Background: an optimization exercise with open tools, aiming at small area and a short achievable clock period. Do not read the settings as production practice.
RTL that was checked went through simulation tests only; none was proved equivalent to the original.
The series may have gaps, and a smaller design here may also do less where the tests do not look.
The RTL of runs 2 to 8 was laid out without a check of its function.

## design/flow/design.v

```verilog
`timescale 1ns / 1ps
module top_fp_mul_N32_M23_E8(input  wire clk,
			  input  wire[32-1:0] a1,
              input  wire[32-1:0] b1,
              output reg[32-1:0] y);
      reg [24-2:0] m;
      reg [8-1:0] e;
      reg s;
      reg [24*2-1:0] product;
      reg [24*2-1:0] product_raw;
      reg G;
      reg R;
      reg S;
      reg normalized;
      reg [32-1:0] a,b;
      wire [32-1:0] y1;
      always @(posedge clk) begin
          a <= {a1};
          b <= {b1};
          y <= y1; 
      end
      always @(*) begin
          product_raw = {1'b1, a[22:0]} * {1'b1, b[22:0]};
          S = |product_raw[21:0]; 
          normalized = product_raw[2*23+1];
          if(!normalized) product = product_raw << 1; 
          else product = product_raw;
          s = a[31] ^ b[31];
          m = product[2*23:23+1] + (product[23] & (product[22] | S));
          e = a[30:23] + b[30:23] - 127 + normalized;
      end
      assign y1 = {s, e, m};
    endmodule
```

## design/flow/run.sh

```bash
#!/bin/bash
# synth_recipe.tcl (not shown) runs the flow's synth.tcl, then flattens the netlist and writes it again
# the make line also repeats each setting of config.mk as NAME=value (left out here)
make -C /OpenROAD-flow-scripts/flow DESIGN_CONFIG=/design/flow/config.mk WORK_HOME=/design/flow/orfs CLKGATE_MAP_FILE= SYNTH_SCRIPT=/design/flow/synth_recipe.tcl finish
```

## design/flow/config.mk

```make
export PLATFORM = sky130hd
export DESIGN_NAME = top_fp_mul_N32_M23_E8
export DESIGN_NICKNAME = top_fp_mul_N32_M23_E8
export VERILOG_FILES = /design/flow/design.v
export SDC_FILE = /design/flow/constraint.sdc
export NUM_CORES = 4
export LEC_CHECK = 0
export CAP_MARGIN = 20
export CORE_MARGIN = 2
export CORE_UTILIZATION = 40
export SLEW_MARGIN = 20
```

## design/flow/constraint.sdc

```tcl
create_clock -name core_clock -period 8.5 [get_ports {clk}]
set_input_delay 1.7000 -clock core_clock [delete_from_list [all_inputs] [get_ports {clk}]]
set_output_delay 1.7000 -clock core_clock [all_outputs]
set_load 0.01 [all_outputs]
```

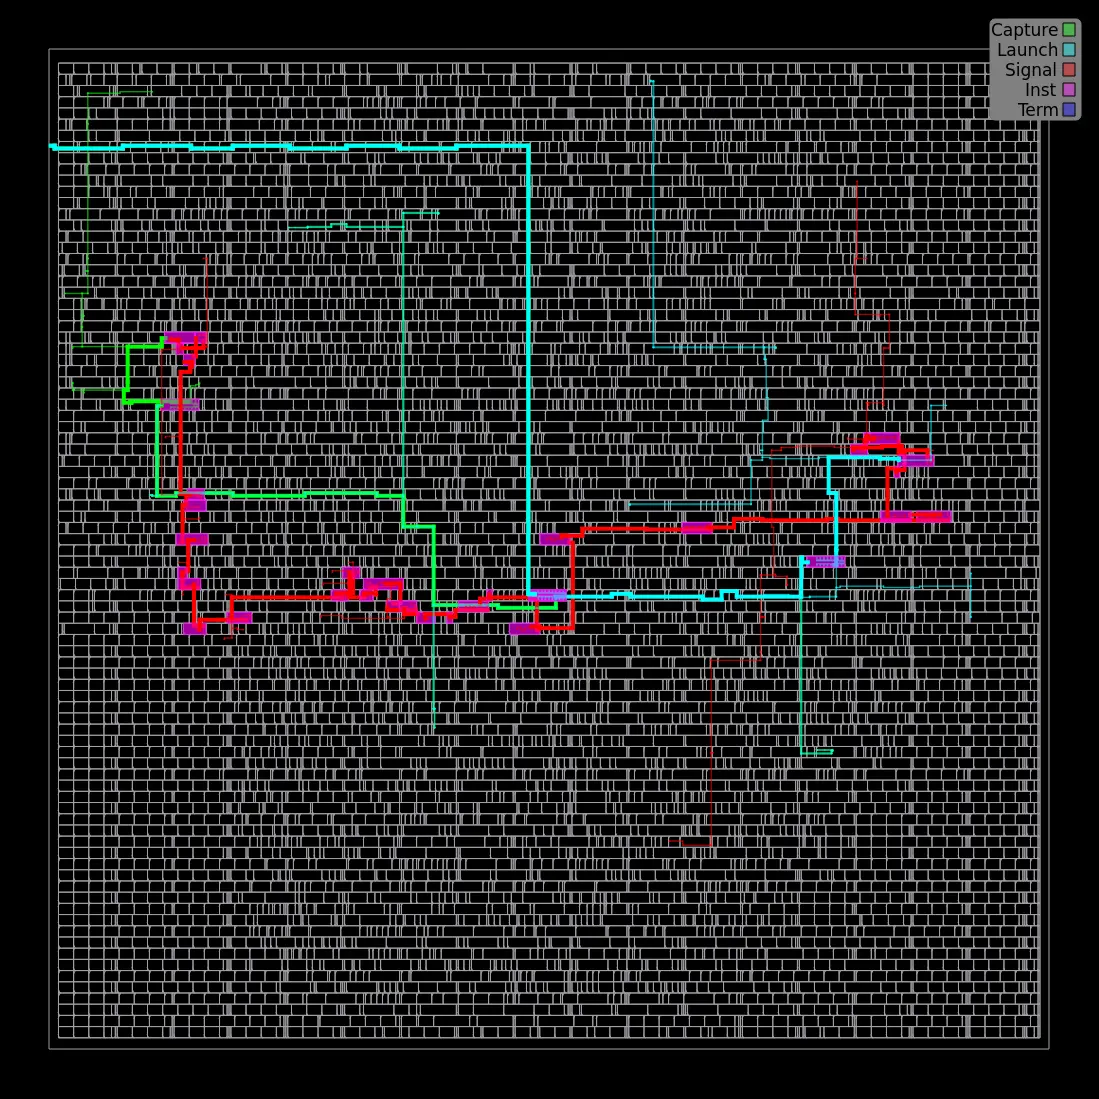
**Above:** run 1 (worst path highlighted).
Finished Core Util: 47.17%
Fin Setup TNS: 0 ns
Tmin final: 8.213 ns

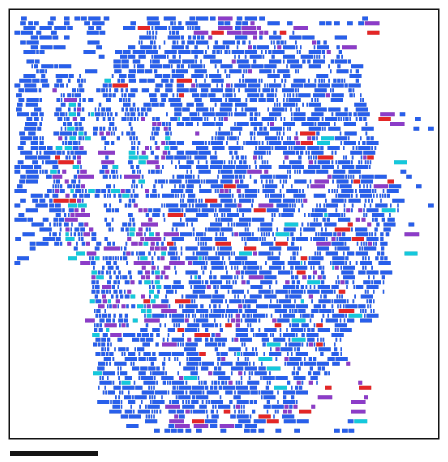
**Above:** run 1 (drive-strength map).
Scale bar: 50 um.
size	colour	cells	most used
x2	cyan	84	a21oi_2
x1 and smaller	blue	2362	inv_1
x3 and x4	purple	214	buf_4
x6 and larger	red	49	buf_12
Post-Layout Inst Area: 26600 um2
Repair and plain buffers: 278
synth-to-layout area growth: 16.63%
final setup margin: 0.2868 ns

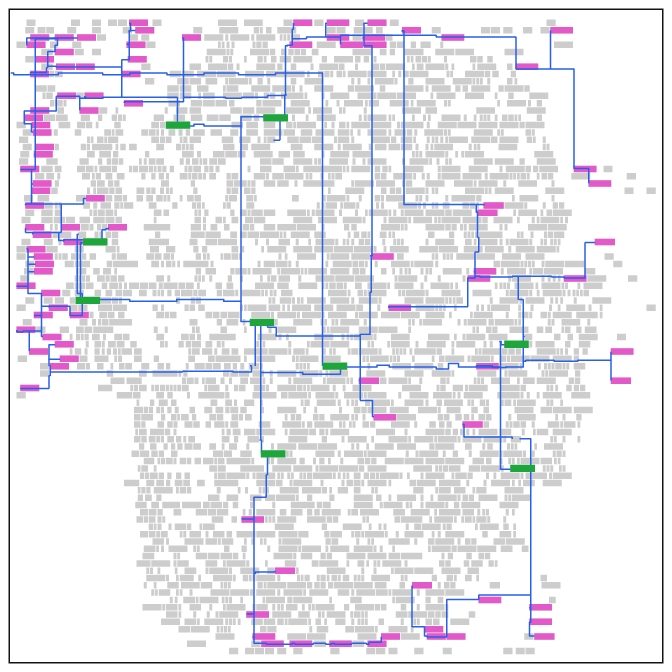
**Above:** run 1 (clock network drawn from the DEF).
[flip-flops] magenta | count: 96
[clock-net drivers] green | count: 9
[clock wires] blue | length: 2450 um
routed clock nets	10
flops lie	widely spread
worst skew pair latency: 0.41 ns
Clock Skew: 0.02877 ns

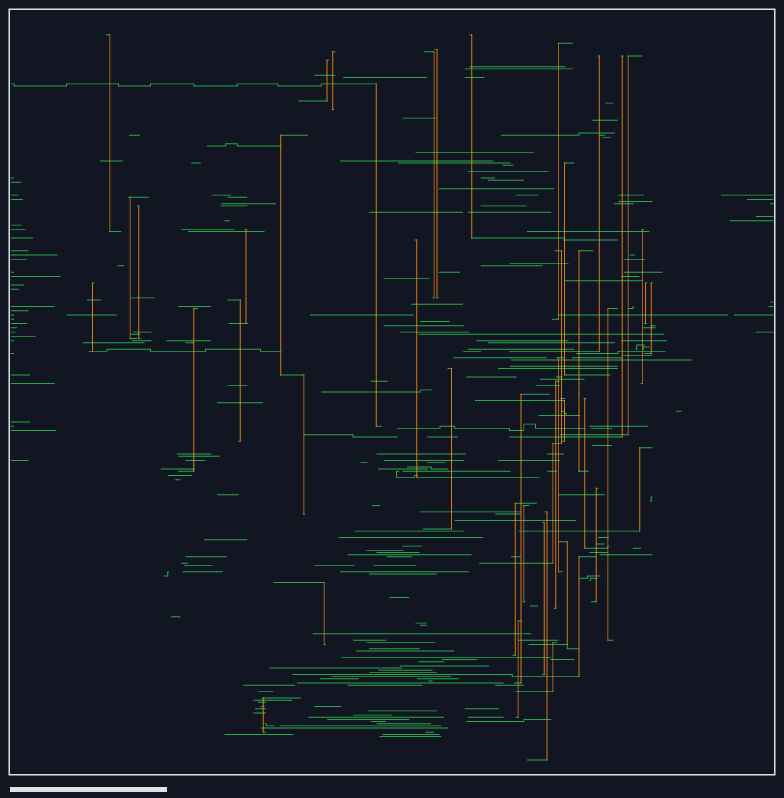
**Above:** run 1 (routed metal, one colour a layer).
Scale bar: 50 um. Two of the layers only.
layer	colour	wire length
M3	green	4230 um
M4	orange	2460 um
gr usage total: 22.67%
via count: 17430

==> flow_metrics.tcl, run 1 <==
set metrics [dict create \
    route.detailed.drc 0 \
    die_h_um 242.8 \
    synthAdderAreaFrac_pct 52.77 \
    synth_compound_area_share_pct 7.269 \
    cts_resized 6 \
    maxSlewViolCount 0 \
    ios 97 \
    first_global_vias 19090 \
    drtIter0Drc 965 \
    finalCritPeriodShare_pct 96.63 \
    synth_top_family_by_area "adder cells" \
    drt-pass1-iter-count 5 \
    ys_seq_area_share_pct 8.427 \
    setup_viol 0 \
    cp-start-kind "flip-flop" \
    hp-class "flip-flop to flip-flop" \
    hold_buffers 0 \
    drive_above_1_share_pct 12.81 \
    syn_avg_cell_area_um2 8.982 \
    worst_pin_slew_ns 0.7490 \
    end_kind "flip-flop" \
    maxCapViolations 0 \
    cts_max_path_buffers 2 \
    relSlewSlack_pct 49.54 \
    clk_pin_slew_ns 0.10 \
    crit_path_top_delay_cell "fa_1" \
    ff2ff_setup_slack_ns 0.29 \
    min_to "y[31]" \
    synth_edf_count 0 \
    rows 87 \
    cts_max_level 3 \
    clock-sinks 96 \
    drt-total-wl_um 64710 \
    avgRoutedWirePerCell_um 18.67 \
    crit_fanout 9 \
    grt-ovfl-total 0 \
    max_stage_delay_ns 0.61 \
    syn_inst 2539 \
    outcome "finished clean" \
    worstPathArrival_ns 8.49 \
    gp_congestion 0.9315 \
    synth-seq-cells 96 \
    core_um2 56390 \
    port_buffers 96 \
    crit_start "a[9]" \
    initial_core_util_pct 40.45 \
    finalNetCount 3441 \
    min_path_cells 1 \
    yosysUniqueCellTypes 91 \
]
==> run 1: layout by cell type, fill, tap and decap left out, drive strengths merged, types with 7 or more instances in the layout <==
master         netlist  layout
nand4               19      19
nand3               27      27
nor3                14      14
o211ai              10      10
o21ai               42      42
buf                 22     178
clkbuf             102      12
dfxtp               96      96
a21oi               67      67
fa                 483     483
ha                 189     189
xor2                25      25
nand2              351     351
xnor2               40      40
nor2                86      86
a21o                13      13
clkdlybuf4s50        0      96
mux2                 7       7
and2               226     226
nor4                17      17
o21bai              11      11
inv                571     576
o21a                12      12
==> run 1: metal layers <==
layer	GRT usage, %	part of all wire [%]	up-vias
li1	-	-	7971
met1	30.99	43	8780
met2	35.87	46	568
met3	4.279	6.5	105
met4	8.264	3.8	4
met5	0	0.039	-
==> run 1: final cells by class <==
class | count | area [um2]
diodes | 1 | 2.502
clock buffers | 9 | 225.2
clock inverters | 7 | 67.56
fillers | 5378 | 29790
inverters | 574 | 2170
multi-input cells | 1745 | 18510
flip-flops and latches | 96 | 2038
well taps | 756 | 945.9
repair buffers | 278 | 2644
==> run 1: metrics by stage <==
| stage | TNS, ns | hold WS (ns) | worst slack, ns | instances | area, um2 |
|---|---|---|---|---|---|
| after global routing | -0.1317 | 0.4514 | -0.06500 | 3465 | 26600 |
| after detailed placement | -0.08656 | 0.4148 | -0.02799 | 3422 | 25590 |
| after global placement | 0 | 0.4066 | 0.006319 | 3422 | 25590 |
| after floorplan | 0 | 0.4056 | 0.0004663 | 2539 | 23070 |
| after CTS | 0 | 0.4293 | 0.001831 | 3438 | 25890 |
| final | 0 | 0.4230 | 0.2868 | 3466 | 26600 |
==> run 1: worst max-delay path: cells and delay by family (launching register included) <==
| kind | cells | cell delay [ns] |
|---|---|---|
| AO/OA/AOI/OAI | 5 | 0.93 |
| buffers and inverters | 5 | 0.52 |
| flip-flops | 1 | 0.44 |
| AND/OR/NAND/NOR | 9 | 1.85 |
| adder cells (fa/ha/maj) | 10 | 4.31 |
==> run 1: sequential cells by signal, indices dropped and copies added (netlist names) <==
signal,count
y,32
a,32
b,32
## Run 2: large edit since run 1, in outline
design/flow/design.v: 33 -> 1346 lines; modules unchanged: 0
  fa: new, 4 lines
  ha: new, 4 lines
  top_fp_mul_N32_M23_E8: edited, 32 -> 1337 lines
==> module fa as of run 2 <==
module fa(input wire a, input wire b, input wire ci, output wire s, output wire co);
  assign s = a ^ b ^ ci;
  assign co = (a & b) | (a & ci) | (b & ci);
endmodule
==> module ha as of run 2 <==
module ha(input wire a, input wire b, output wire s, output wire co);
  assign s = a ^ b;
  assign co = a & b;
endmodule
==> run 2 against run 1 <==
Against the previous run:
- worst hold slack got worse by 0.10 ns
- global-route usage increased by 7.6 points
- non-clock buffer count shrank 109
- area after synthesis shrank 5.5%
- die area is 5.4% lower
- critical endpoint is now rp22
==> flow_metrics.tcl, run 2 <==
set metrics [dict create \
    hold_buffers 0 \
    maxSlewViolCount 0 \
    cts_resized 0 \
    setup_viol 0 \
    outcome "finished clean" \
    rows 85 \
    clock-sinks 117 \
    crit_path_top_delay_cell "dfxtp_1" \
    route.detailed.drc 0 \
    clk_pin_slew_ns 0.08 \
    drtIter0Drc 2468 \
    die_h_um 236.1 \
    max_stage_delay_ns 1.03 \
    period_needed_ns 6.776 \
    n_antenna_cell 0 \
    gp_congestion 0.9348 \
    cts_max_level 4 \
    crit_fanout 31 \
    tns_ns 0 \
    cp-start-kind "flip-flop" \
    maxCapViolations 0 \
    largest_registers "rx: 25 flops, ry: 25 flops" \
    hp-class "flip-flop to flip-flop" \
    initial_core_util_pct 40.29 \
]
run 2: changes by cell type after synthesis, sizes merged, moves of 145 or more:
cell	delta
o21ai	+175
clkbuf	+182
a21oi	+216
inv	-261
and2	-201
nor2	+180
fa	-219
nand2	-152
a22oi	+145
run 2: cells by family (layout without fill, tap and decap cells):
kind of cell	Yosys count	after routing	share of synthesized area, %
buf+inv	656	515	11.67
flops	117	117	10.87
fa+ha+maj	373	373	30.55
xor+xnor	95	95	3.860
mux	9	9	0.4470
simple gates	584	584	11.60
compound gates	1032	1032	31.01
run 2: through the flow:
step / utilization (%) / setup slack, ns / instances / hold WS, ns
CTS: 43.40 / 1.818 / 3421 / 0.3232
floorplan: - / 2.741 / 2866 / 0.3096
finish: 43.40 / 1.724 / 3421 / 0.3222
global placement: 42.31 / 1.852 / 3389 / 0.3112
detailed placement: 42.31 / 1.798 / 3389 / 0.3121
global route: 43.40 / 1.329 / 3421 / 0.3311
run 2: area by class of cell:
| class | instances | share of cell area [%] |
|---|---|---|
| multi-input combinational | 2093 | 71.99 |
| sequential | 117 | 10.18 |
| timing repair buffer | 169 | 6.499 |
| inverter | 314 | 5.077 |
| tap | 696 | 3.751 |
| clock buffer | 17 | 1.832 |
| clock inverter | 15 | 0.6736 |
run 2: metal layers:
layer	up-vias	GRT usage (%)
li1	9565	-
met1	10440	39.90
met2	1315	46.85
met3	256	5.594
met4	0	16.84
met5	-	0
run 2: critical path: cells and delay by family (launching register included):
kind / cells / cell delay (ns)
xor gates and xnor gates: 1 / 0.15
DFF: 1 / 1.03
adders and majority gates: 6 / 2.70
AOI/OAI and AO/OA: 8 / 1.91
buffers and inverters: 4 / 0.92
run 2: path summary, 6_finish.rpt:
path	start	to	depth (start not counted)
worst min register to register	re[0]	re2[0]	0
worst max-delay path	rb[10]	rp22	19
worst max register to register	rb[10]	rp22	19
worst min-delay path	re[0]	re2[0]	0
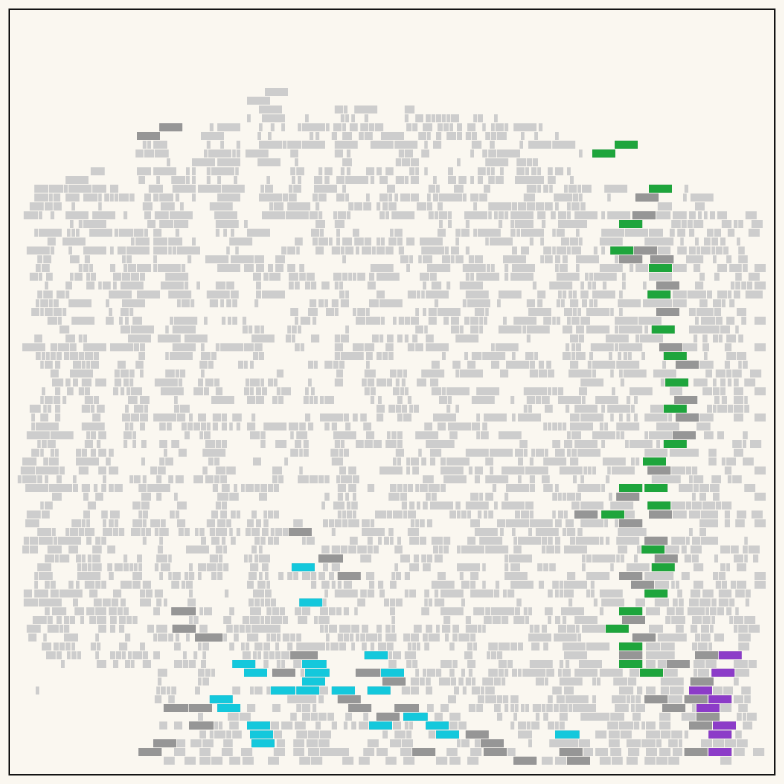
**Above:** run 2 (where the registers sit).
Other sequential cells in the stronger grey, the rest of the logic in the fainter grey.
signal	colour	sequential cells
re2	purple	8
rx	green	25
ra	cyan	23
not coloured	61
FF+latch area: 2364 um2
Finished Core Util: 43.40%

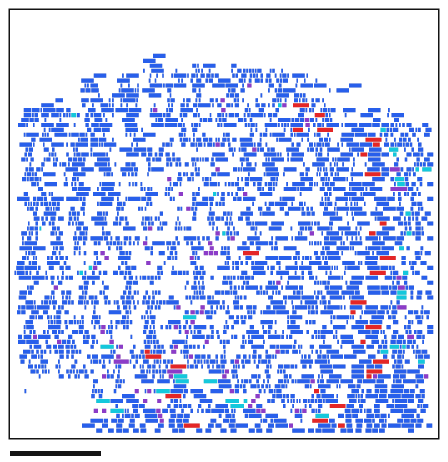
**Above:** run 2 (drive-strength map).
Scale bar: 50 um.
size	colour	cells	most used
x1 and smaller	blue	2576	inv_1
x6 and larger	red	29	clkbuf_16
x2	cyan	36	dfxtp_2
x3 and x4	purple	84	buf_4
synth-to-layout area growth: 7.715%
final setup margin: 1.724 ns
Repair and plain buffers: 169
Post-Layout Inst Area: 23220 um2

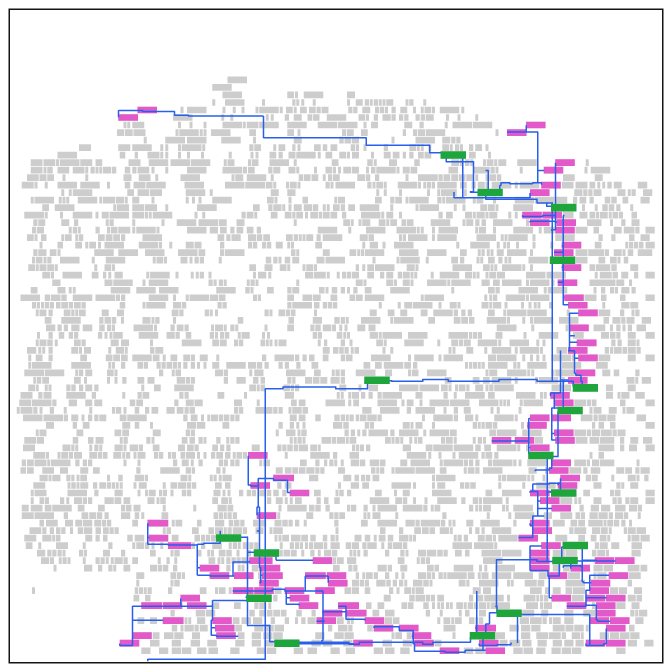
**Above:** run 2 (clock network drawn from the DEF).
[clock wires] blue | length: 1910 um
[clock-net drivers] green | count: 17
[flip-flops] magenta | count: 117
flops lie	widely spread
worst skew pair latency: 0.45 ns
Clock Skew: 0.02164 ns

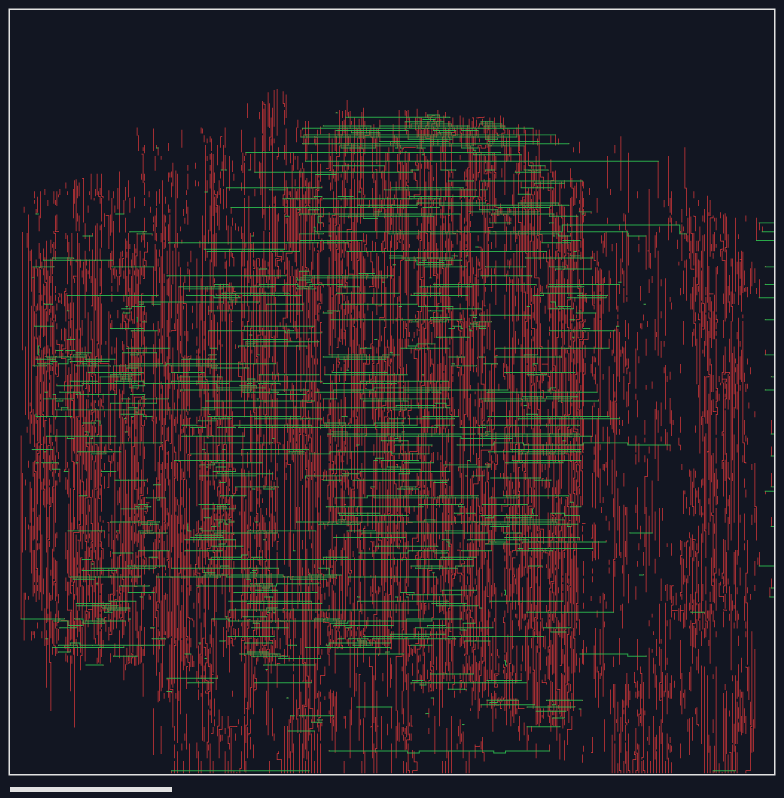
**Above:** run 2 (routed metal, one colour a layer).
Scale bar: 50 um. Two of the layers only.
layer	colour	wire length
M3	green	8240 um
M2	red	37.5 mm
via count: 21580
gr usage total: 30.27%
WL/cell: 24.68 um
WL final: 84420 um

--- run 3 (diff from run 2) ---
--- a/design/flow/config.mk
+++ b/design/flow/config.mk
@@ -5,7 +5,9 @@
 export SDC_FILE = /design/flow/constraint.sdc
 export NUM_CORES = 4
 export LEC_CHECK = 0
+export ABC_AREA = 1
 export CAP_MARGIN = 20
 export CORE_MARGIN = 2
 export CORE_UTILIZATION = 40
 export SLEW_MARGIN = 20
+export SYNTH_HIERARCHICAL = 1
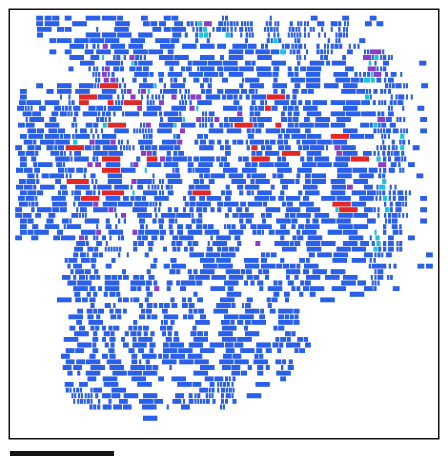
**Above:** run 3 (drive-strength map).
Scale bar: 50 um.
size	colour	cells	most used
x3 and x4	purple	48	buf_4
x2	cyan	37	nand2_2
x1 and smaller	blue	1730	xor2_1
x6 and larger	red	25	clkbuf_16
Post-Layout Inst Area: 18350 um2
final setup margin: 2.533 ns
Repair and plain buffers: 133
synth-to-layout area growth: 11.83%

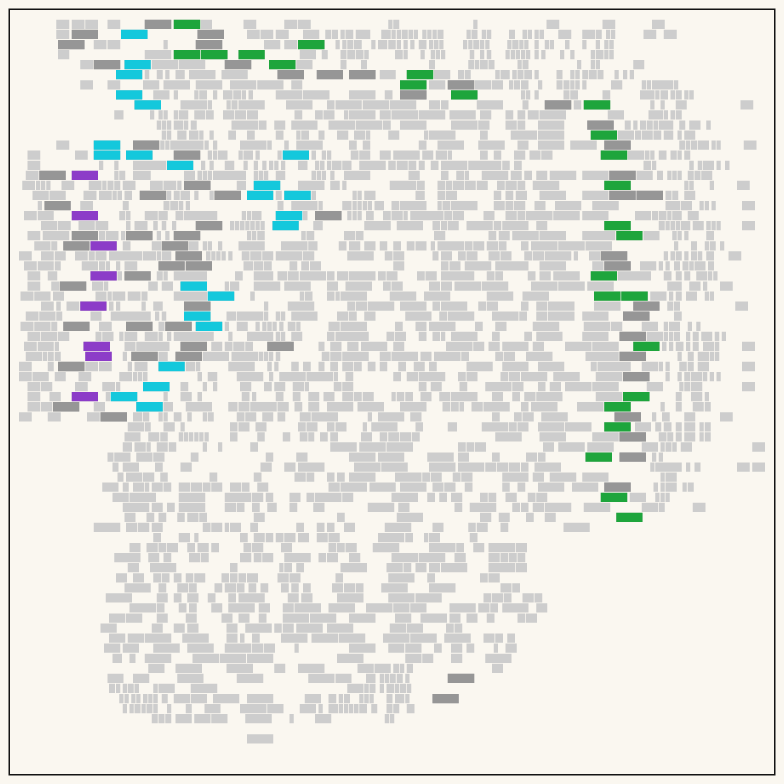
**Above:** run 3 (where the registers sit).
Other sequential cells in the stronger grey, the rest of the logic in the fainter grey.
signal	colour	sequential cells
rx	green	25
ra	cyan	23
re2	purple	8
not coloured	61
FF+latch area: 2342 um2
Finished Core Util: 45.14%
Seq/total area: 12.77%

==> run 3 against run 2 <==
Against the previous run:
- worst setup slack better by 0.81 ns
- critical path type unchanged
- highest routed layer unchanged
- worst hold slack better by 0.0028 ns
- core utilization rose by 1.7 points
- register-to-register slack better by 0.81 ns
- critical path depth is the same
- routed wire length fell by 38%
- still clean on timing, DRC and antenna
- final cell count down 31%
==> flow_metrics.tcl, run 3 <==
set metrics [dict create \
    initial_core_util_pct 40.37 \
    cts_tree "done" \
    drtIter0Drc 1449 \
    grt_util_met2_pct 36.77 \
    gp_congestion 0.8804 \
    syn_inst 1810 \
    fp.dieArea_um2 42660 \
    route.detailed.drc 0 \
    highest_layer "met4" \
    gr-usage-met1_pct 34.17 \
    die_h_um 206.5 \
    largest_registers "rx: 25 flops, ry: 25 flops" \
    tns_ns 0 \
    clock_skew_ns 0.02123 \
    setup_viol 0 \
    cts-buffers-inserted 17 \
    yosysMostFrequentCell "xor2_1" \
    wl_met1_um 21760 \
    outcome "finished clean" \
    clock-sinks 117 \
    layout_commonest_cell "xor2_1" \
    worstPathArrival_ns 6.30 \
    nFillCells 3867 \
    hold_viol 0 \
    maxSlewViolCount 0 \
    cts_resized 0 \
    crit_required_ns 8.84 \
    core_um2 40650 \
    grt_most_used_layer "met2" \
    hold_buffers 0 \
    syn_avg_cell_area_um2 9.065 \
    synth_area_leaders "fa_1 (32%), xor2_1 (16%), dfxtp_1 (14%), o22ai_1 (10%), ha_1 (6.3%)" \
    die_w_um 206.5 \
    ys.flop_type "dfxtp_1" \
    clock_latency_ns 0.44 \
    route.met2.wl_um 22670 \
    finalCritPeriodShare_pct 70.19 \
    yosysUniqueCellTypes 40 \
    root_buffer "clkbuf_16" \
    relSlewSlack_pct 27.01 \
    async_flop_share_pct 0 \
    first_global_vias 13550 \
    ys_seq_area_share_pct 14.27 \
    n_antenna_cell 0 \
    clk_pin_slew_ns 0.08 \
    grtUsageMet3_pct 8.744 \
    maxCapViolations 0 \
    fmax_ghz 0.1676 \
    viasPerCell 5.694 \
    route.met3.wl_um 6530 \
    drt-pass1-iter-count 5 \
    hp-class "flip-flop to flip-flop" \
    cts_max_level 4 \
    rows 74 \
    synthTopCellsByCount "xor2_1 (295), fa_1 (266), o22ai_1 (264)" \
    cp-start-kind "flip-flop" \
    grt-ovfl-total 0 \
    crit_fanout 23 \
]
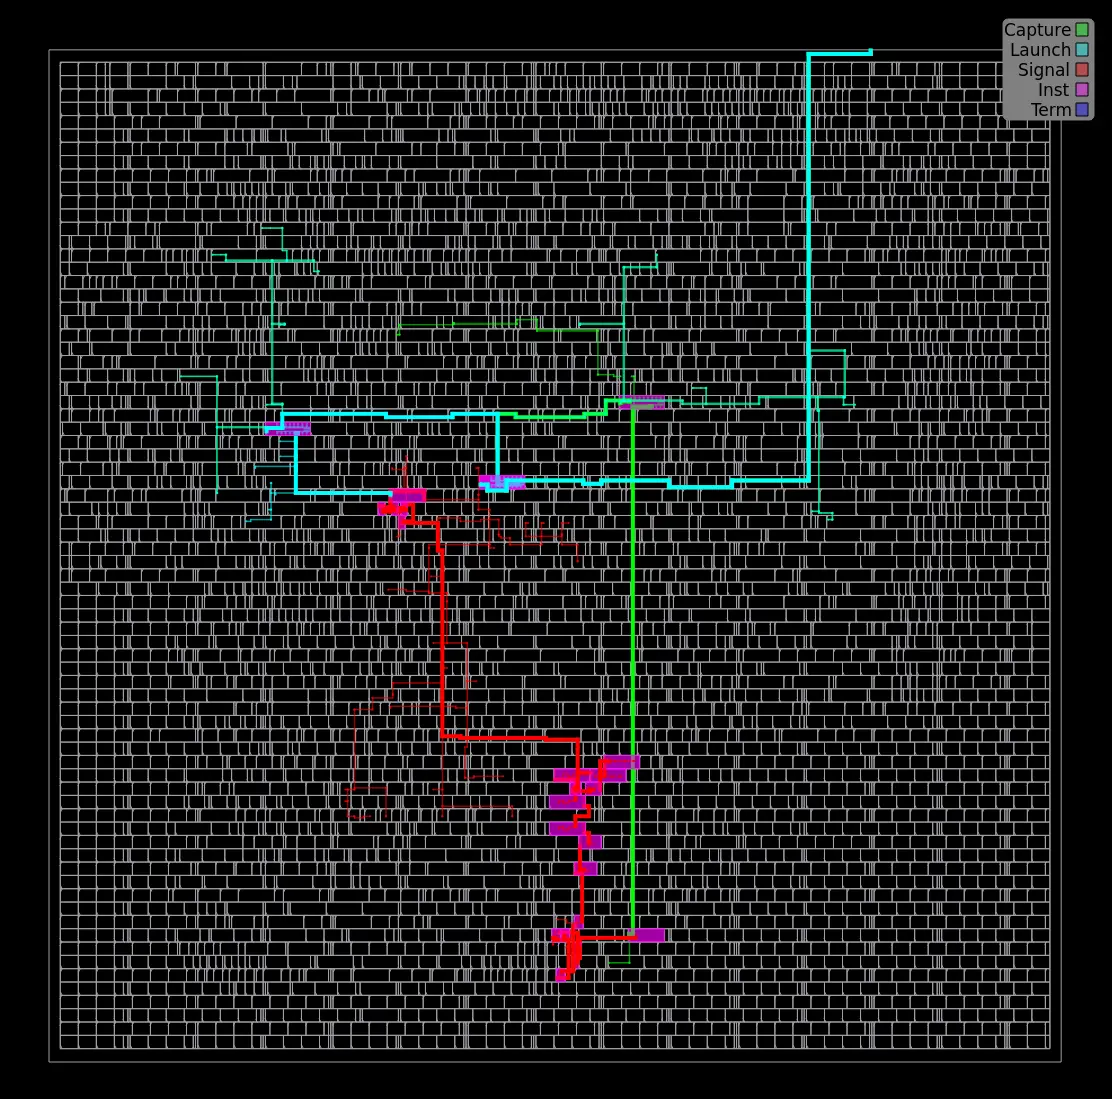
**Above:** run 3 (worst path highlighted).
Tmin final: 5.967 ns
Final Non-Filler Cells: 2372

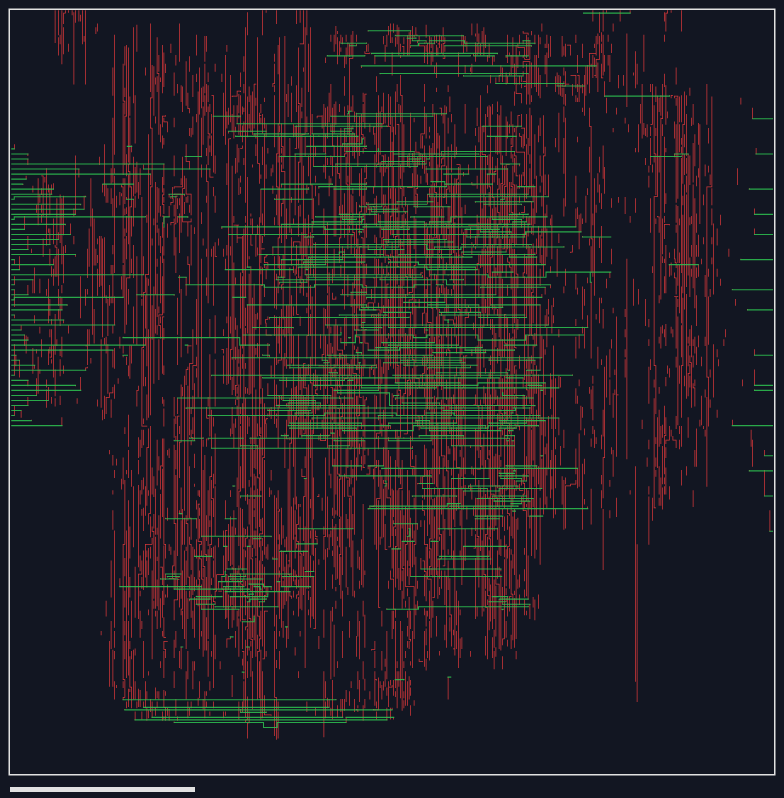
**Above:** run 3 (routed metal, one colour a layer).
Scale bar: 50 um. Two of the layers only.
layer	colour	wire length
M2	red	22.7 mm
M3	green	6530 um
via count: 13510
WL/cell: 22.00 um
gr usage total: 24.81%
WL final: 52180 um

## run 3: worst max-delay path: stages (launching register included)
cell and delay (ns):
dfxtp_1 0.89, nor2_1 0.12, inv_1 0.10, nand2_1 0.08
nand2_1 0.71, o22ai_1 0.17, xor2_1 0.21, fa_1 0.47
fa_1 0.44, fa_1 0.39, fa_1 0.51, fa_1 0.41
ha_1 0.29, ha_1 0.31, a21oi_1 0.22, a21oi_1 0.10
nor3_1 0.23, nand3_1 0.11, nand2_1 0.07, nand2_1 0.05
## run 3: final cells by class
cell class	count	area (um2)	share of cell area (%)
Clock buffer	20	446.7	2.434
Clock inverter	12	142.6	0.7774
Inverter	140	525.5	2.864
Multi-Input combinational cell	1418	12980	70.74
Sequential cell	117	2342	12.77
Tap cell	532	665.6	3.628
Timing Repair Buffer	133	1246	6.792
## run 3: path summary, 6_finish.rpt
| path | startpoint | to | slack, ns | depth (start not counted) |
|---|---|---|---|---|
| max reg2reg | rb[5] | rp22 | 2.53 | 19 |
| min | re[2] | re2[2] | 0.32 | 0 |
| max | rb[5] | rp22 | 2.53 | 19 |
| min reg2reg | re[2] | re2[2] | 0.32 | 0 |
## run 3: through the flow
step | setup WS (ns) | instances | util [%] | hold WS (ns)
3_3_place_gp | 2.681 | 2339 | 43.66 | 0.3096
3_5_place_dp | 2.595 | 2339 | 43.66 | 0.3138
6_report | 2.533 | 2372 | 45.14 | 0.3250
5_1_grt | 2.222 | 2372 | 45.14 | 0.3316
4_1_cts | 2.594 | 2371 | 45.11 | 0.3270
2_1_floorplan | 3.580 | 1811 | - | 0.3096
## run 3: per-module statistics from Yosys, one instance, submodules excluded
module | cells inside | area (um2) | times used
ha | 1 | 12.51 | 22
fa | 1 | 20.02 | 264
top_fp_mul_N32_M23_E8 | 1524 | 10850 | 1
## run 3: kinds of logic after synthesis
kind of cell / synth area share, %
DFF: 14.27
adders and majority gates: 38.78
buffers and inverters: 6.642
AOI/OAI and AO/OA: 13.25
and+or+nand+nor: 10.69
xor gates and xnor gates: 16.33
other: 0.02285
--- run 4 (diff from run 3) ---
--- a/design/flow/config.mk
+++ b/design/flow/config.mk
@@ -9,5 +9,6 @@
 export CAP_MARGIN = 20
 export CORE_MARGIN = 2
 export CORE_UTILIZATION = 40
+export SETUP_SLACK_MARGIN = 4.5
 export SLEW_MARGIN = 20
 export SYNTH_HIERARCHICAL = 1
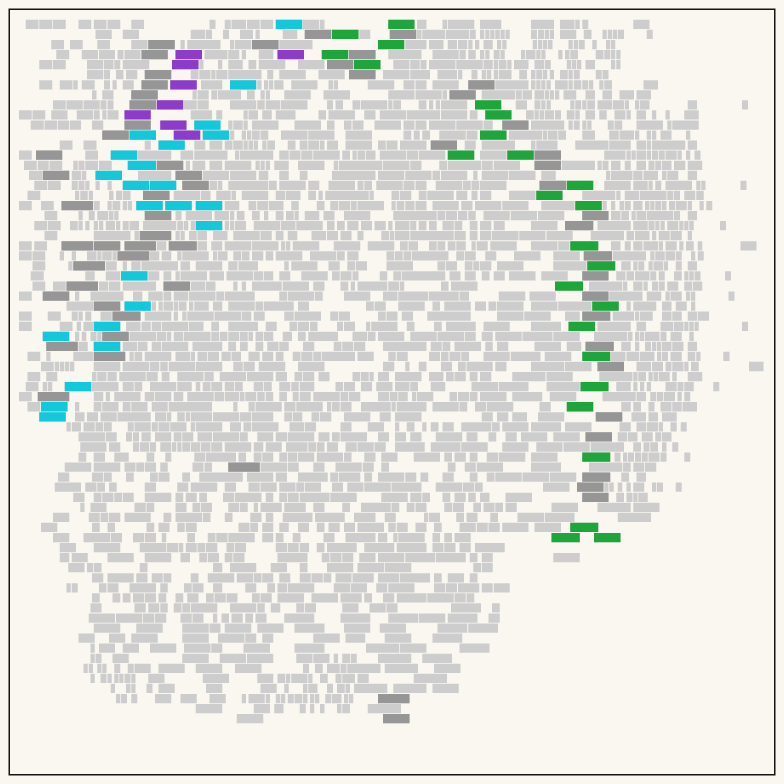
**Above:** run 4 (where the registers sit).
Other sequential cells in the stronger grey, the rest of the logic in the fainter grey.
signal	colour	sequential cells
ra	cyan	23
rx	green	25
re2	purple	8
not coloured	61
Seq/total area: 10.87%
FF+latch area: 2407 um2
Finished Core Util: 54.47%

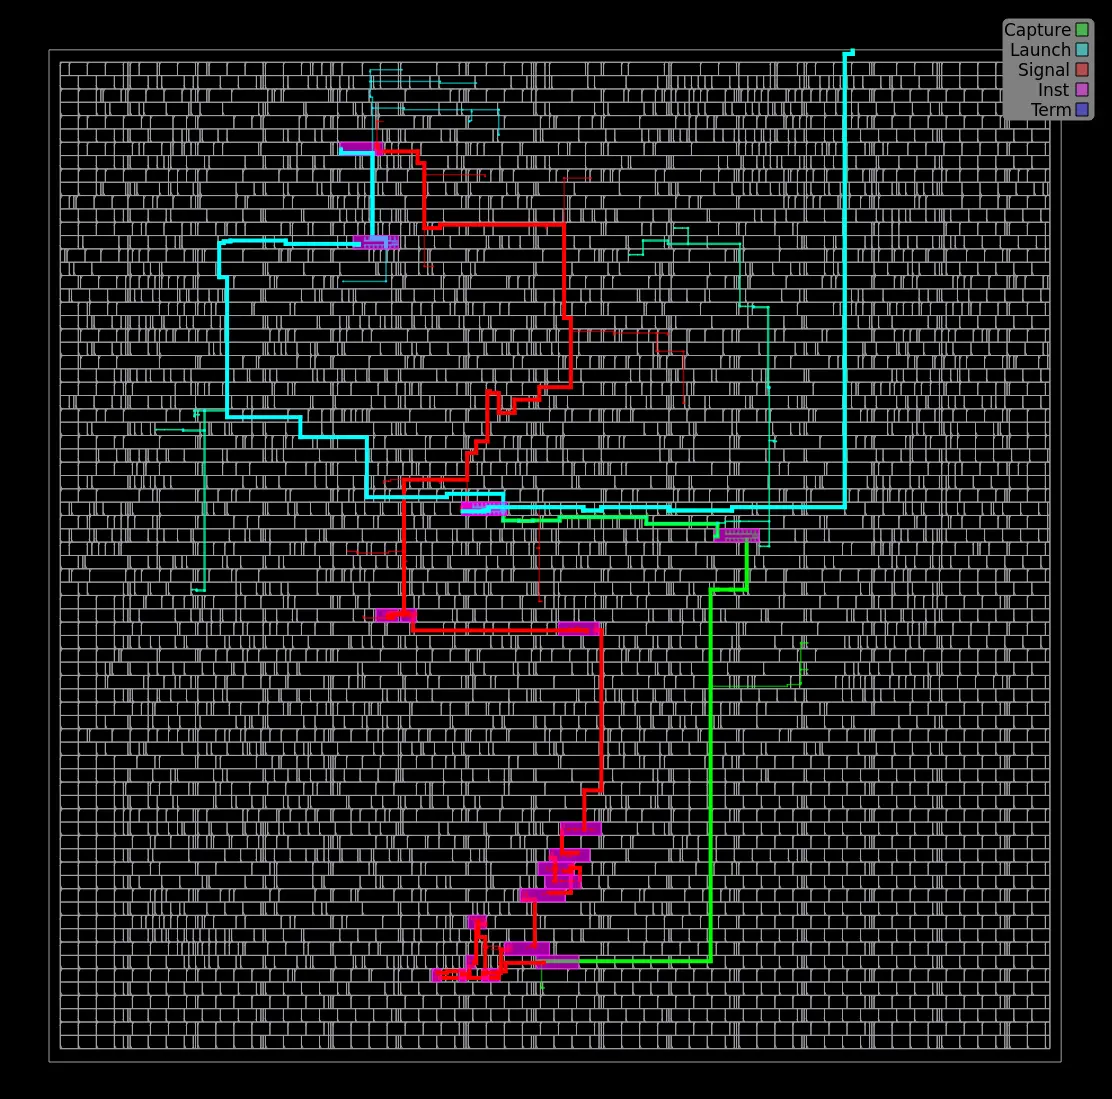
**Above:** run 4 (worst path highlighted).
Tmin final: 4.685 ns
Final Non-Filler Cells: 2541
final setup margin: 3.815 ns

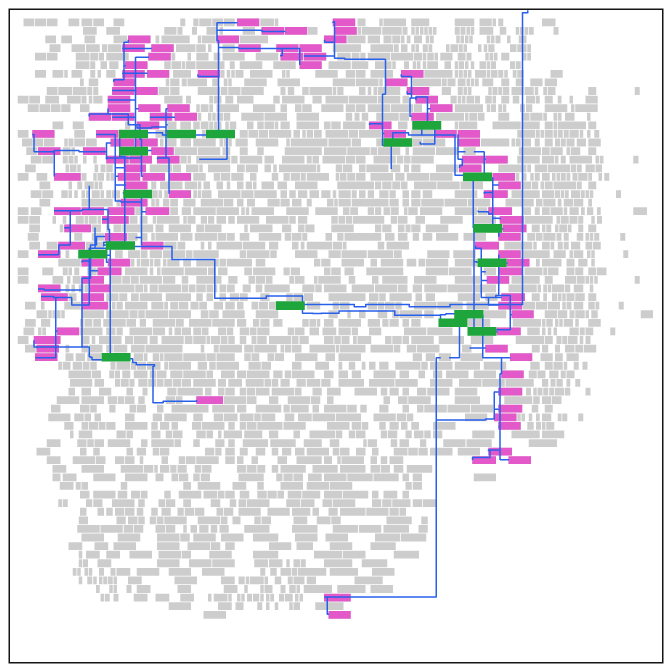
**Above:** run 4 (clock network drawn from the DEF).
[clock wires] blue | length: 1770 um
[flip-flops] magenta | count: 117
[clock-net drivers] green | count: 17
routed clock nets	18
worst skew pair latency: 0.43 ns

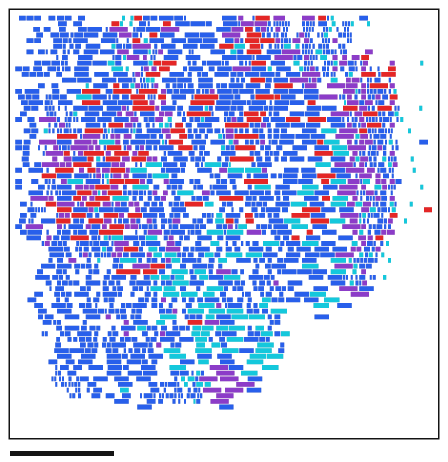
**Above:** run 4 (drive-strength map).
Scale bar: 50 um.
size	colour	cells	most used
x2	cyan	208	fa_2
x6 and larger	red	119	nand2_8
x1 and smaller	blue	1425	xor2_1
x3 and x4	purple	257	buf_4
Post-Layout Inst Area: 22140 um2
synth-to-layout area growth: 34.92%
Repair and plain buffers: 284

==> run 4 against run 3 <==
Against the previous run:
- still clean
- fmax up 27%
- sequential share of layout area shrank 1.9 points
- clock-buffer cell count is 3 lower
- via count increased by 12%
- worst setup slack gained 1.3 ns
- area after synthesis did not move
- first-iteration DRC count up 24%
- flip-flop and latch count stayed put
- critical path depth is 3 lower
- largest cell class unchanged
- highest routed layer is now met5
==> flow_metrics.tcl, run 4 <==
set metrics [dict create \
    grt_usage_pct 27.53 \
    fp.dieArea_um2 42660 \
    yosysUniqueCellTypes 40 \
    wl_met1_um 23890 \
    initial_core_util_pct 40.37 \
    relSlewSlack_pct 46.94 \
    grt-ovfl-total 0 \
    finalHoldWorstSlack_ns 0.3261 \
    highest_layer "met5" \
    max_stage_delay_ns 0.55 \
    worstPathArrival_ns 5.05 \
    cts_tree "done" \
    route.detailed.drc 0 \
    outcome "finished clean" \
    drt-total-wl_um 60860 \
    route.met2.wl_um 26880 \
    die_h_um 206.5 \
    finalCritPeriodShare_pct 55.11 \
    clock_skew_ns 0.01456 \
    avgRoutedWirePerCell_um 23.95 \
    route.vias.total 15140 \
    async_flop_share_pct 0 \
    cp-start-kind "flip-flop" \
    setup_viol 0 \
    crit_fanout 25 \
]
run 4: cell counts after synthesis:
No cell type changed its count.
run 4: through the flow:
stage,std cells
floorplan,1811
global placement,2332
detailed placement,2332
CTS,2471
global route,2541
finish,2541
run 4: final timing paths:
kind	start	to	slack [ns]	cells after the start
worst max-delay path	ra[20]	ry[0]	3.82	16
worst min-delay path	re[5]	re2[5]	0.33	0
worst max register to register	ra[20]	ry[0]	3.82	16
worst min register to register	re[5]	re2[5]	0.33	0
run 4: timing repair:
item / 4_1_cts / 5_1_grt
setup buffers: 80 / 67
gates cloned: 27 / 3
resized for setup: 291 / 236
pin swaps: 85 / 93
setup endpoints to repair: 68 / 58
run 4: cell type report:
type	instances	area, um2
flip-flops and latches	117	2407
clock buffers	17	425.4
inverters	140	576.8
multi-input cells	1432	14910
repair inverters	4	22.52
fillers	3367	18510
repair buffers	284	2969
well taps	532	665.6
clock inverters	15	158.9
run 4: logic make-up (layout without fill, tap and decap cells):
kind of cell	Yosys count	in the layout	synth area share, %
and+or+nand+nor	404	418	10.69
AOI/OAI and AO/OA	357	357	13.25
adders and majority gates	349	349	38.78
xor gates and xnor gates	306	306	16.33
buffers and inverters	276	460	6.642
DFF	117	117	14.27
other	1	2	0.02285
run 4: routing by layer:
| metal | up-vias | global-route usage (%) |
|---|---|---|
| met5 | - | 0.6912 |
| met4 | 4 | 12.09 |
| met3 | 217 | 7.849 |
| met2 | 1097 | 41.33 |
| met1 | 7392 | 36.95 |
| li1 | 6425 | - |
run 4: worst max-delay path, delay by kind of cell (launching register included):
family,cells,cell delay [ns]
DFF,1,0.34
adders and majority gates,7,2.80
and+or+nand+nor,4,0.43
buffers and inverters,3,0.57
AOI/OAI and AO/OA,1,0.14
xor gates and xnor gates,1,0.31
run 4: modules after synthesis (local to each module, per instance):
module / cell area, um2 / cells / times used
top_fp_mul_N32_M23_E8: 10850 / 1524 / 1
ha: 12.51 / 1 / 22
fa: 20.02 / 1 / 264
--- run 5 (diff from run 4) ---
--- a/design/flow/config.mk
+++ b/design/flow/config.mk
@@ -9,6 +9,6 @@
 export CAP_MARGIN = 20
 export CORE_MARGIN = 2
 export CORE_UTILIZATION = 40
-export SETUP_SLACK_MARGIN = 4.5
+export SETUP_SLACK_MARGIN = 3.5
 export SLEW_MARGIN = 20
 export SYNTH_HIERARCHICAL = 1
==> run 5 against run 4 <==
Against the previous run:
- clock-buffer cell count is 3 higher
- worst hold slack got worse by 0.00086 ns
- core utilization fell by 5.7 points
- clock skew up 0.0068 ns
- sequential share of layout area grew 1.1 points
- flip-flop and latch count unchanged
- register-to-register slack lost 0.26 ns
- die area unchanged
- design area decreased by 10%
- area after synthesis unchanged
- routed wire length decreased by 6.8%
- synthesized cell count is the same
- critical path type unchanged
==> flow_metrics.tcl, run 5 <==
set metrics [dict create \
    synth-seq-cells 117 \
    critPathBufInv 2 \
    syn_to_final_growth_pct 20.81 \
    grt_most_used_layer "met2" \
    ff2ff_setup_slack_ns 3.56 \
    viasPerCell 5.910 \
    grtUsageMet3_pct 9.309 \
    crit_path_top_delay_cell "fa_1" \
    cp_cell_sequence "clkinvlp_4 -> buf_4 -> o22ai_1 -> xor2_1 -> fa_1 -> fa_1 -> fa_1 -> fa_1 -> fa_1 -> ha_1 -> ha_1 -> nand2_1 -> nor2_2 -> a21boi_0 -> nor3_2 -> nand3_1 -> nand2_1 -> nand2_1" \
    r2r_start "rb[0]" \
    antenna_found_initial 0 \
    cts_max_level 4 \
    fp.dieArea_um2 42660 \
    crit_fanout 5 \
    cts_tree "done" \
    worstReg2RegEnd "rp22" \
    finalCritPeriodShare_pct 58.16 \
    avgRoutedWirePerCell_um 23.38 \
    nFillCells 3688 \
    max_stage_delay_ns 0.52 \
    initial_core_util_pct 40.37 \
    grt-ovfl-total 0 \
    hp-class "flip-flop to flip-flop" \
    cp.depth 18 \
    worstHoldStart "re[2]" \
    synth_edf_count 0 \
    relSlewSlack_pct 38.13 \
    grt_util_met2_pct 39.75 \
    drive_above_1_share_pct 13.21 \
    die_h_um 206.5 \
    min_path_cells 0 \
    r2r_cells 18 \
    setup_viol 0 \
    root_buffer "clkbuf_16" \
    yosysUniqueCellTypes 40 \
    n_antenna_cell 0 \
    gr-usage-met1_pct 35.85 \
    outcome "finished clean" \
    min_to "re2[2]" \
    cp-start-kind "flip-flop" \
    largest_registers "rx: 25 flops, ry: 25 flops" \
    path_class "flip-flop to flip-flop" \
    synth_top_area_cell "fa_1" \
    route.vias.total 14330 \
    first_global_vias 14140 \
    critPathTopFamily "adder cells" \
    rows 74 \
    worstPathArrival_ns 5.33 \
    async_flop_share_pct 0 \
    route.detailed.drc 0 \
    worst_pin_slew_ns 0.9271 \
]
-- run 5: changes by cell type in the layout (fill, tap and decap cells not counted), sizes merged, moves of 3 or more --
cell,previous run,this run
buf,201,72
clkbuf,22,25
clkdlybuf4s50,65,91
clkinvlp,10,6
nand2,272,264
-- run 5: what timing repair did --
item	in CTS	in global routing
setup endpoints to repair	13	15
cloned	16	4
endpoints found under the hold margin	0	0
buffers inserted	22	12
pin swaps	11	20
resized for setup	126	72
-- run 5: worst max-delay path by stage --
stage | startpoint | to
global route | rb[1] | rp22
detailed placement | rb[5] | rp22
global placement | rb[9] | rp22
CTS | rb[7] | rp22
finish | rb[0] | rp22
floorplan | rb[5] | rp22
-- run 5: cell families (layout without fill, tap and decap cells) --
group | count (synthesis) | after routing | share of synthesized area (%)
AND/OR/NAND/NOR | 404 | 410 | 10.69
flip-flops | 117 | 117 | 14.27
XOR/XNOR | 306 | 306 | 16.33
AO/OA/AOI/OAI | 357 | 357 | 13.25
adder cells (fa/ha/maj) | 349 | 349 | 38.78
buffers and inverters | 276 | 352 | 6.642
other | 1 | 2 | 0.02285
-- run 5: final cells by class --
cell class | count | area [um2] | share of cell area (%)
Timing Repair inverter | 2 | 10.01 | 0.05050
Tap cell | 532 | 665.6 | 3.358
Timing Repair Buffer | 178 | 2043 | 10.31
Clock buffer | 20 | 446.7 | 2.253
Multi-Input combinational cell | 1424 | 13600 | 68.60
Sequential cell | 117 | 2372 | 11.97
Clock inverter | 12 | 142.6 | 0.7196
Inverter | 140 | 544.3 | 2.746
-- run 5: stage by stage --
step	hold WS (ns)	cell area, um2	cells	setup WS [ns]
floorplan	0.3096	16410	1811	3.580
global placement	0.3096	17740	2339	2.681
detailed placement	0.3138	17740	2339	2.595
CTS	0.3270	19360	2409	3.451
global route	0.3316	19820	2425	3.364
finish	0.3253	19820	2425	3.556
-- run 5: layer usage --
layer,up-vias,wire (um)
li1,6178,-
met1,7037,22930
met2,968,24630
met3,148,7269
met4,0,1861
met5,-,0
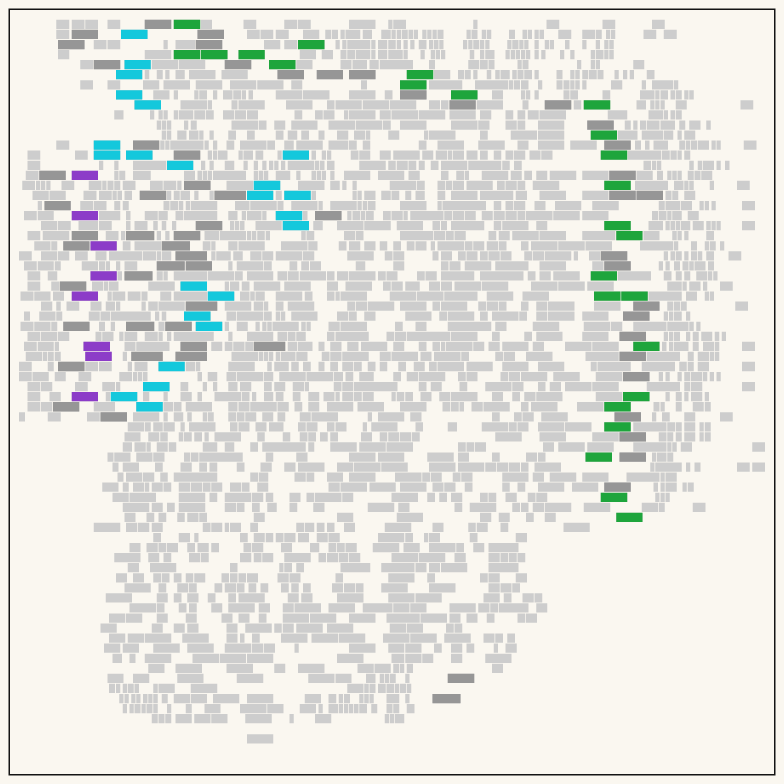
**Above:** run 5 (where the registers sit).
Other sequential cells in the stronger grey, the rest of the logic in the fainter grey.
signal	colour	sequential cells
re2	purple	8
ra	cyan	23
rx	green	25
not coloured	61
Finished Core Util: 48.77%
FF+latch area: 2372 um2
Seq/total area: 11.97%

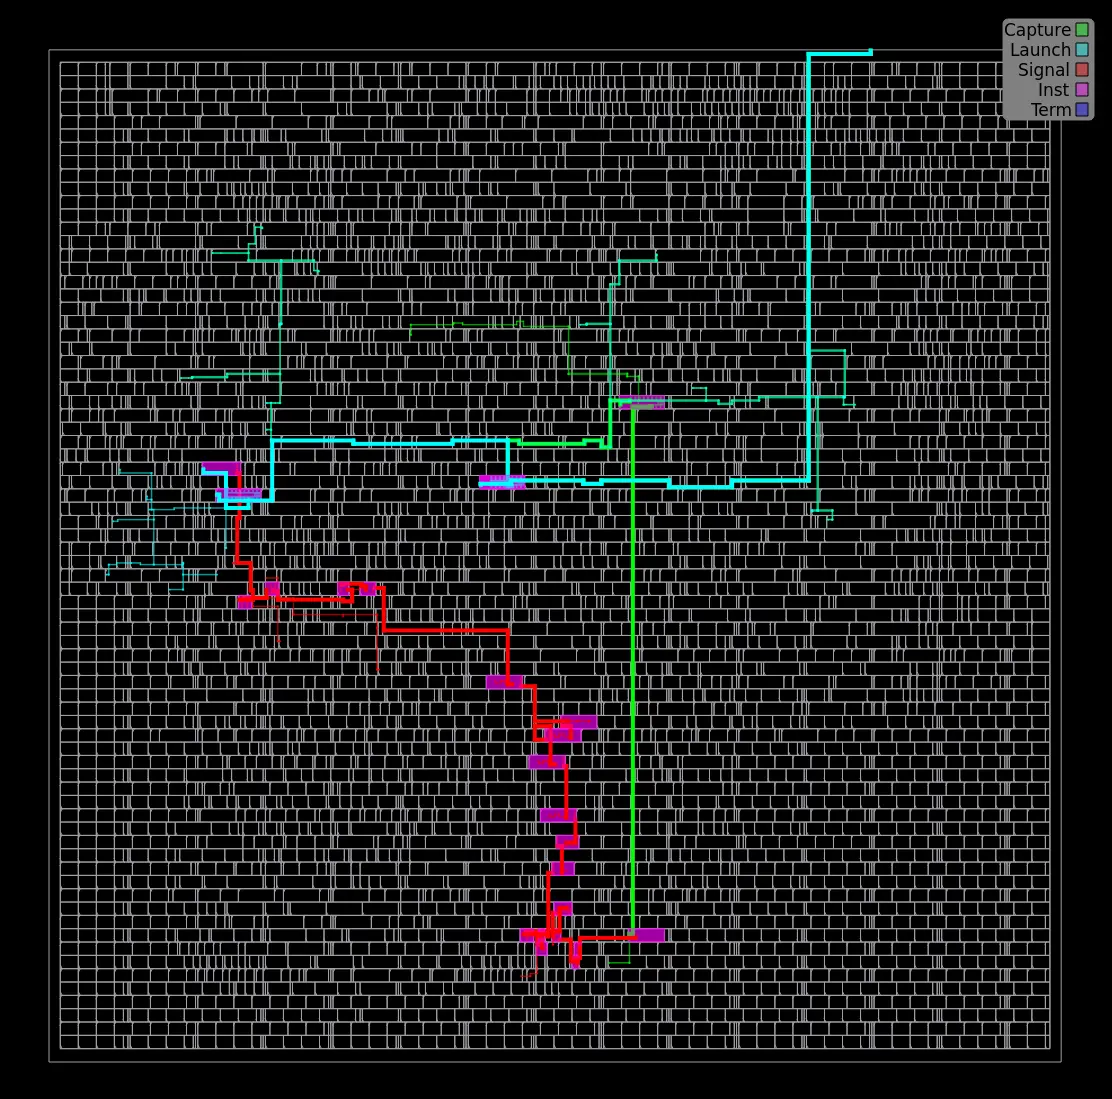
**Above:** run 5 (worst path highlighted).
Final Non-Filler Cells: 2425
final setup margin: 3.556 ns
Tmin final: 4.944 ns

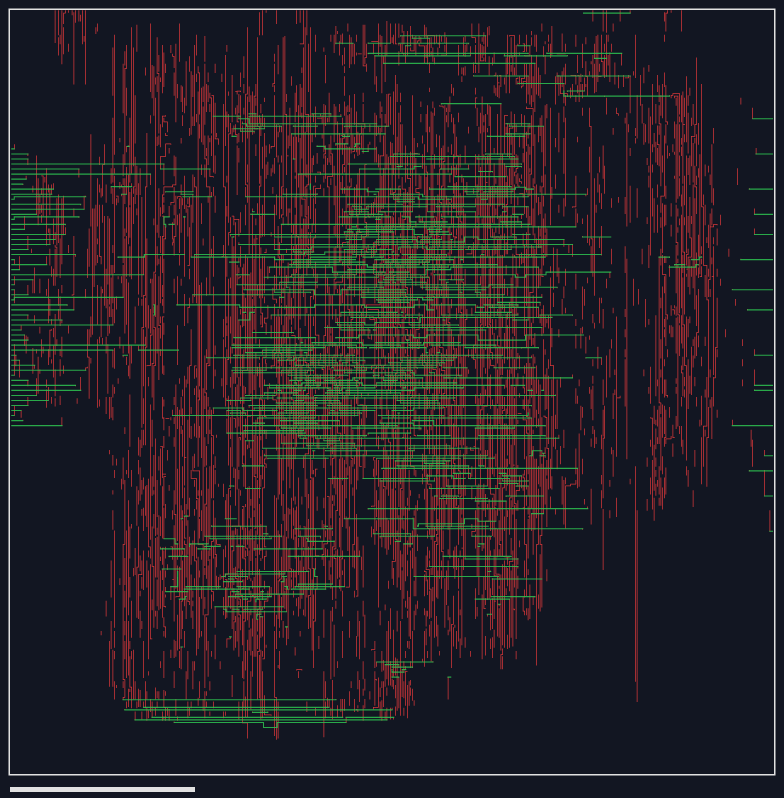
**Above:** run 5 (routed metal, one colour a layer).
Scale bar: 50 um. Two of the layers only.
layer	colour	wire length
M3	green	7270 um
M2	red	24.6 mm
gr usage total: 26.45%
WL final: 56700 um

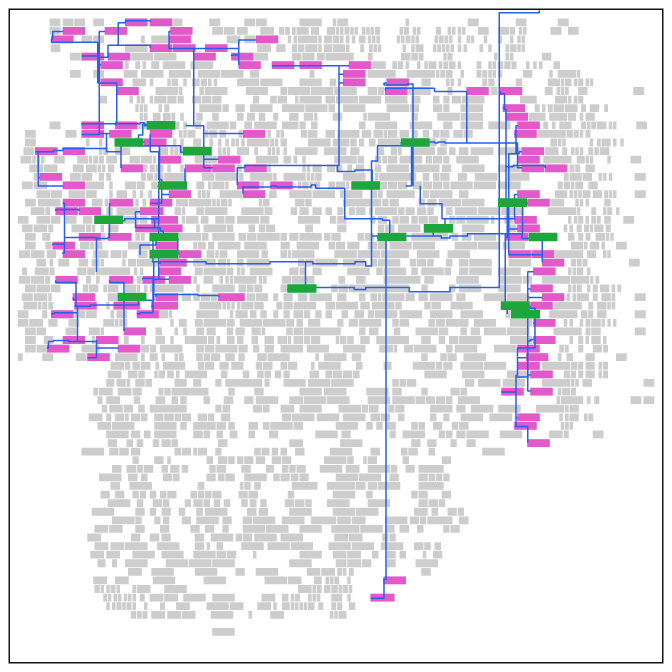
**Above:** run 5 (clock network drawn from the DEF).
[clock-net drivers] green | count: 17
[flip-flops] magenta | count: 117
[clock wires] blue | length: 1980 um
routed clock nets	18
worst skew pair latency: 0.44 ns
Clock Skew: 0.02137 ns

--- run 6: outline of the changes from run 5 ---
design/flow/design.v: 1346 -> 1291 lines; modules unchanged: 2
  bsel: new, 3 lines
  top_fp_mul_N32_M23_E8: edited, 1337 -> 1279 lines
==> module bsel as of run 6 <==
module bsel(input wire a, input wire am1, input wire one, input wire two, input wire neg, output wire pp);
  assign pp = neg ^ ((a & one) | (am1 & two));
endmodule
--- a/design/flow/config.mk
+++ b/design/flow/config.mk
@@ -10,5 +10,5 @@
 export CORE_MARGIN = 2
 export CORE_UTILIZATION = 40
-export SETUP_SLACK_MARGIN = 3.5
+export SETUP_SLACK_MARGIN = 4.0
 export SLEW_MARGIN = 20
 export SYNTH_HIERARCHICAL = 1
==> run 6 against run 5 <==
Against the previous run:
- clock skew down 0.011 ns
- area after synthesis up 21%
- flip-flop and latch count up 12
- highest routed layer is now met5
- design area up 28%
- worst hold slack about the same
- critical path depth down 3
- via count up 52%
==> flow_metrics.tcl, run 6 <==
set metrics [dict create \
    initial_core_util_pct 40.56 \
    rows 81 \
    relSlewSlack_pct 52.94 \
    cp-start-kind "flip-flop" \
    yosys_warnings 7 \
    cts_tree "done" \
    viasPerCell 5.348 \
    drt-pass1-iter-count 6 \
    crit_fanout 5 \
    drive_above_1_share_pct 12.71 \
    critPathBufInv 2 \
    antenna_found_initial 1 \
    synth_edf_count 0 \
    worst_pin_slew_ns 0.7006 \
    hold_buffers 0 \
    nFillCells 4591 \
    die_h_um 226.8 \
    cp_cell_sequence "ha_4 -> nand2_2 -> nor2_4 -> buf_4 -> nand3_2 -> nand3_2 -> nand2_1 -> nand2_2 -> nand2_1 -> nand2_1 -> nand2_1 -> nand2_1 -> nand2_1 -> nand2_1 -> clkdlybuf4s50_1" \
    cts-buffers-inserted 17 \
    setup_viol 0 \
    async_flop_share_pct 0 \
    grt_usage_pct 30.38 \
    drtIter0Drc 2501 \
    cts_max_level 4 \
    finalCritPeriodShare_pct 54.99 \
    place_inst 3840 \
    crit_path_top_delay_cell "clkdlybuf4s50_1" \
    first_global_vias 20690 \
    route.detailed.drc 0 \
    path_class "flip-flop to output pin" \
    ff2ff_setup_slack_ns 3.99 \
    worstPathArrival_ns 2.97 \
    core_um2 48950 \
    synth_area_leaders "nand2_1 (29%), fa_1 (27%), dfxtp_1 (13%), nand3_1 (8.2%), inv_1 (7.0%)" \
    outcome "finished clean" \
    synth_top_area_share_pct 28.81 \
    syn_to_final_growth_pct 27.34 \
    multi_input_area_um2 16600 \
    tns_ns 0 \
    largest_registers "rx: 25 flops, ry: 25 flops, ra: 23 flops" \
    clock_skew_ns 0.01082 \
    clock-sinks 129 \
    yosysUniqueCellTypes 43 \
    grt-ovfl-total 0 \
    ys_seq_area_share_pct 13.01 \
    clock_latency_ns 0.46 \
    n_antenna_cell 0 \
    root_buffer "clkbuf_16" \
    synth_top_area_cell "nand2_1" \
    maxCapViolations 0 \
    critPathTopFamily "simple AND/OR/NAND/NOR gates" \
    gp_congestion 0.9019 \
    max_stage_delay_ns 0.53 \
    fp.dieArea_um2 51430 \
    layout_common_cells "nand2_1 (1511), inv_1 (367), nand3_1 (321), fa_1 (243), buf_4 (115)" \
    hp-class "flip-flop to flip-flop" \
    synth-seq-cells 129 \
]
run 6: cells by family (layout without fill, tap and decap cells):
kind of cell,after synthesis,after routing,synth area share (%)
xor+xnor,77,77,3.397
compound gates,106,106,3.082
other cells,1,46,0.01889
flops,129,129,13.01
simple gates,1983,1986,40.60
mux,5,5,0.2836
fa+ha+maj,348,348,31.99
buf+inv,388,702,7.625
run 6: modules after synthesis (local to each module, per instance):
module                 area (um2)  times used  flops+latches
top_fp_mul_N32_M23_E8        7027           1            129
ha                          12.51          22              0
fa                          20.02         264              0
bsel                        27.53         264              0
run 6: cell type report:
class / count / area share (%)
clock buffer: 19 / 1.752
clock inverter: 13 / 0.5147
inverter: 374 / 5.572
multi-input combinational: 2568 / 65.67
sequential: 129 / 10.99
tap: 664 / 3.286
timing repair buffer: 296 / 12.22
run 6: worst paths after layout:
check        startpoint      to  cells past startpoint
max               ry[4]   y[17]                     15
min               re[7]  re2[7]                      0
max reg2reg     negr[3]    rp22                     18
min reg2reg       re[7]  re2[7]                      0
run 6: metrics by stage:
step	hold WS, ns	instance area, um2	utilization [%]	setup WS, ns
after detailed placement	0.3121	21860	44.66	3.255
after floorplan	0.3096	20090	-	4.006
final	0.3249	25280	51.65	3.826
after CTS	0.3261	24330	49.70	3.778
after global routing	0.3343	25280	51.65	3.680
after global placement	0.3107	21860	44.66	3.309
run 6: timing repair:
item,CTS,global route
pin swaps,14,40
buffers inserted,112,70
setup endpoints to repair,35,33
gates resized for setup,154,94
cloned,7,2
run 6: per-layer routing:
layer | GRT usage (%) | up-vias | part of all wire [%]
met5 | 0 | - | 0.014
met4 | 14.90 | 2 | 5.5
met3 | 6.648 | 293 | 11
met2 | 46.57 | 1219 | 43
met1 | 40.46 | 10150 | 40
li1 | - | 10060 | -
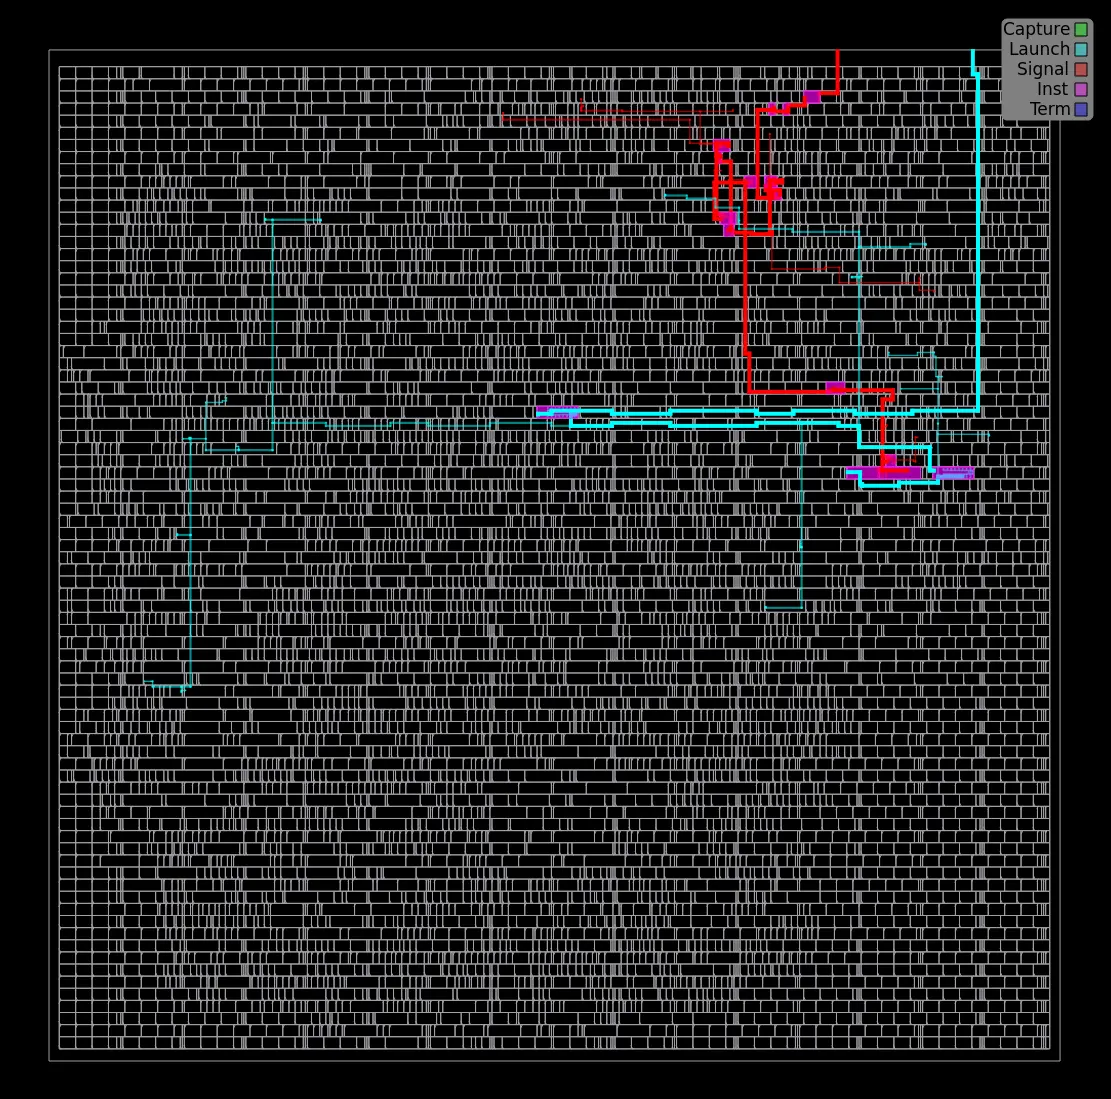
**Above:** run 6 (worst path highlighted).
Final Non-Filler Cells: 4063
Tmin final: 4.674 ns

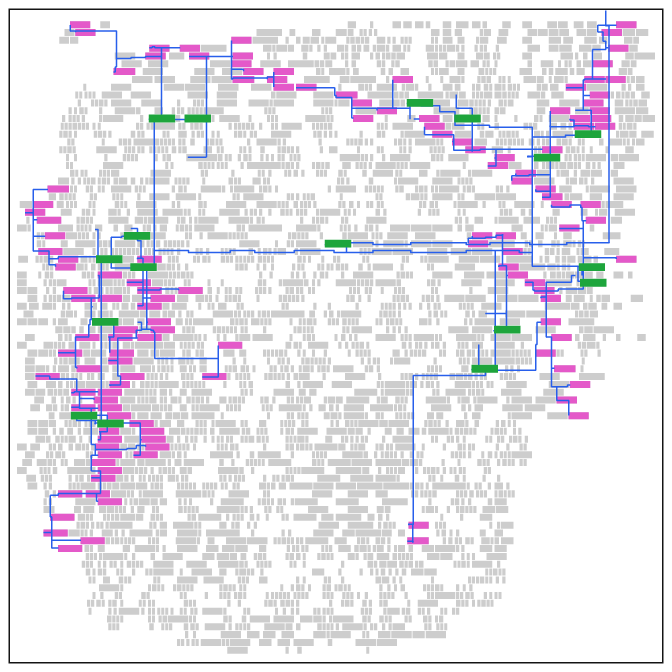
**Above:** run 6 (clock network drawn from the DEF).
[clock-net drivers] green | count: 17
[flip-flops] magenta | count: 129
[clock wires] blue | length: 2100 um
routed clock nets	18

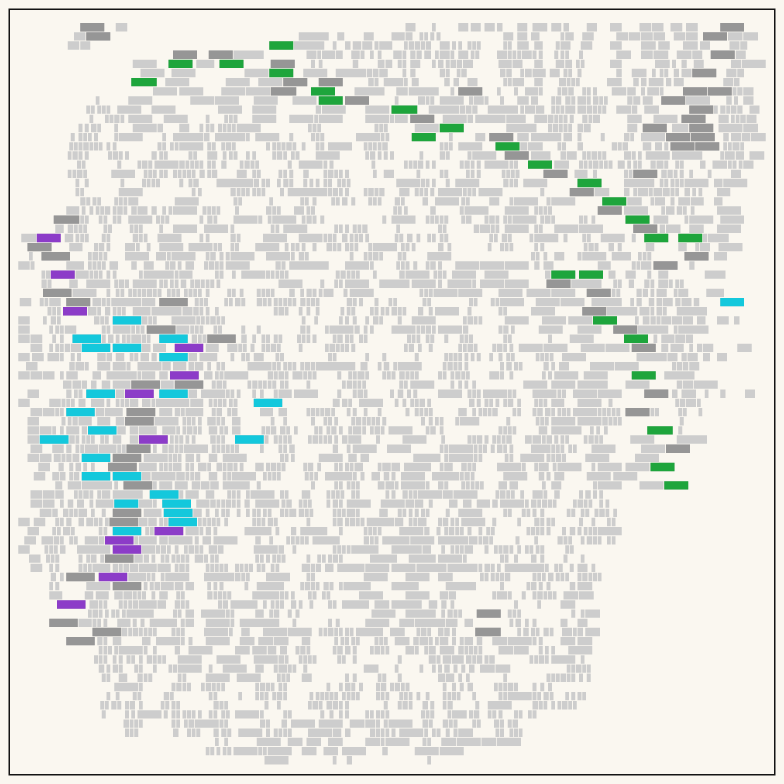
**Above:** run 6 (where the registers sit).
Other sequential cells in the stronger grey, the rest of the logic in the fainter grey.
signal	colour	sequential cells
rx	green	25
two	purple	12
ra	cyan	23
Finished Core Util: 51.65%
FF+latch area: 2778 um2
Seq/total area: 10.99%

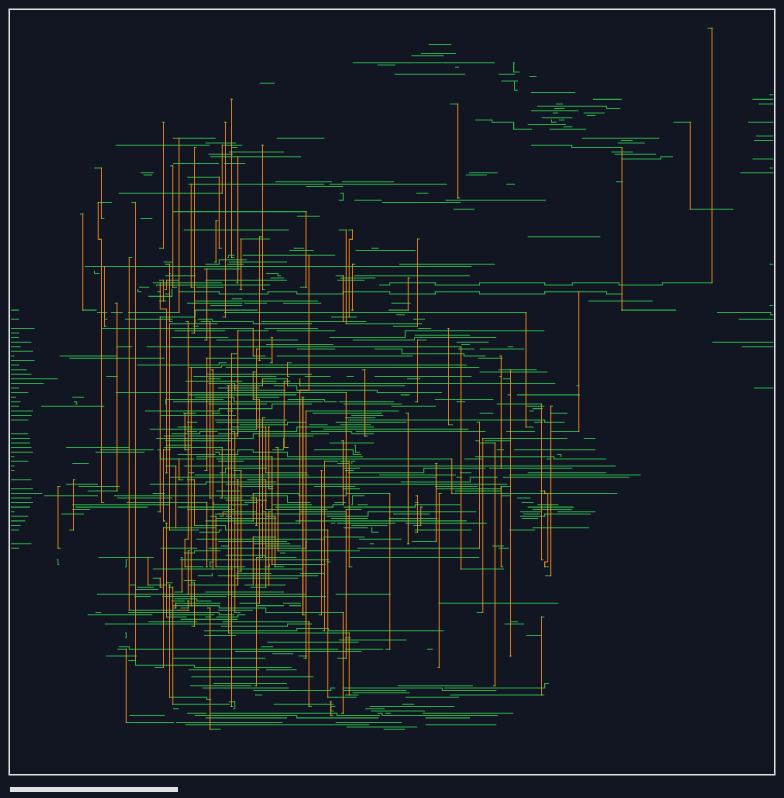
**Above:** run 6 (routed metal, one colour a layer).
Scale bar: 50 um. Two of the layers only.
layer	colour	wire length
M4	orange	4320 um
M3	green	8960 um
WL final: 78260 um
via count: 21730
WL/cell: 19.26 um

--- run 7 (diff from run 6) ---
--- a/design/flow/config.mk
+++ b/design/flow/config.mk
@@ -9,6 +9,6 @@
 export CAP_MARGIN = 20
 export CORE_MARGIN = 2
 export CORE_UTILIZATION = 40
-export SETUP_SLACK_MARGIN = 4.0
+export SETUP_SLACK_MARGIN = 3.5
 export SLEW_MARGIN = 20
 export SYNTH_HIERARCHICAL = 1
==> run 7 against run 6 <==
Against the previous run:
- global-route usage decreased by 2.7 points
- via count decreased by 6.4%
- highest routed layer is now met4
- register-to-register slack got worse by 0.34 ns
- non-clock buffer count decreased by 149
- critical path depth decreased by 1
- die area unchanged
==> flow_metrics.tcl, run 7 <==
set metrics [dict create \
    min_to "rs2" \
    synth_top_area_share_pct 28.81 \
    placed_area_um2 22070 \
    synthMuxAreaShare_pct 0.2836 \
    gp_congestion 0.9036 \
    design_area_um2 23010 \
    hold_buffers 0 \
    ys_seq_area_share_pct 13.01 \
    grt-ovfl-total 0 \
    finalCritPeriodShare_pct 57.41 \
    synth_compound_area_share_pct 3.082 \
    layout_common_cells "nand2_1 (1523), inv_1 (369), nand3_1 (324), fa_1 (266), dfxtp_1 (111)" \
    die_h_um 226.8 \
    grt_most_used_layer "met2" \
    yosysUniqueCellTypes 43 \
    synth-seq-cells 129 \
    worstHoldStart "rs" \
    async_flop_share_pct 0 \
    worstPathArrival_ns 3.18 \
    worst_pin_slew_ns 0.7182 \
    largest_class "multi-input combinational cells" \
    wl_met1_um 30140 \
    clk_share_pct 2.392 \
    nonClkBufAreaFrac_pct 6.351 \
    outcome "finished clean" \
    hp-class "flip-flop to flip-flop" \
    multi_input_area_share_pct 70.08 \
    synth_xor_area_share_pct 3.397 \
    synthAdderAreaFrac_pct 31.99 \
    num-multi-input-gates 2570 \
    highest_layer "met4" \
    initial_core_util_pct 40.56 \
    nFillCells 4924 \
    viasPerCell 5.191 \
    r2r_cells 15 \
    yosys_warnings 7 \
    maxCapViolations 0 \
    cts_tree "done" \
    first_global_vias 19520 \
]
[run 7: cell count changes in the layout (fill, tap and decap cells not counted), moves of 12 or more]
cell,change
ha_1,+20
buf_4,-84
buf_8,-17
fa_2,-23
fa_1,+23
dfxtp_1,+38
buf_6,-19
buf_12,-16
nand2_1,+12
ha_4,-23
dfxtp_4,-37
dlygate4sd2_1,-15
clkdlybuf4s50_1,+27
[run 7: modules after synthesis, one instance, submodules excluded]
module,cell area [um2],flops+latches
bsel,27.53,0
fa,20.02,0
ha,12.51,0
top_fp_mul_N32_M23_E8,7027,129
[run 7: through the flow]
stage | util [%] | setup slack [ns] | hold slack [ns] | instances
5_1_grt | 47.01 | 3.460 | 0.3329 | 3916
3_3_place_gp | 45.09 | 3.129 | 0.3111 | 3876
6_report | 47.01 | 3.620 | 0.3265 | 3916
3_5_place_dp | 45.10 | 3.192 | 0.3132 | 3876
4_1_cts | 46.36 | 3.482 | 0.3299 | 3909
2_1_floorplan | - | 3.515 | 0.3096 | 3082
[run 7: worst max-delay path, stage by stage (launching register included)]
cell	delay, ns
dfxtp_1	0.32
ha_1	0.42
nand2_2	0.13
nor2_4	0.15
nand2_2	0.11
nor2_4	0.12
nand2_2	0.08
nand2_4	0.11
nand2_4	0.09
nand2_2	0.16
nand2_4	0.12
nand2_8	0.17
nand3_1	0.09
nand2_1	0.09
clkdlybuf4s50_1	0.54
[run 7: worst max-delay path by stage]
stage	startpoint	cells after the start	end	slack (ns)
floorplan	negr[0]	15	ry[0]	3.51
global placement	ra[11]	15	ry[0]	3.13
detailed placement	ra[20]	16	ry[0]	3.19
CTS	negr[10]	15	ry[0]	3.48
global route	rx[14]	14	y[10]	3.46
finish	rx[8]	14	y[10]	3.62
[run 7: timing repair]
action,4_1_cts,5_1_grt
setup endpoints to repair,27,33
gates resized for setup,17,61
cloned,1,4
setup buffers,0,3
pin swaps,1,6
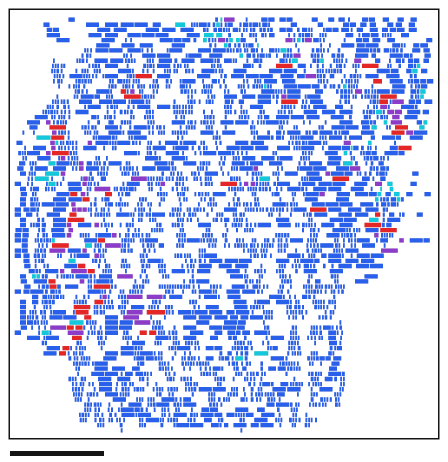
**Above:** run 7 (drive-strength map).
Scale bar: 50 um.
size	colour	cells	most used
x6 and larger	red	45	clkbuf_16
x2	cyan	54	nand2_2
x3 and x4	purple	69	buf_4
x1 and smaller	blue	3084	nand2_1
synth-to-layout area growth: 15.91%
Repair and plain buffers: 147
final setup margin: 3.620 ns

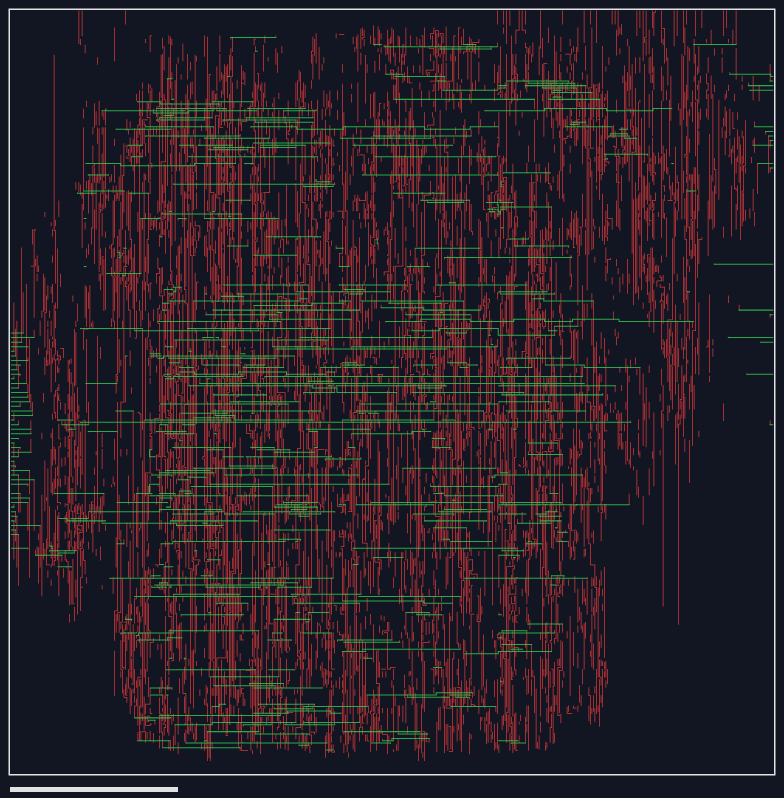
**Above:** run 7 (routed metal, one colour a layer).
Scale bar: 50 um. Two of the layers only.
layer	colour	wire length
M2	red	30.7 mm
M3	green	6390 um
WL final: 69660 um
gr usage total: 27.72%
via count: 20330
WL/cell: 17.79 um

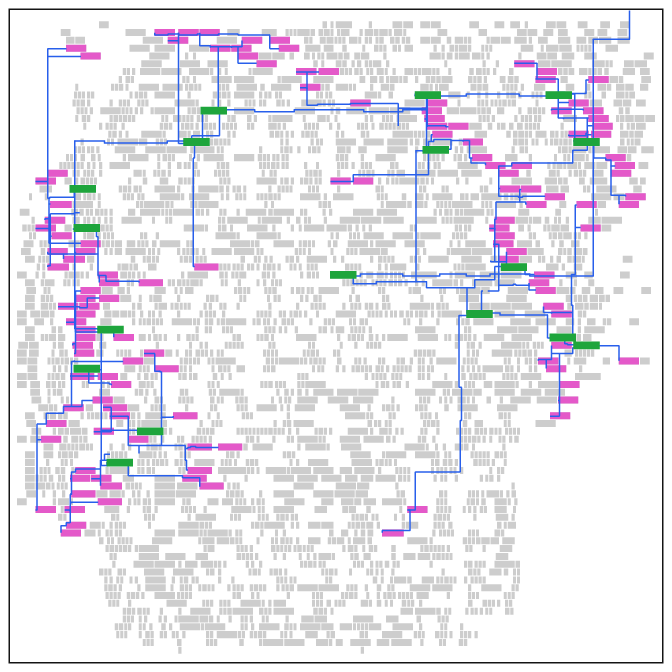
**Above:** run 7 (clock network drawn from the DEF).
[clock-net drivers] green | count: 17
[clock wires] blue | length: 2330 um
[flip-flops] magenta | count: 129
routed clock nets	18
flops lie	widely spread
worst skew pair latency: 0.46 ns
Clock Skew: 0.01809 ns

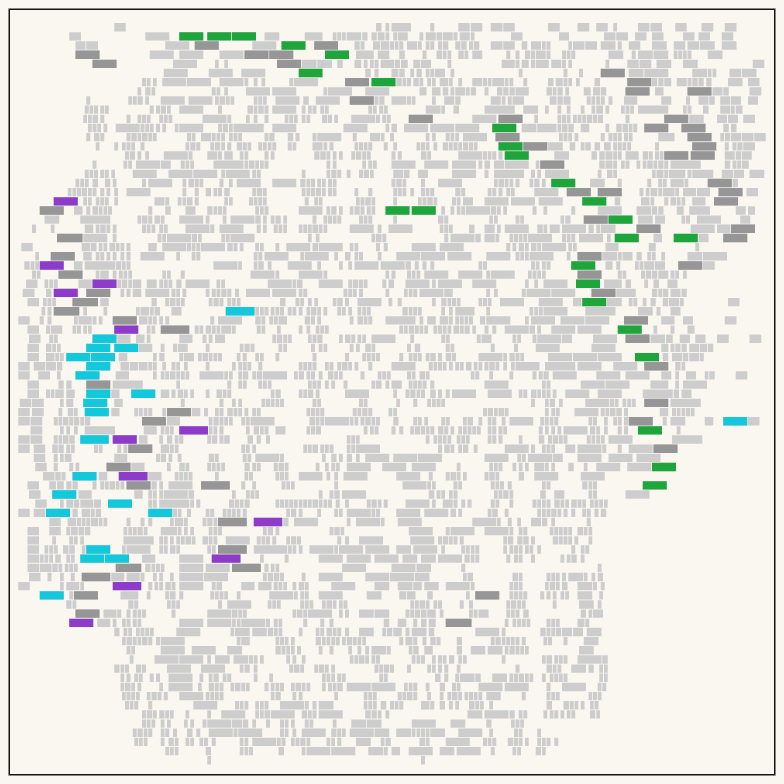
**Above:** run 7 (where the registers sit).
Other sequential cells in the stronger grey, the rest of the logic in the fainter grey.
signal	colour	sequential cells
rx	green	25
two	purple	12
ra	cyan	23
Seq/total area: 11.46%
FF+latch area: 2638 um2
Finished Core Util: 47.01%

--- run 8: outline of the changes from run 7 ---
design/flow/design.v: 1291 -> 1361 lines; modules unchanged: 2
  top_fp_mul_N32_M23_E8: edited, 1279 -> 1352 lines
  removed: bsel
==> design/flow/flow/run.sh (new file) <==
#!/bin/bash
bash standard.sh MATCH_CELL_FOOTPRINT=0 "BUFFER_PORTS_ARGS=-buffer_cell sky130_fd_sc_hd__buf_2" finish > standard.log 2>&1
==> design/flow/standard.sh (new file) <==
#!/bin/bash
# synth_recipe.tcl (not shown) runs the flow's synth.tcl, then flattens the netlist and writes it again
# the make line also repeats each setting of config.mk as NAME=value (left out here)
make -C /OpenROAD-flow-scripts/flow DESIGN_CONFIG=/design/flow/config.mk WORK_HOME=/design/flow/orfs CLKGATE_MAP_FILE= SYNTH_SCRIPT=/design/flow/synth_recipe.tcl "${@:-finish}"
removed: design/flow/run.sh
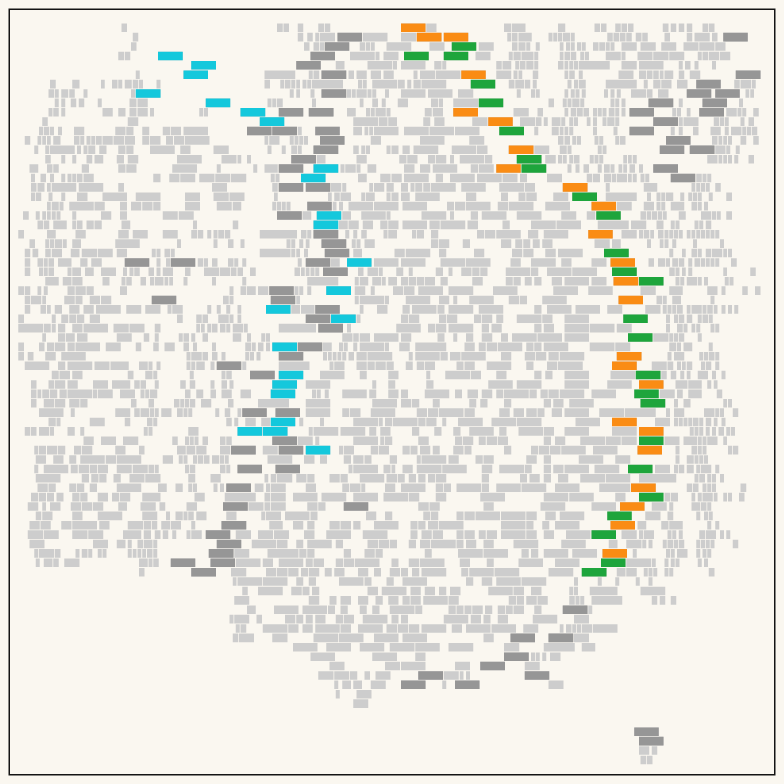
**Above:** run 8 (where the registers sit).
Other sequential cells in the stronger grey, the rest of the logic in the fainter grey.
signal	colour	sequential cells
ra	cyan	23
rx	green	25
ry	orange	24
not coloured	80
Finished Core Util: 44.46%
FF+latch area: 3043 um2

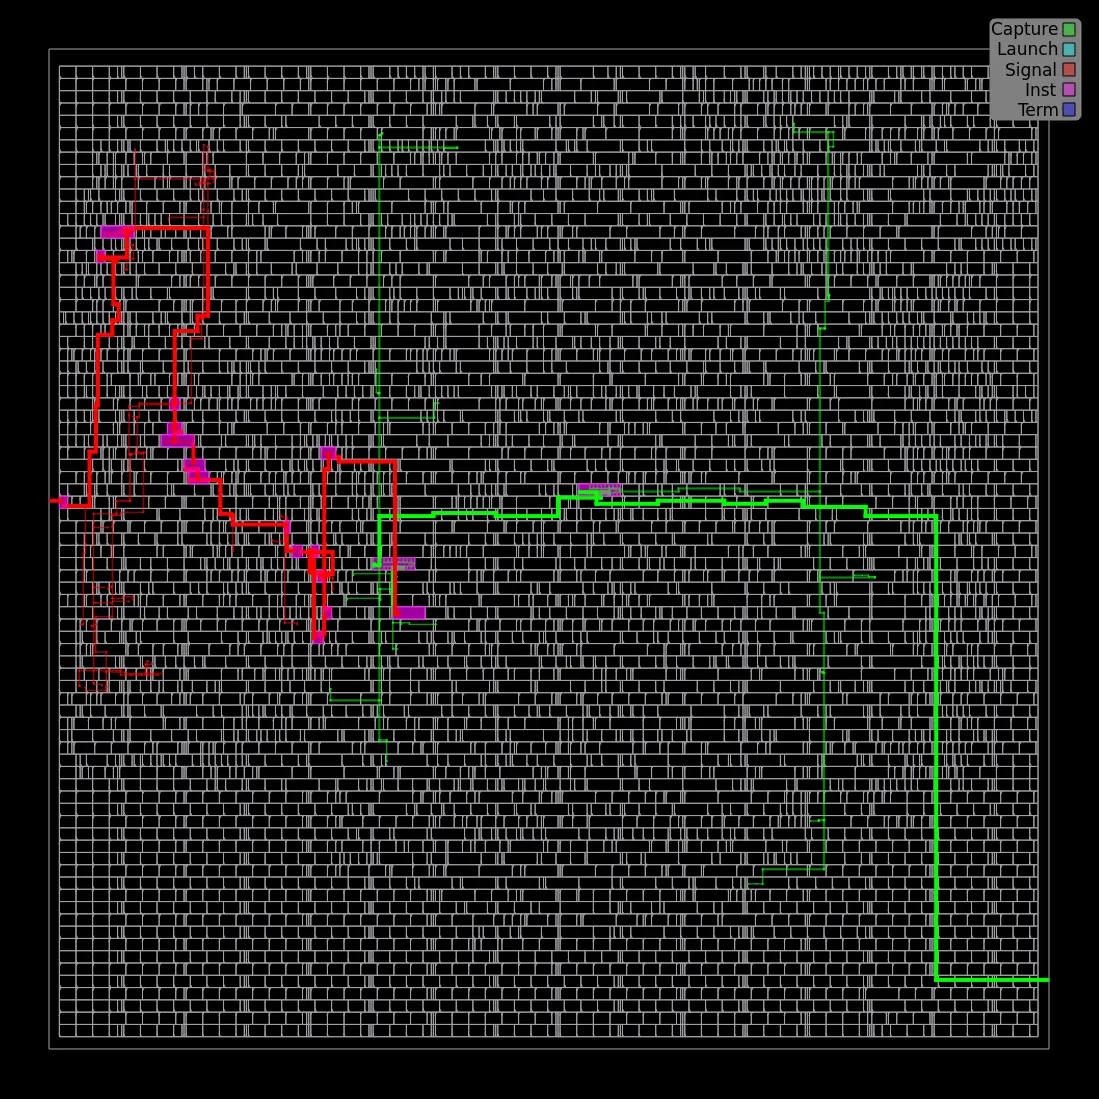
**Above:** run 8 (worst path highlighted).
Tmin final: 4.859 ns
final setup margin: 3.641 ns
Final Non-Filler Cells: 2867

==> run 8 against run 7 <==
Against the previous run:
- area after synthesis decreased by 4.8%
- clock-buffer cell count decreased by 3
- synthesized cell count decreased by 27%
- global-route usage decreased by 4.9 points
- sequential share of layout area increased by 3.2 points
- core utilization decreased by 2.5 points
- register-to-register slack improved by 0.42 ns
- critical path depth increased by 1
- via count decreased by 22%
- routed wire length decreased by 19%
- design area decreased by 10%
==> flow_metrics.tcl, run 8 <==
set metrics [dict create \
    synth-seq-cells 152 \
    finalCritPeriodShare_pct 57.16 \
    cts_tree "done" \
    post-place-ws_ns 2.132 \
    first_global_vias 15790 \
    clock_skew_ns 0.01171 \
    maxCapViolations 0 \
    yosys_warnings 7 \
    outcome "finished clean" \
    async_flop_share_pct 0 \
    gp_congestion 0.9349 \
    cp_cell_sequence "buf_2 -> clkinv_2 -> nand2_8 -> o22ai_1 -> xor2_1 -> fa_1 -> ha_1 -> ha_1 -> nand2_1 -> nor2_2 -> inv_1 -> nor3_1 -> nand4_1 -> nand3_1 -> xor2_1" \
    syn_avg_cell_area_um2 8.534 \
    max_stage_delay_ns 0.54 \
    yosysUniqueCellTypes 43 \
    die_h_um 221.4 \
    worstPathArrival_ns 5.21 \
    highest_layer "met5" \
    clock_latency_ns 0.45 \
    synthMuxAreaShare_pct 0.1191 \
    hp-class "flip-flop to flip-flop" \
    placed_area_um2 19820 \
    synth_compound_area_share_pct 13.28 \
    cts_max_level 4 \
    layout_common_cells "nand2_1 (366), xor2_1 (309), o22ai_1 (263), fa_1 (245), inv_1 (187)" \
    viasPerCell 5.565 \
    ys_seq_area_share_pct 16.10 \
    grt-ovfl-total 0 \
    root_buffer "clkbuf_16" \
    synth_top_area_share_pct 26.05 \
    hold_buffers 0 \
    initial_core_util_pct 40.60 \
    clock-sinks 152 \
    wl_met1_um 24420 \
    synth_xor_area_share_pct 14.78 \
    synthAdderAreaFrac_pct 35.45 \
    route.detailed.drc 0 \
    crit_path_top_delay_cell "fa_1" \
    worst_pin_slew_ns 0.8853 \
]
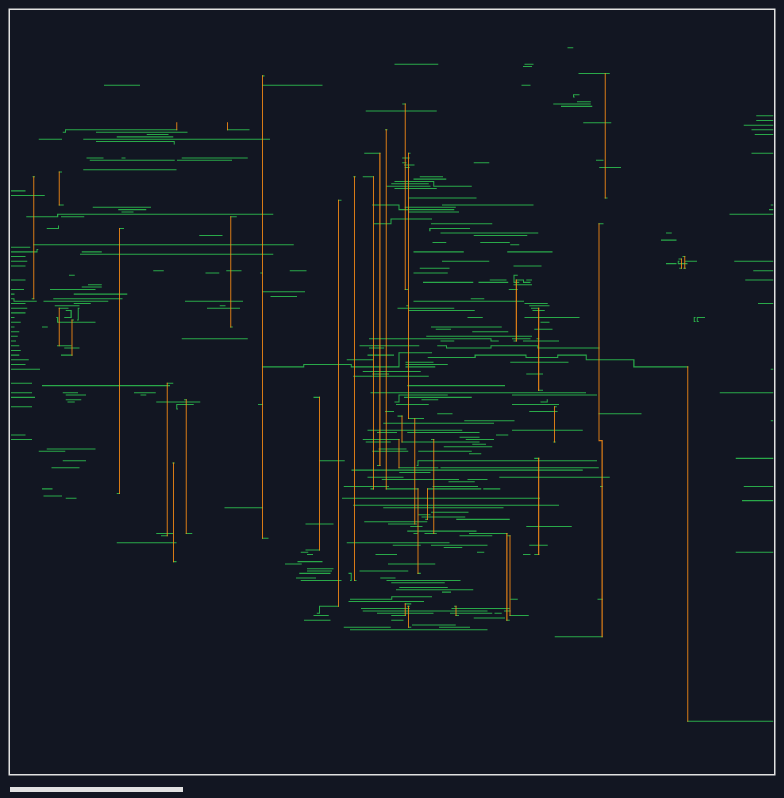
**Above:** run 8 (routed metal, one colour a layer).
Scale bar: 50 um. Two of the layers only.
layer	colour	wire length
M4	orange	1630 um
M3	green	3860 um
WL final: 56340 um
gr usage total: 22.84%
via count: 15950
WL/cell: 19.65 um

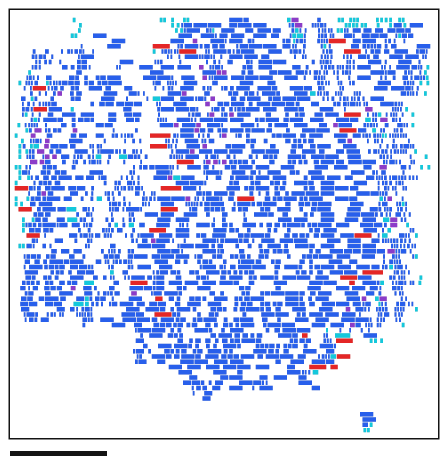
**Above:** run 8 (drive-strength map).
Scale bar: 50 um.
size	colour	cells	most used
x6 and larger	red	30	clkbuf_16
x2	cyan	137	buf_2
x3 and x4	purple	51	buf_4
x1 and smaller	blue	2041	nand2_1
Post-Layout Inst Area: 20700 um2
synth-to-layout area growth: 9.505%
Repair and plain buffers: 127

run 8: cell count changes in the layout (fill, tap and decap cells not counted), moves of 93 or more:
cell / previous run / this run
buf_2: 0 / 93
clkdlybuf4s50_1: 94 / 0
inv_1: 369 / 187
nand2_1: 1523 / 366
nand3_1: 324 / 78
o22ai_1: 0 / 263
xor2_1: 65 / 309
run 8: worst max-delay path: cells and delay by family:
| family | cells | cell delay [ns] |
|---|---|---|
| AND/OR/NAND/NOR | 6 | 1.16 |
| adder cells (fa/ha/maj) | 3 | 1.16 |
| buffers and inverters | 3 | 0.63 |
| XOR/XNOR | 2 | 0.42 |
| AO/OA/AOI/OAI | 1 | 0.11 |
run 8: routing by layer:
metal	track usage, %	up-vias
met2	37.49	683
met4	8.465	2
met3	3.678	96
met5	0	-
li1	-	7412
met1	30.32	7761
run 8: cell type report:
class | instances | area (um2)
antenna | 1 | 2.502
clock buffer | 18 | 429.2
clock inverter | 13 | 171.4
fill | 4573 | 25860
inverter | 221 | 842.1
multi-input combinational | 1726 | 14680
sequential | 152 | 3043
tap | 607 | 759.5
timing repair buffer | 127 | 758.2
timing repair inverter | 2 | 12.51
run 8: stage by stage:
step	hold WS, ns	cells
2_1_floorplan	0.3096	2215
3_3_place_gp	0.3113	2823
3_5_place_dp	0.3121	2823
4_1_cts	0.3279	2859
5_1_grt	0.3345	2866
6_report	0.3267	2867
run 8: final timing paths:
check / depth (start not counted) / endpoint / start
worst max-delay path: 15 / rR[22] / b1[0]
worst min-delay path: 0 / re2[0] / re[0]
worst max register to register: 12 / rcj / ra[8]
worst min register to register: 0 / re2[0] / re[0]
run 8: Yosys stat by module, one instance, submodules excluded:
| module | times used | cell area [um2] | flip-flops and latches | cells |
|---|---|---|---|---|
| fa | 242 | 20.02 | 0 | 1 |
| top_fp_mul_N32_M23_E8 | 1 | 13310 | 152 | 1913 |
| ha | 60 | 12.51 | 0 | 1 |
run 8: timing repair:
item | in CTS | in global routing
setup buffers | 4 | 6
gates resized for setup | 26 | 34
pin swaps | 0 | 3
cloned | 1 | 1
setup endpoints to repair | 47 | 51

==> re-timing with driven ports <==
How much do the figures lean on ideal ports? The routed layouts below were timed once more, with nothing changed but the port constraints. Step 1 (the two cells are an assumption about what drives the block):
set clk [get_ports {clk}]
set_driving_cell -lib_cell sky130_fd_sc_hd__clkbuf_16 $clk
set_driving_cell -lib_cell sky130_fd_sc_hd__buf_2 [delete_from_list [all_inputs] $clk]
Step 2 adds t to the input delays and takes it off the output delays; t is the mean of the earliest and latest rising clock arrival at the registers after step 1. Input paths then give back, and output paths get back, about the clock's delay inside the block. Slacks: no drivers / after step 1 / after step 2; pairs: no drivers / after step 1.
run	shift t [ns]	setup slack, ns	hold WS [ns]	worst setup path after step 2	worst register clock-pin slew, ns
run 1	0.458	0.287 / 0.287 / 0.287	0.423 / 0.423 / 0.423	register to register	0.11 / 0.11
run 2	0.498	1.724 / 1.724 / 1.724	0.322 / 0.322 / 0.322	register to register	0.08 / 0.08
run 3	0.481	2.533 / 2.533 / 2.533	0.325 / 0.325 / 0.325	register to register	0.08 / 0.08
run 4	0.481	3.815 / 3.814 / 3.815	0.326 / 0.326 / 0.326	register to register	0.07 / 0.07
run 5	0.481	3.556 / 3.556 / 3.556	0.325 / 0.325 / 0.325	register to register	0.08 / 0.08
run 6	0.506	3.826 / 3.771 / 3.994	0.325 / 0.325 / 0.325	register to register	0.07 / 0.07
run 7	0.509	3.620 / 3.565 / 3.652	0.326 / 0.326 / 0.326	register to register	0.07 / 0.07
run 8	0.506	3.641 / 3.653 / 3.146	0.327 / 0.327 / 0.327	input to register	0.07 / 0.07
After both steps every run listed still meets setup and hold. The setup slack of run 8, which loses most, moves by +0.012 ns with the drivers and by -0.495 ns with both steps.
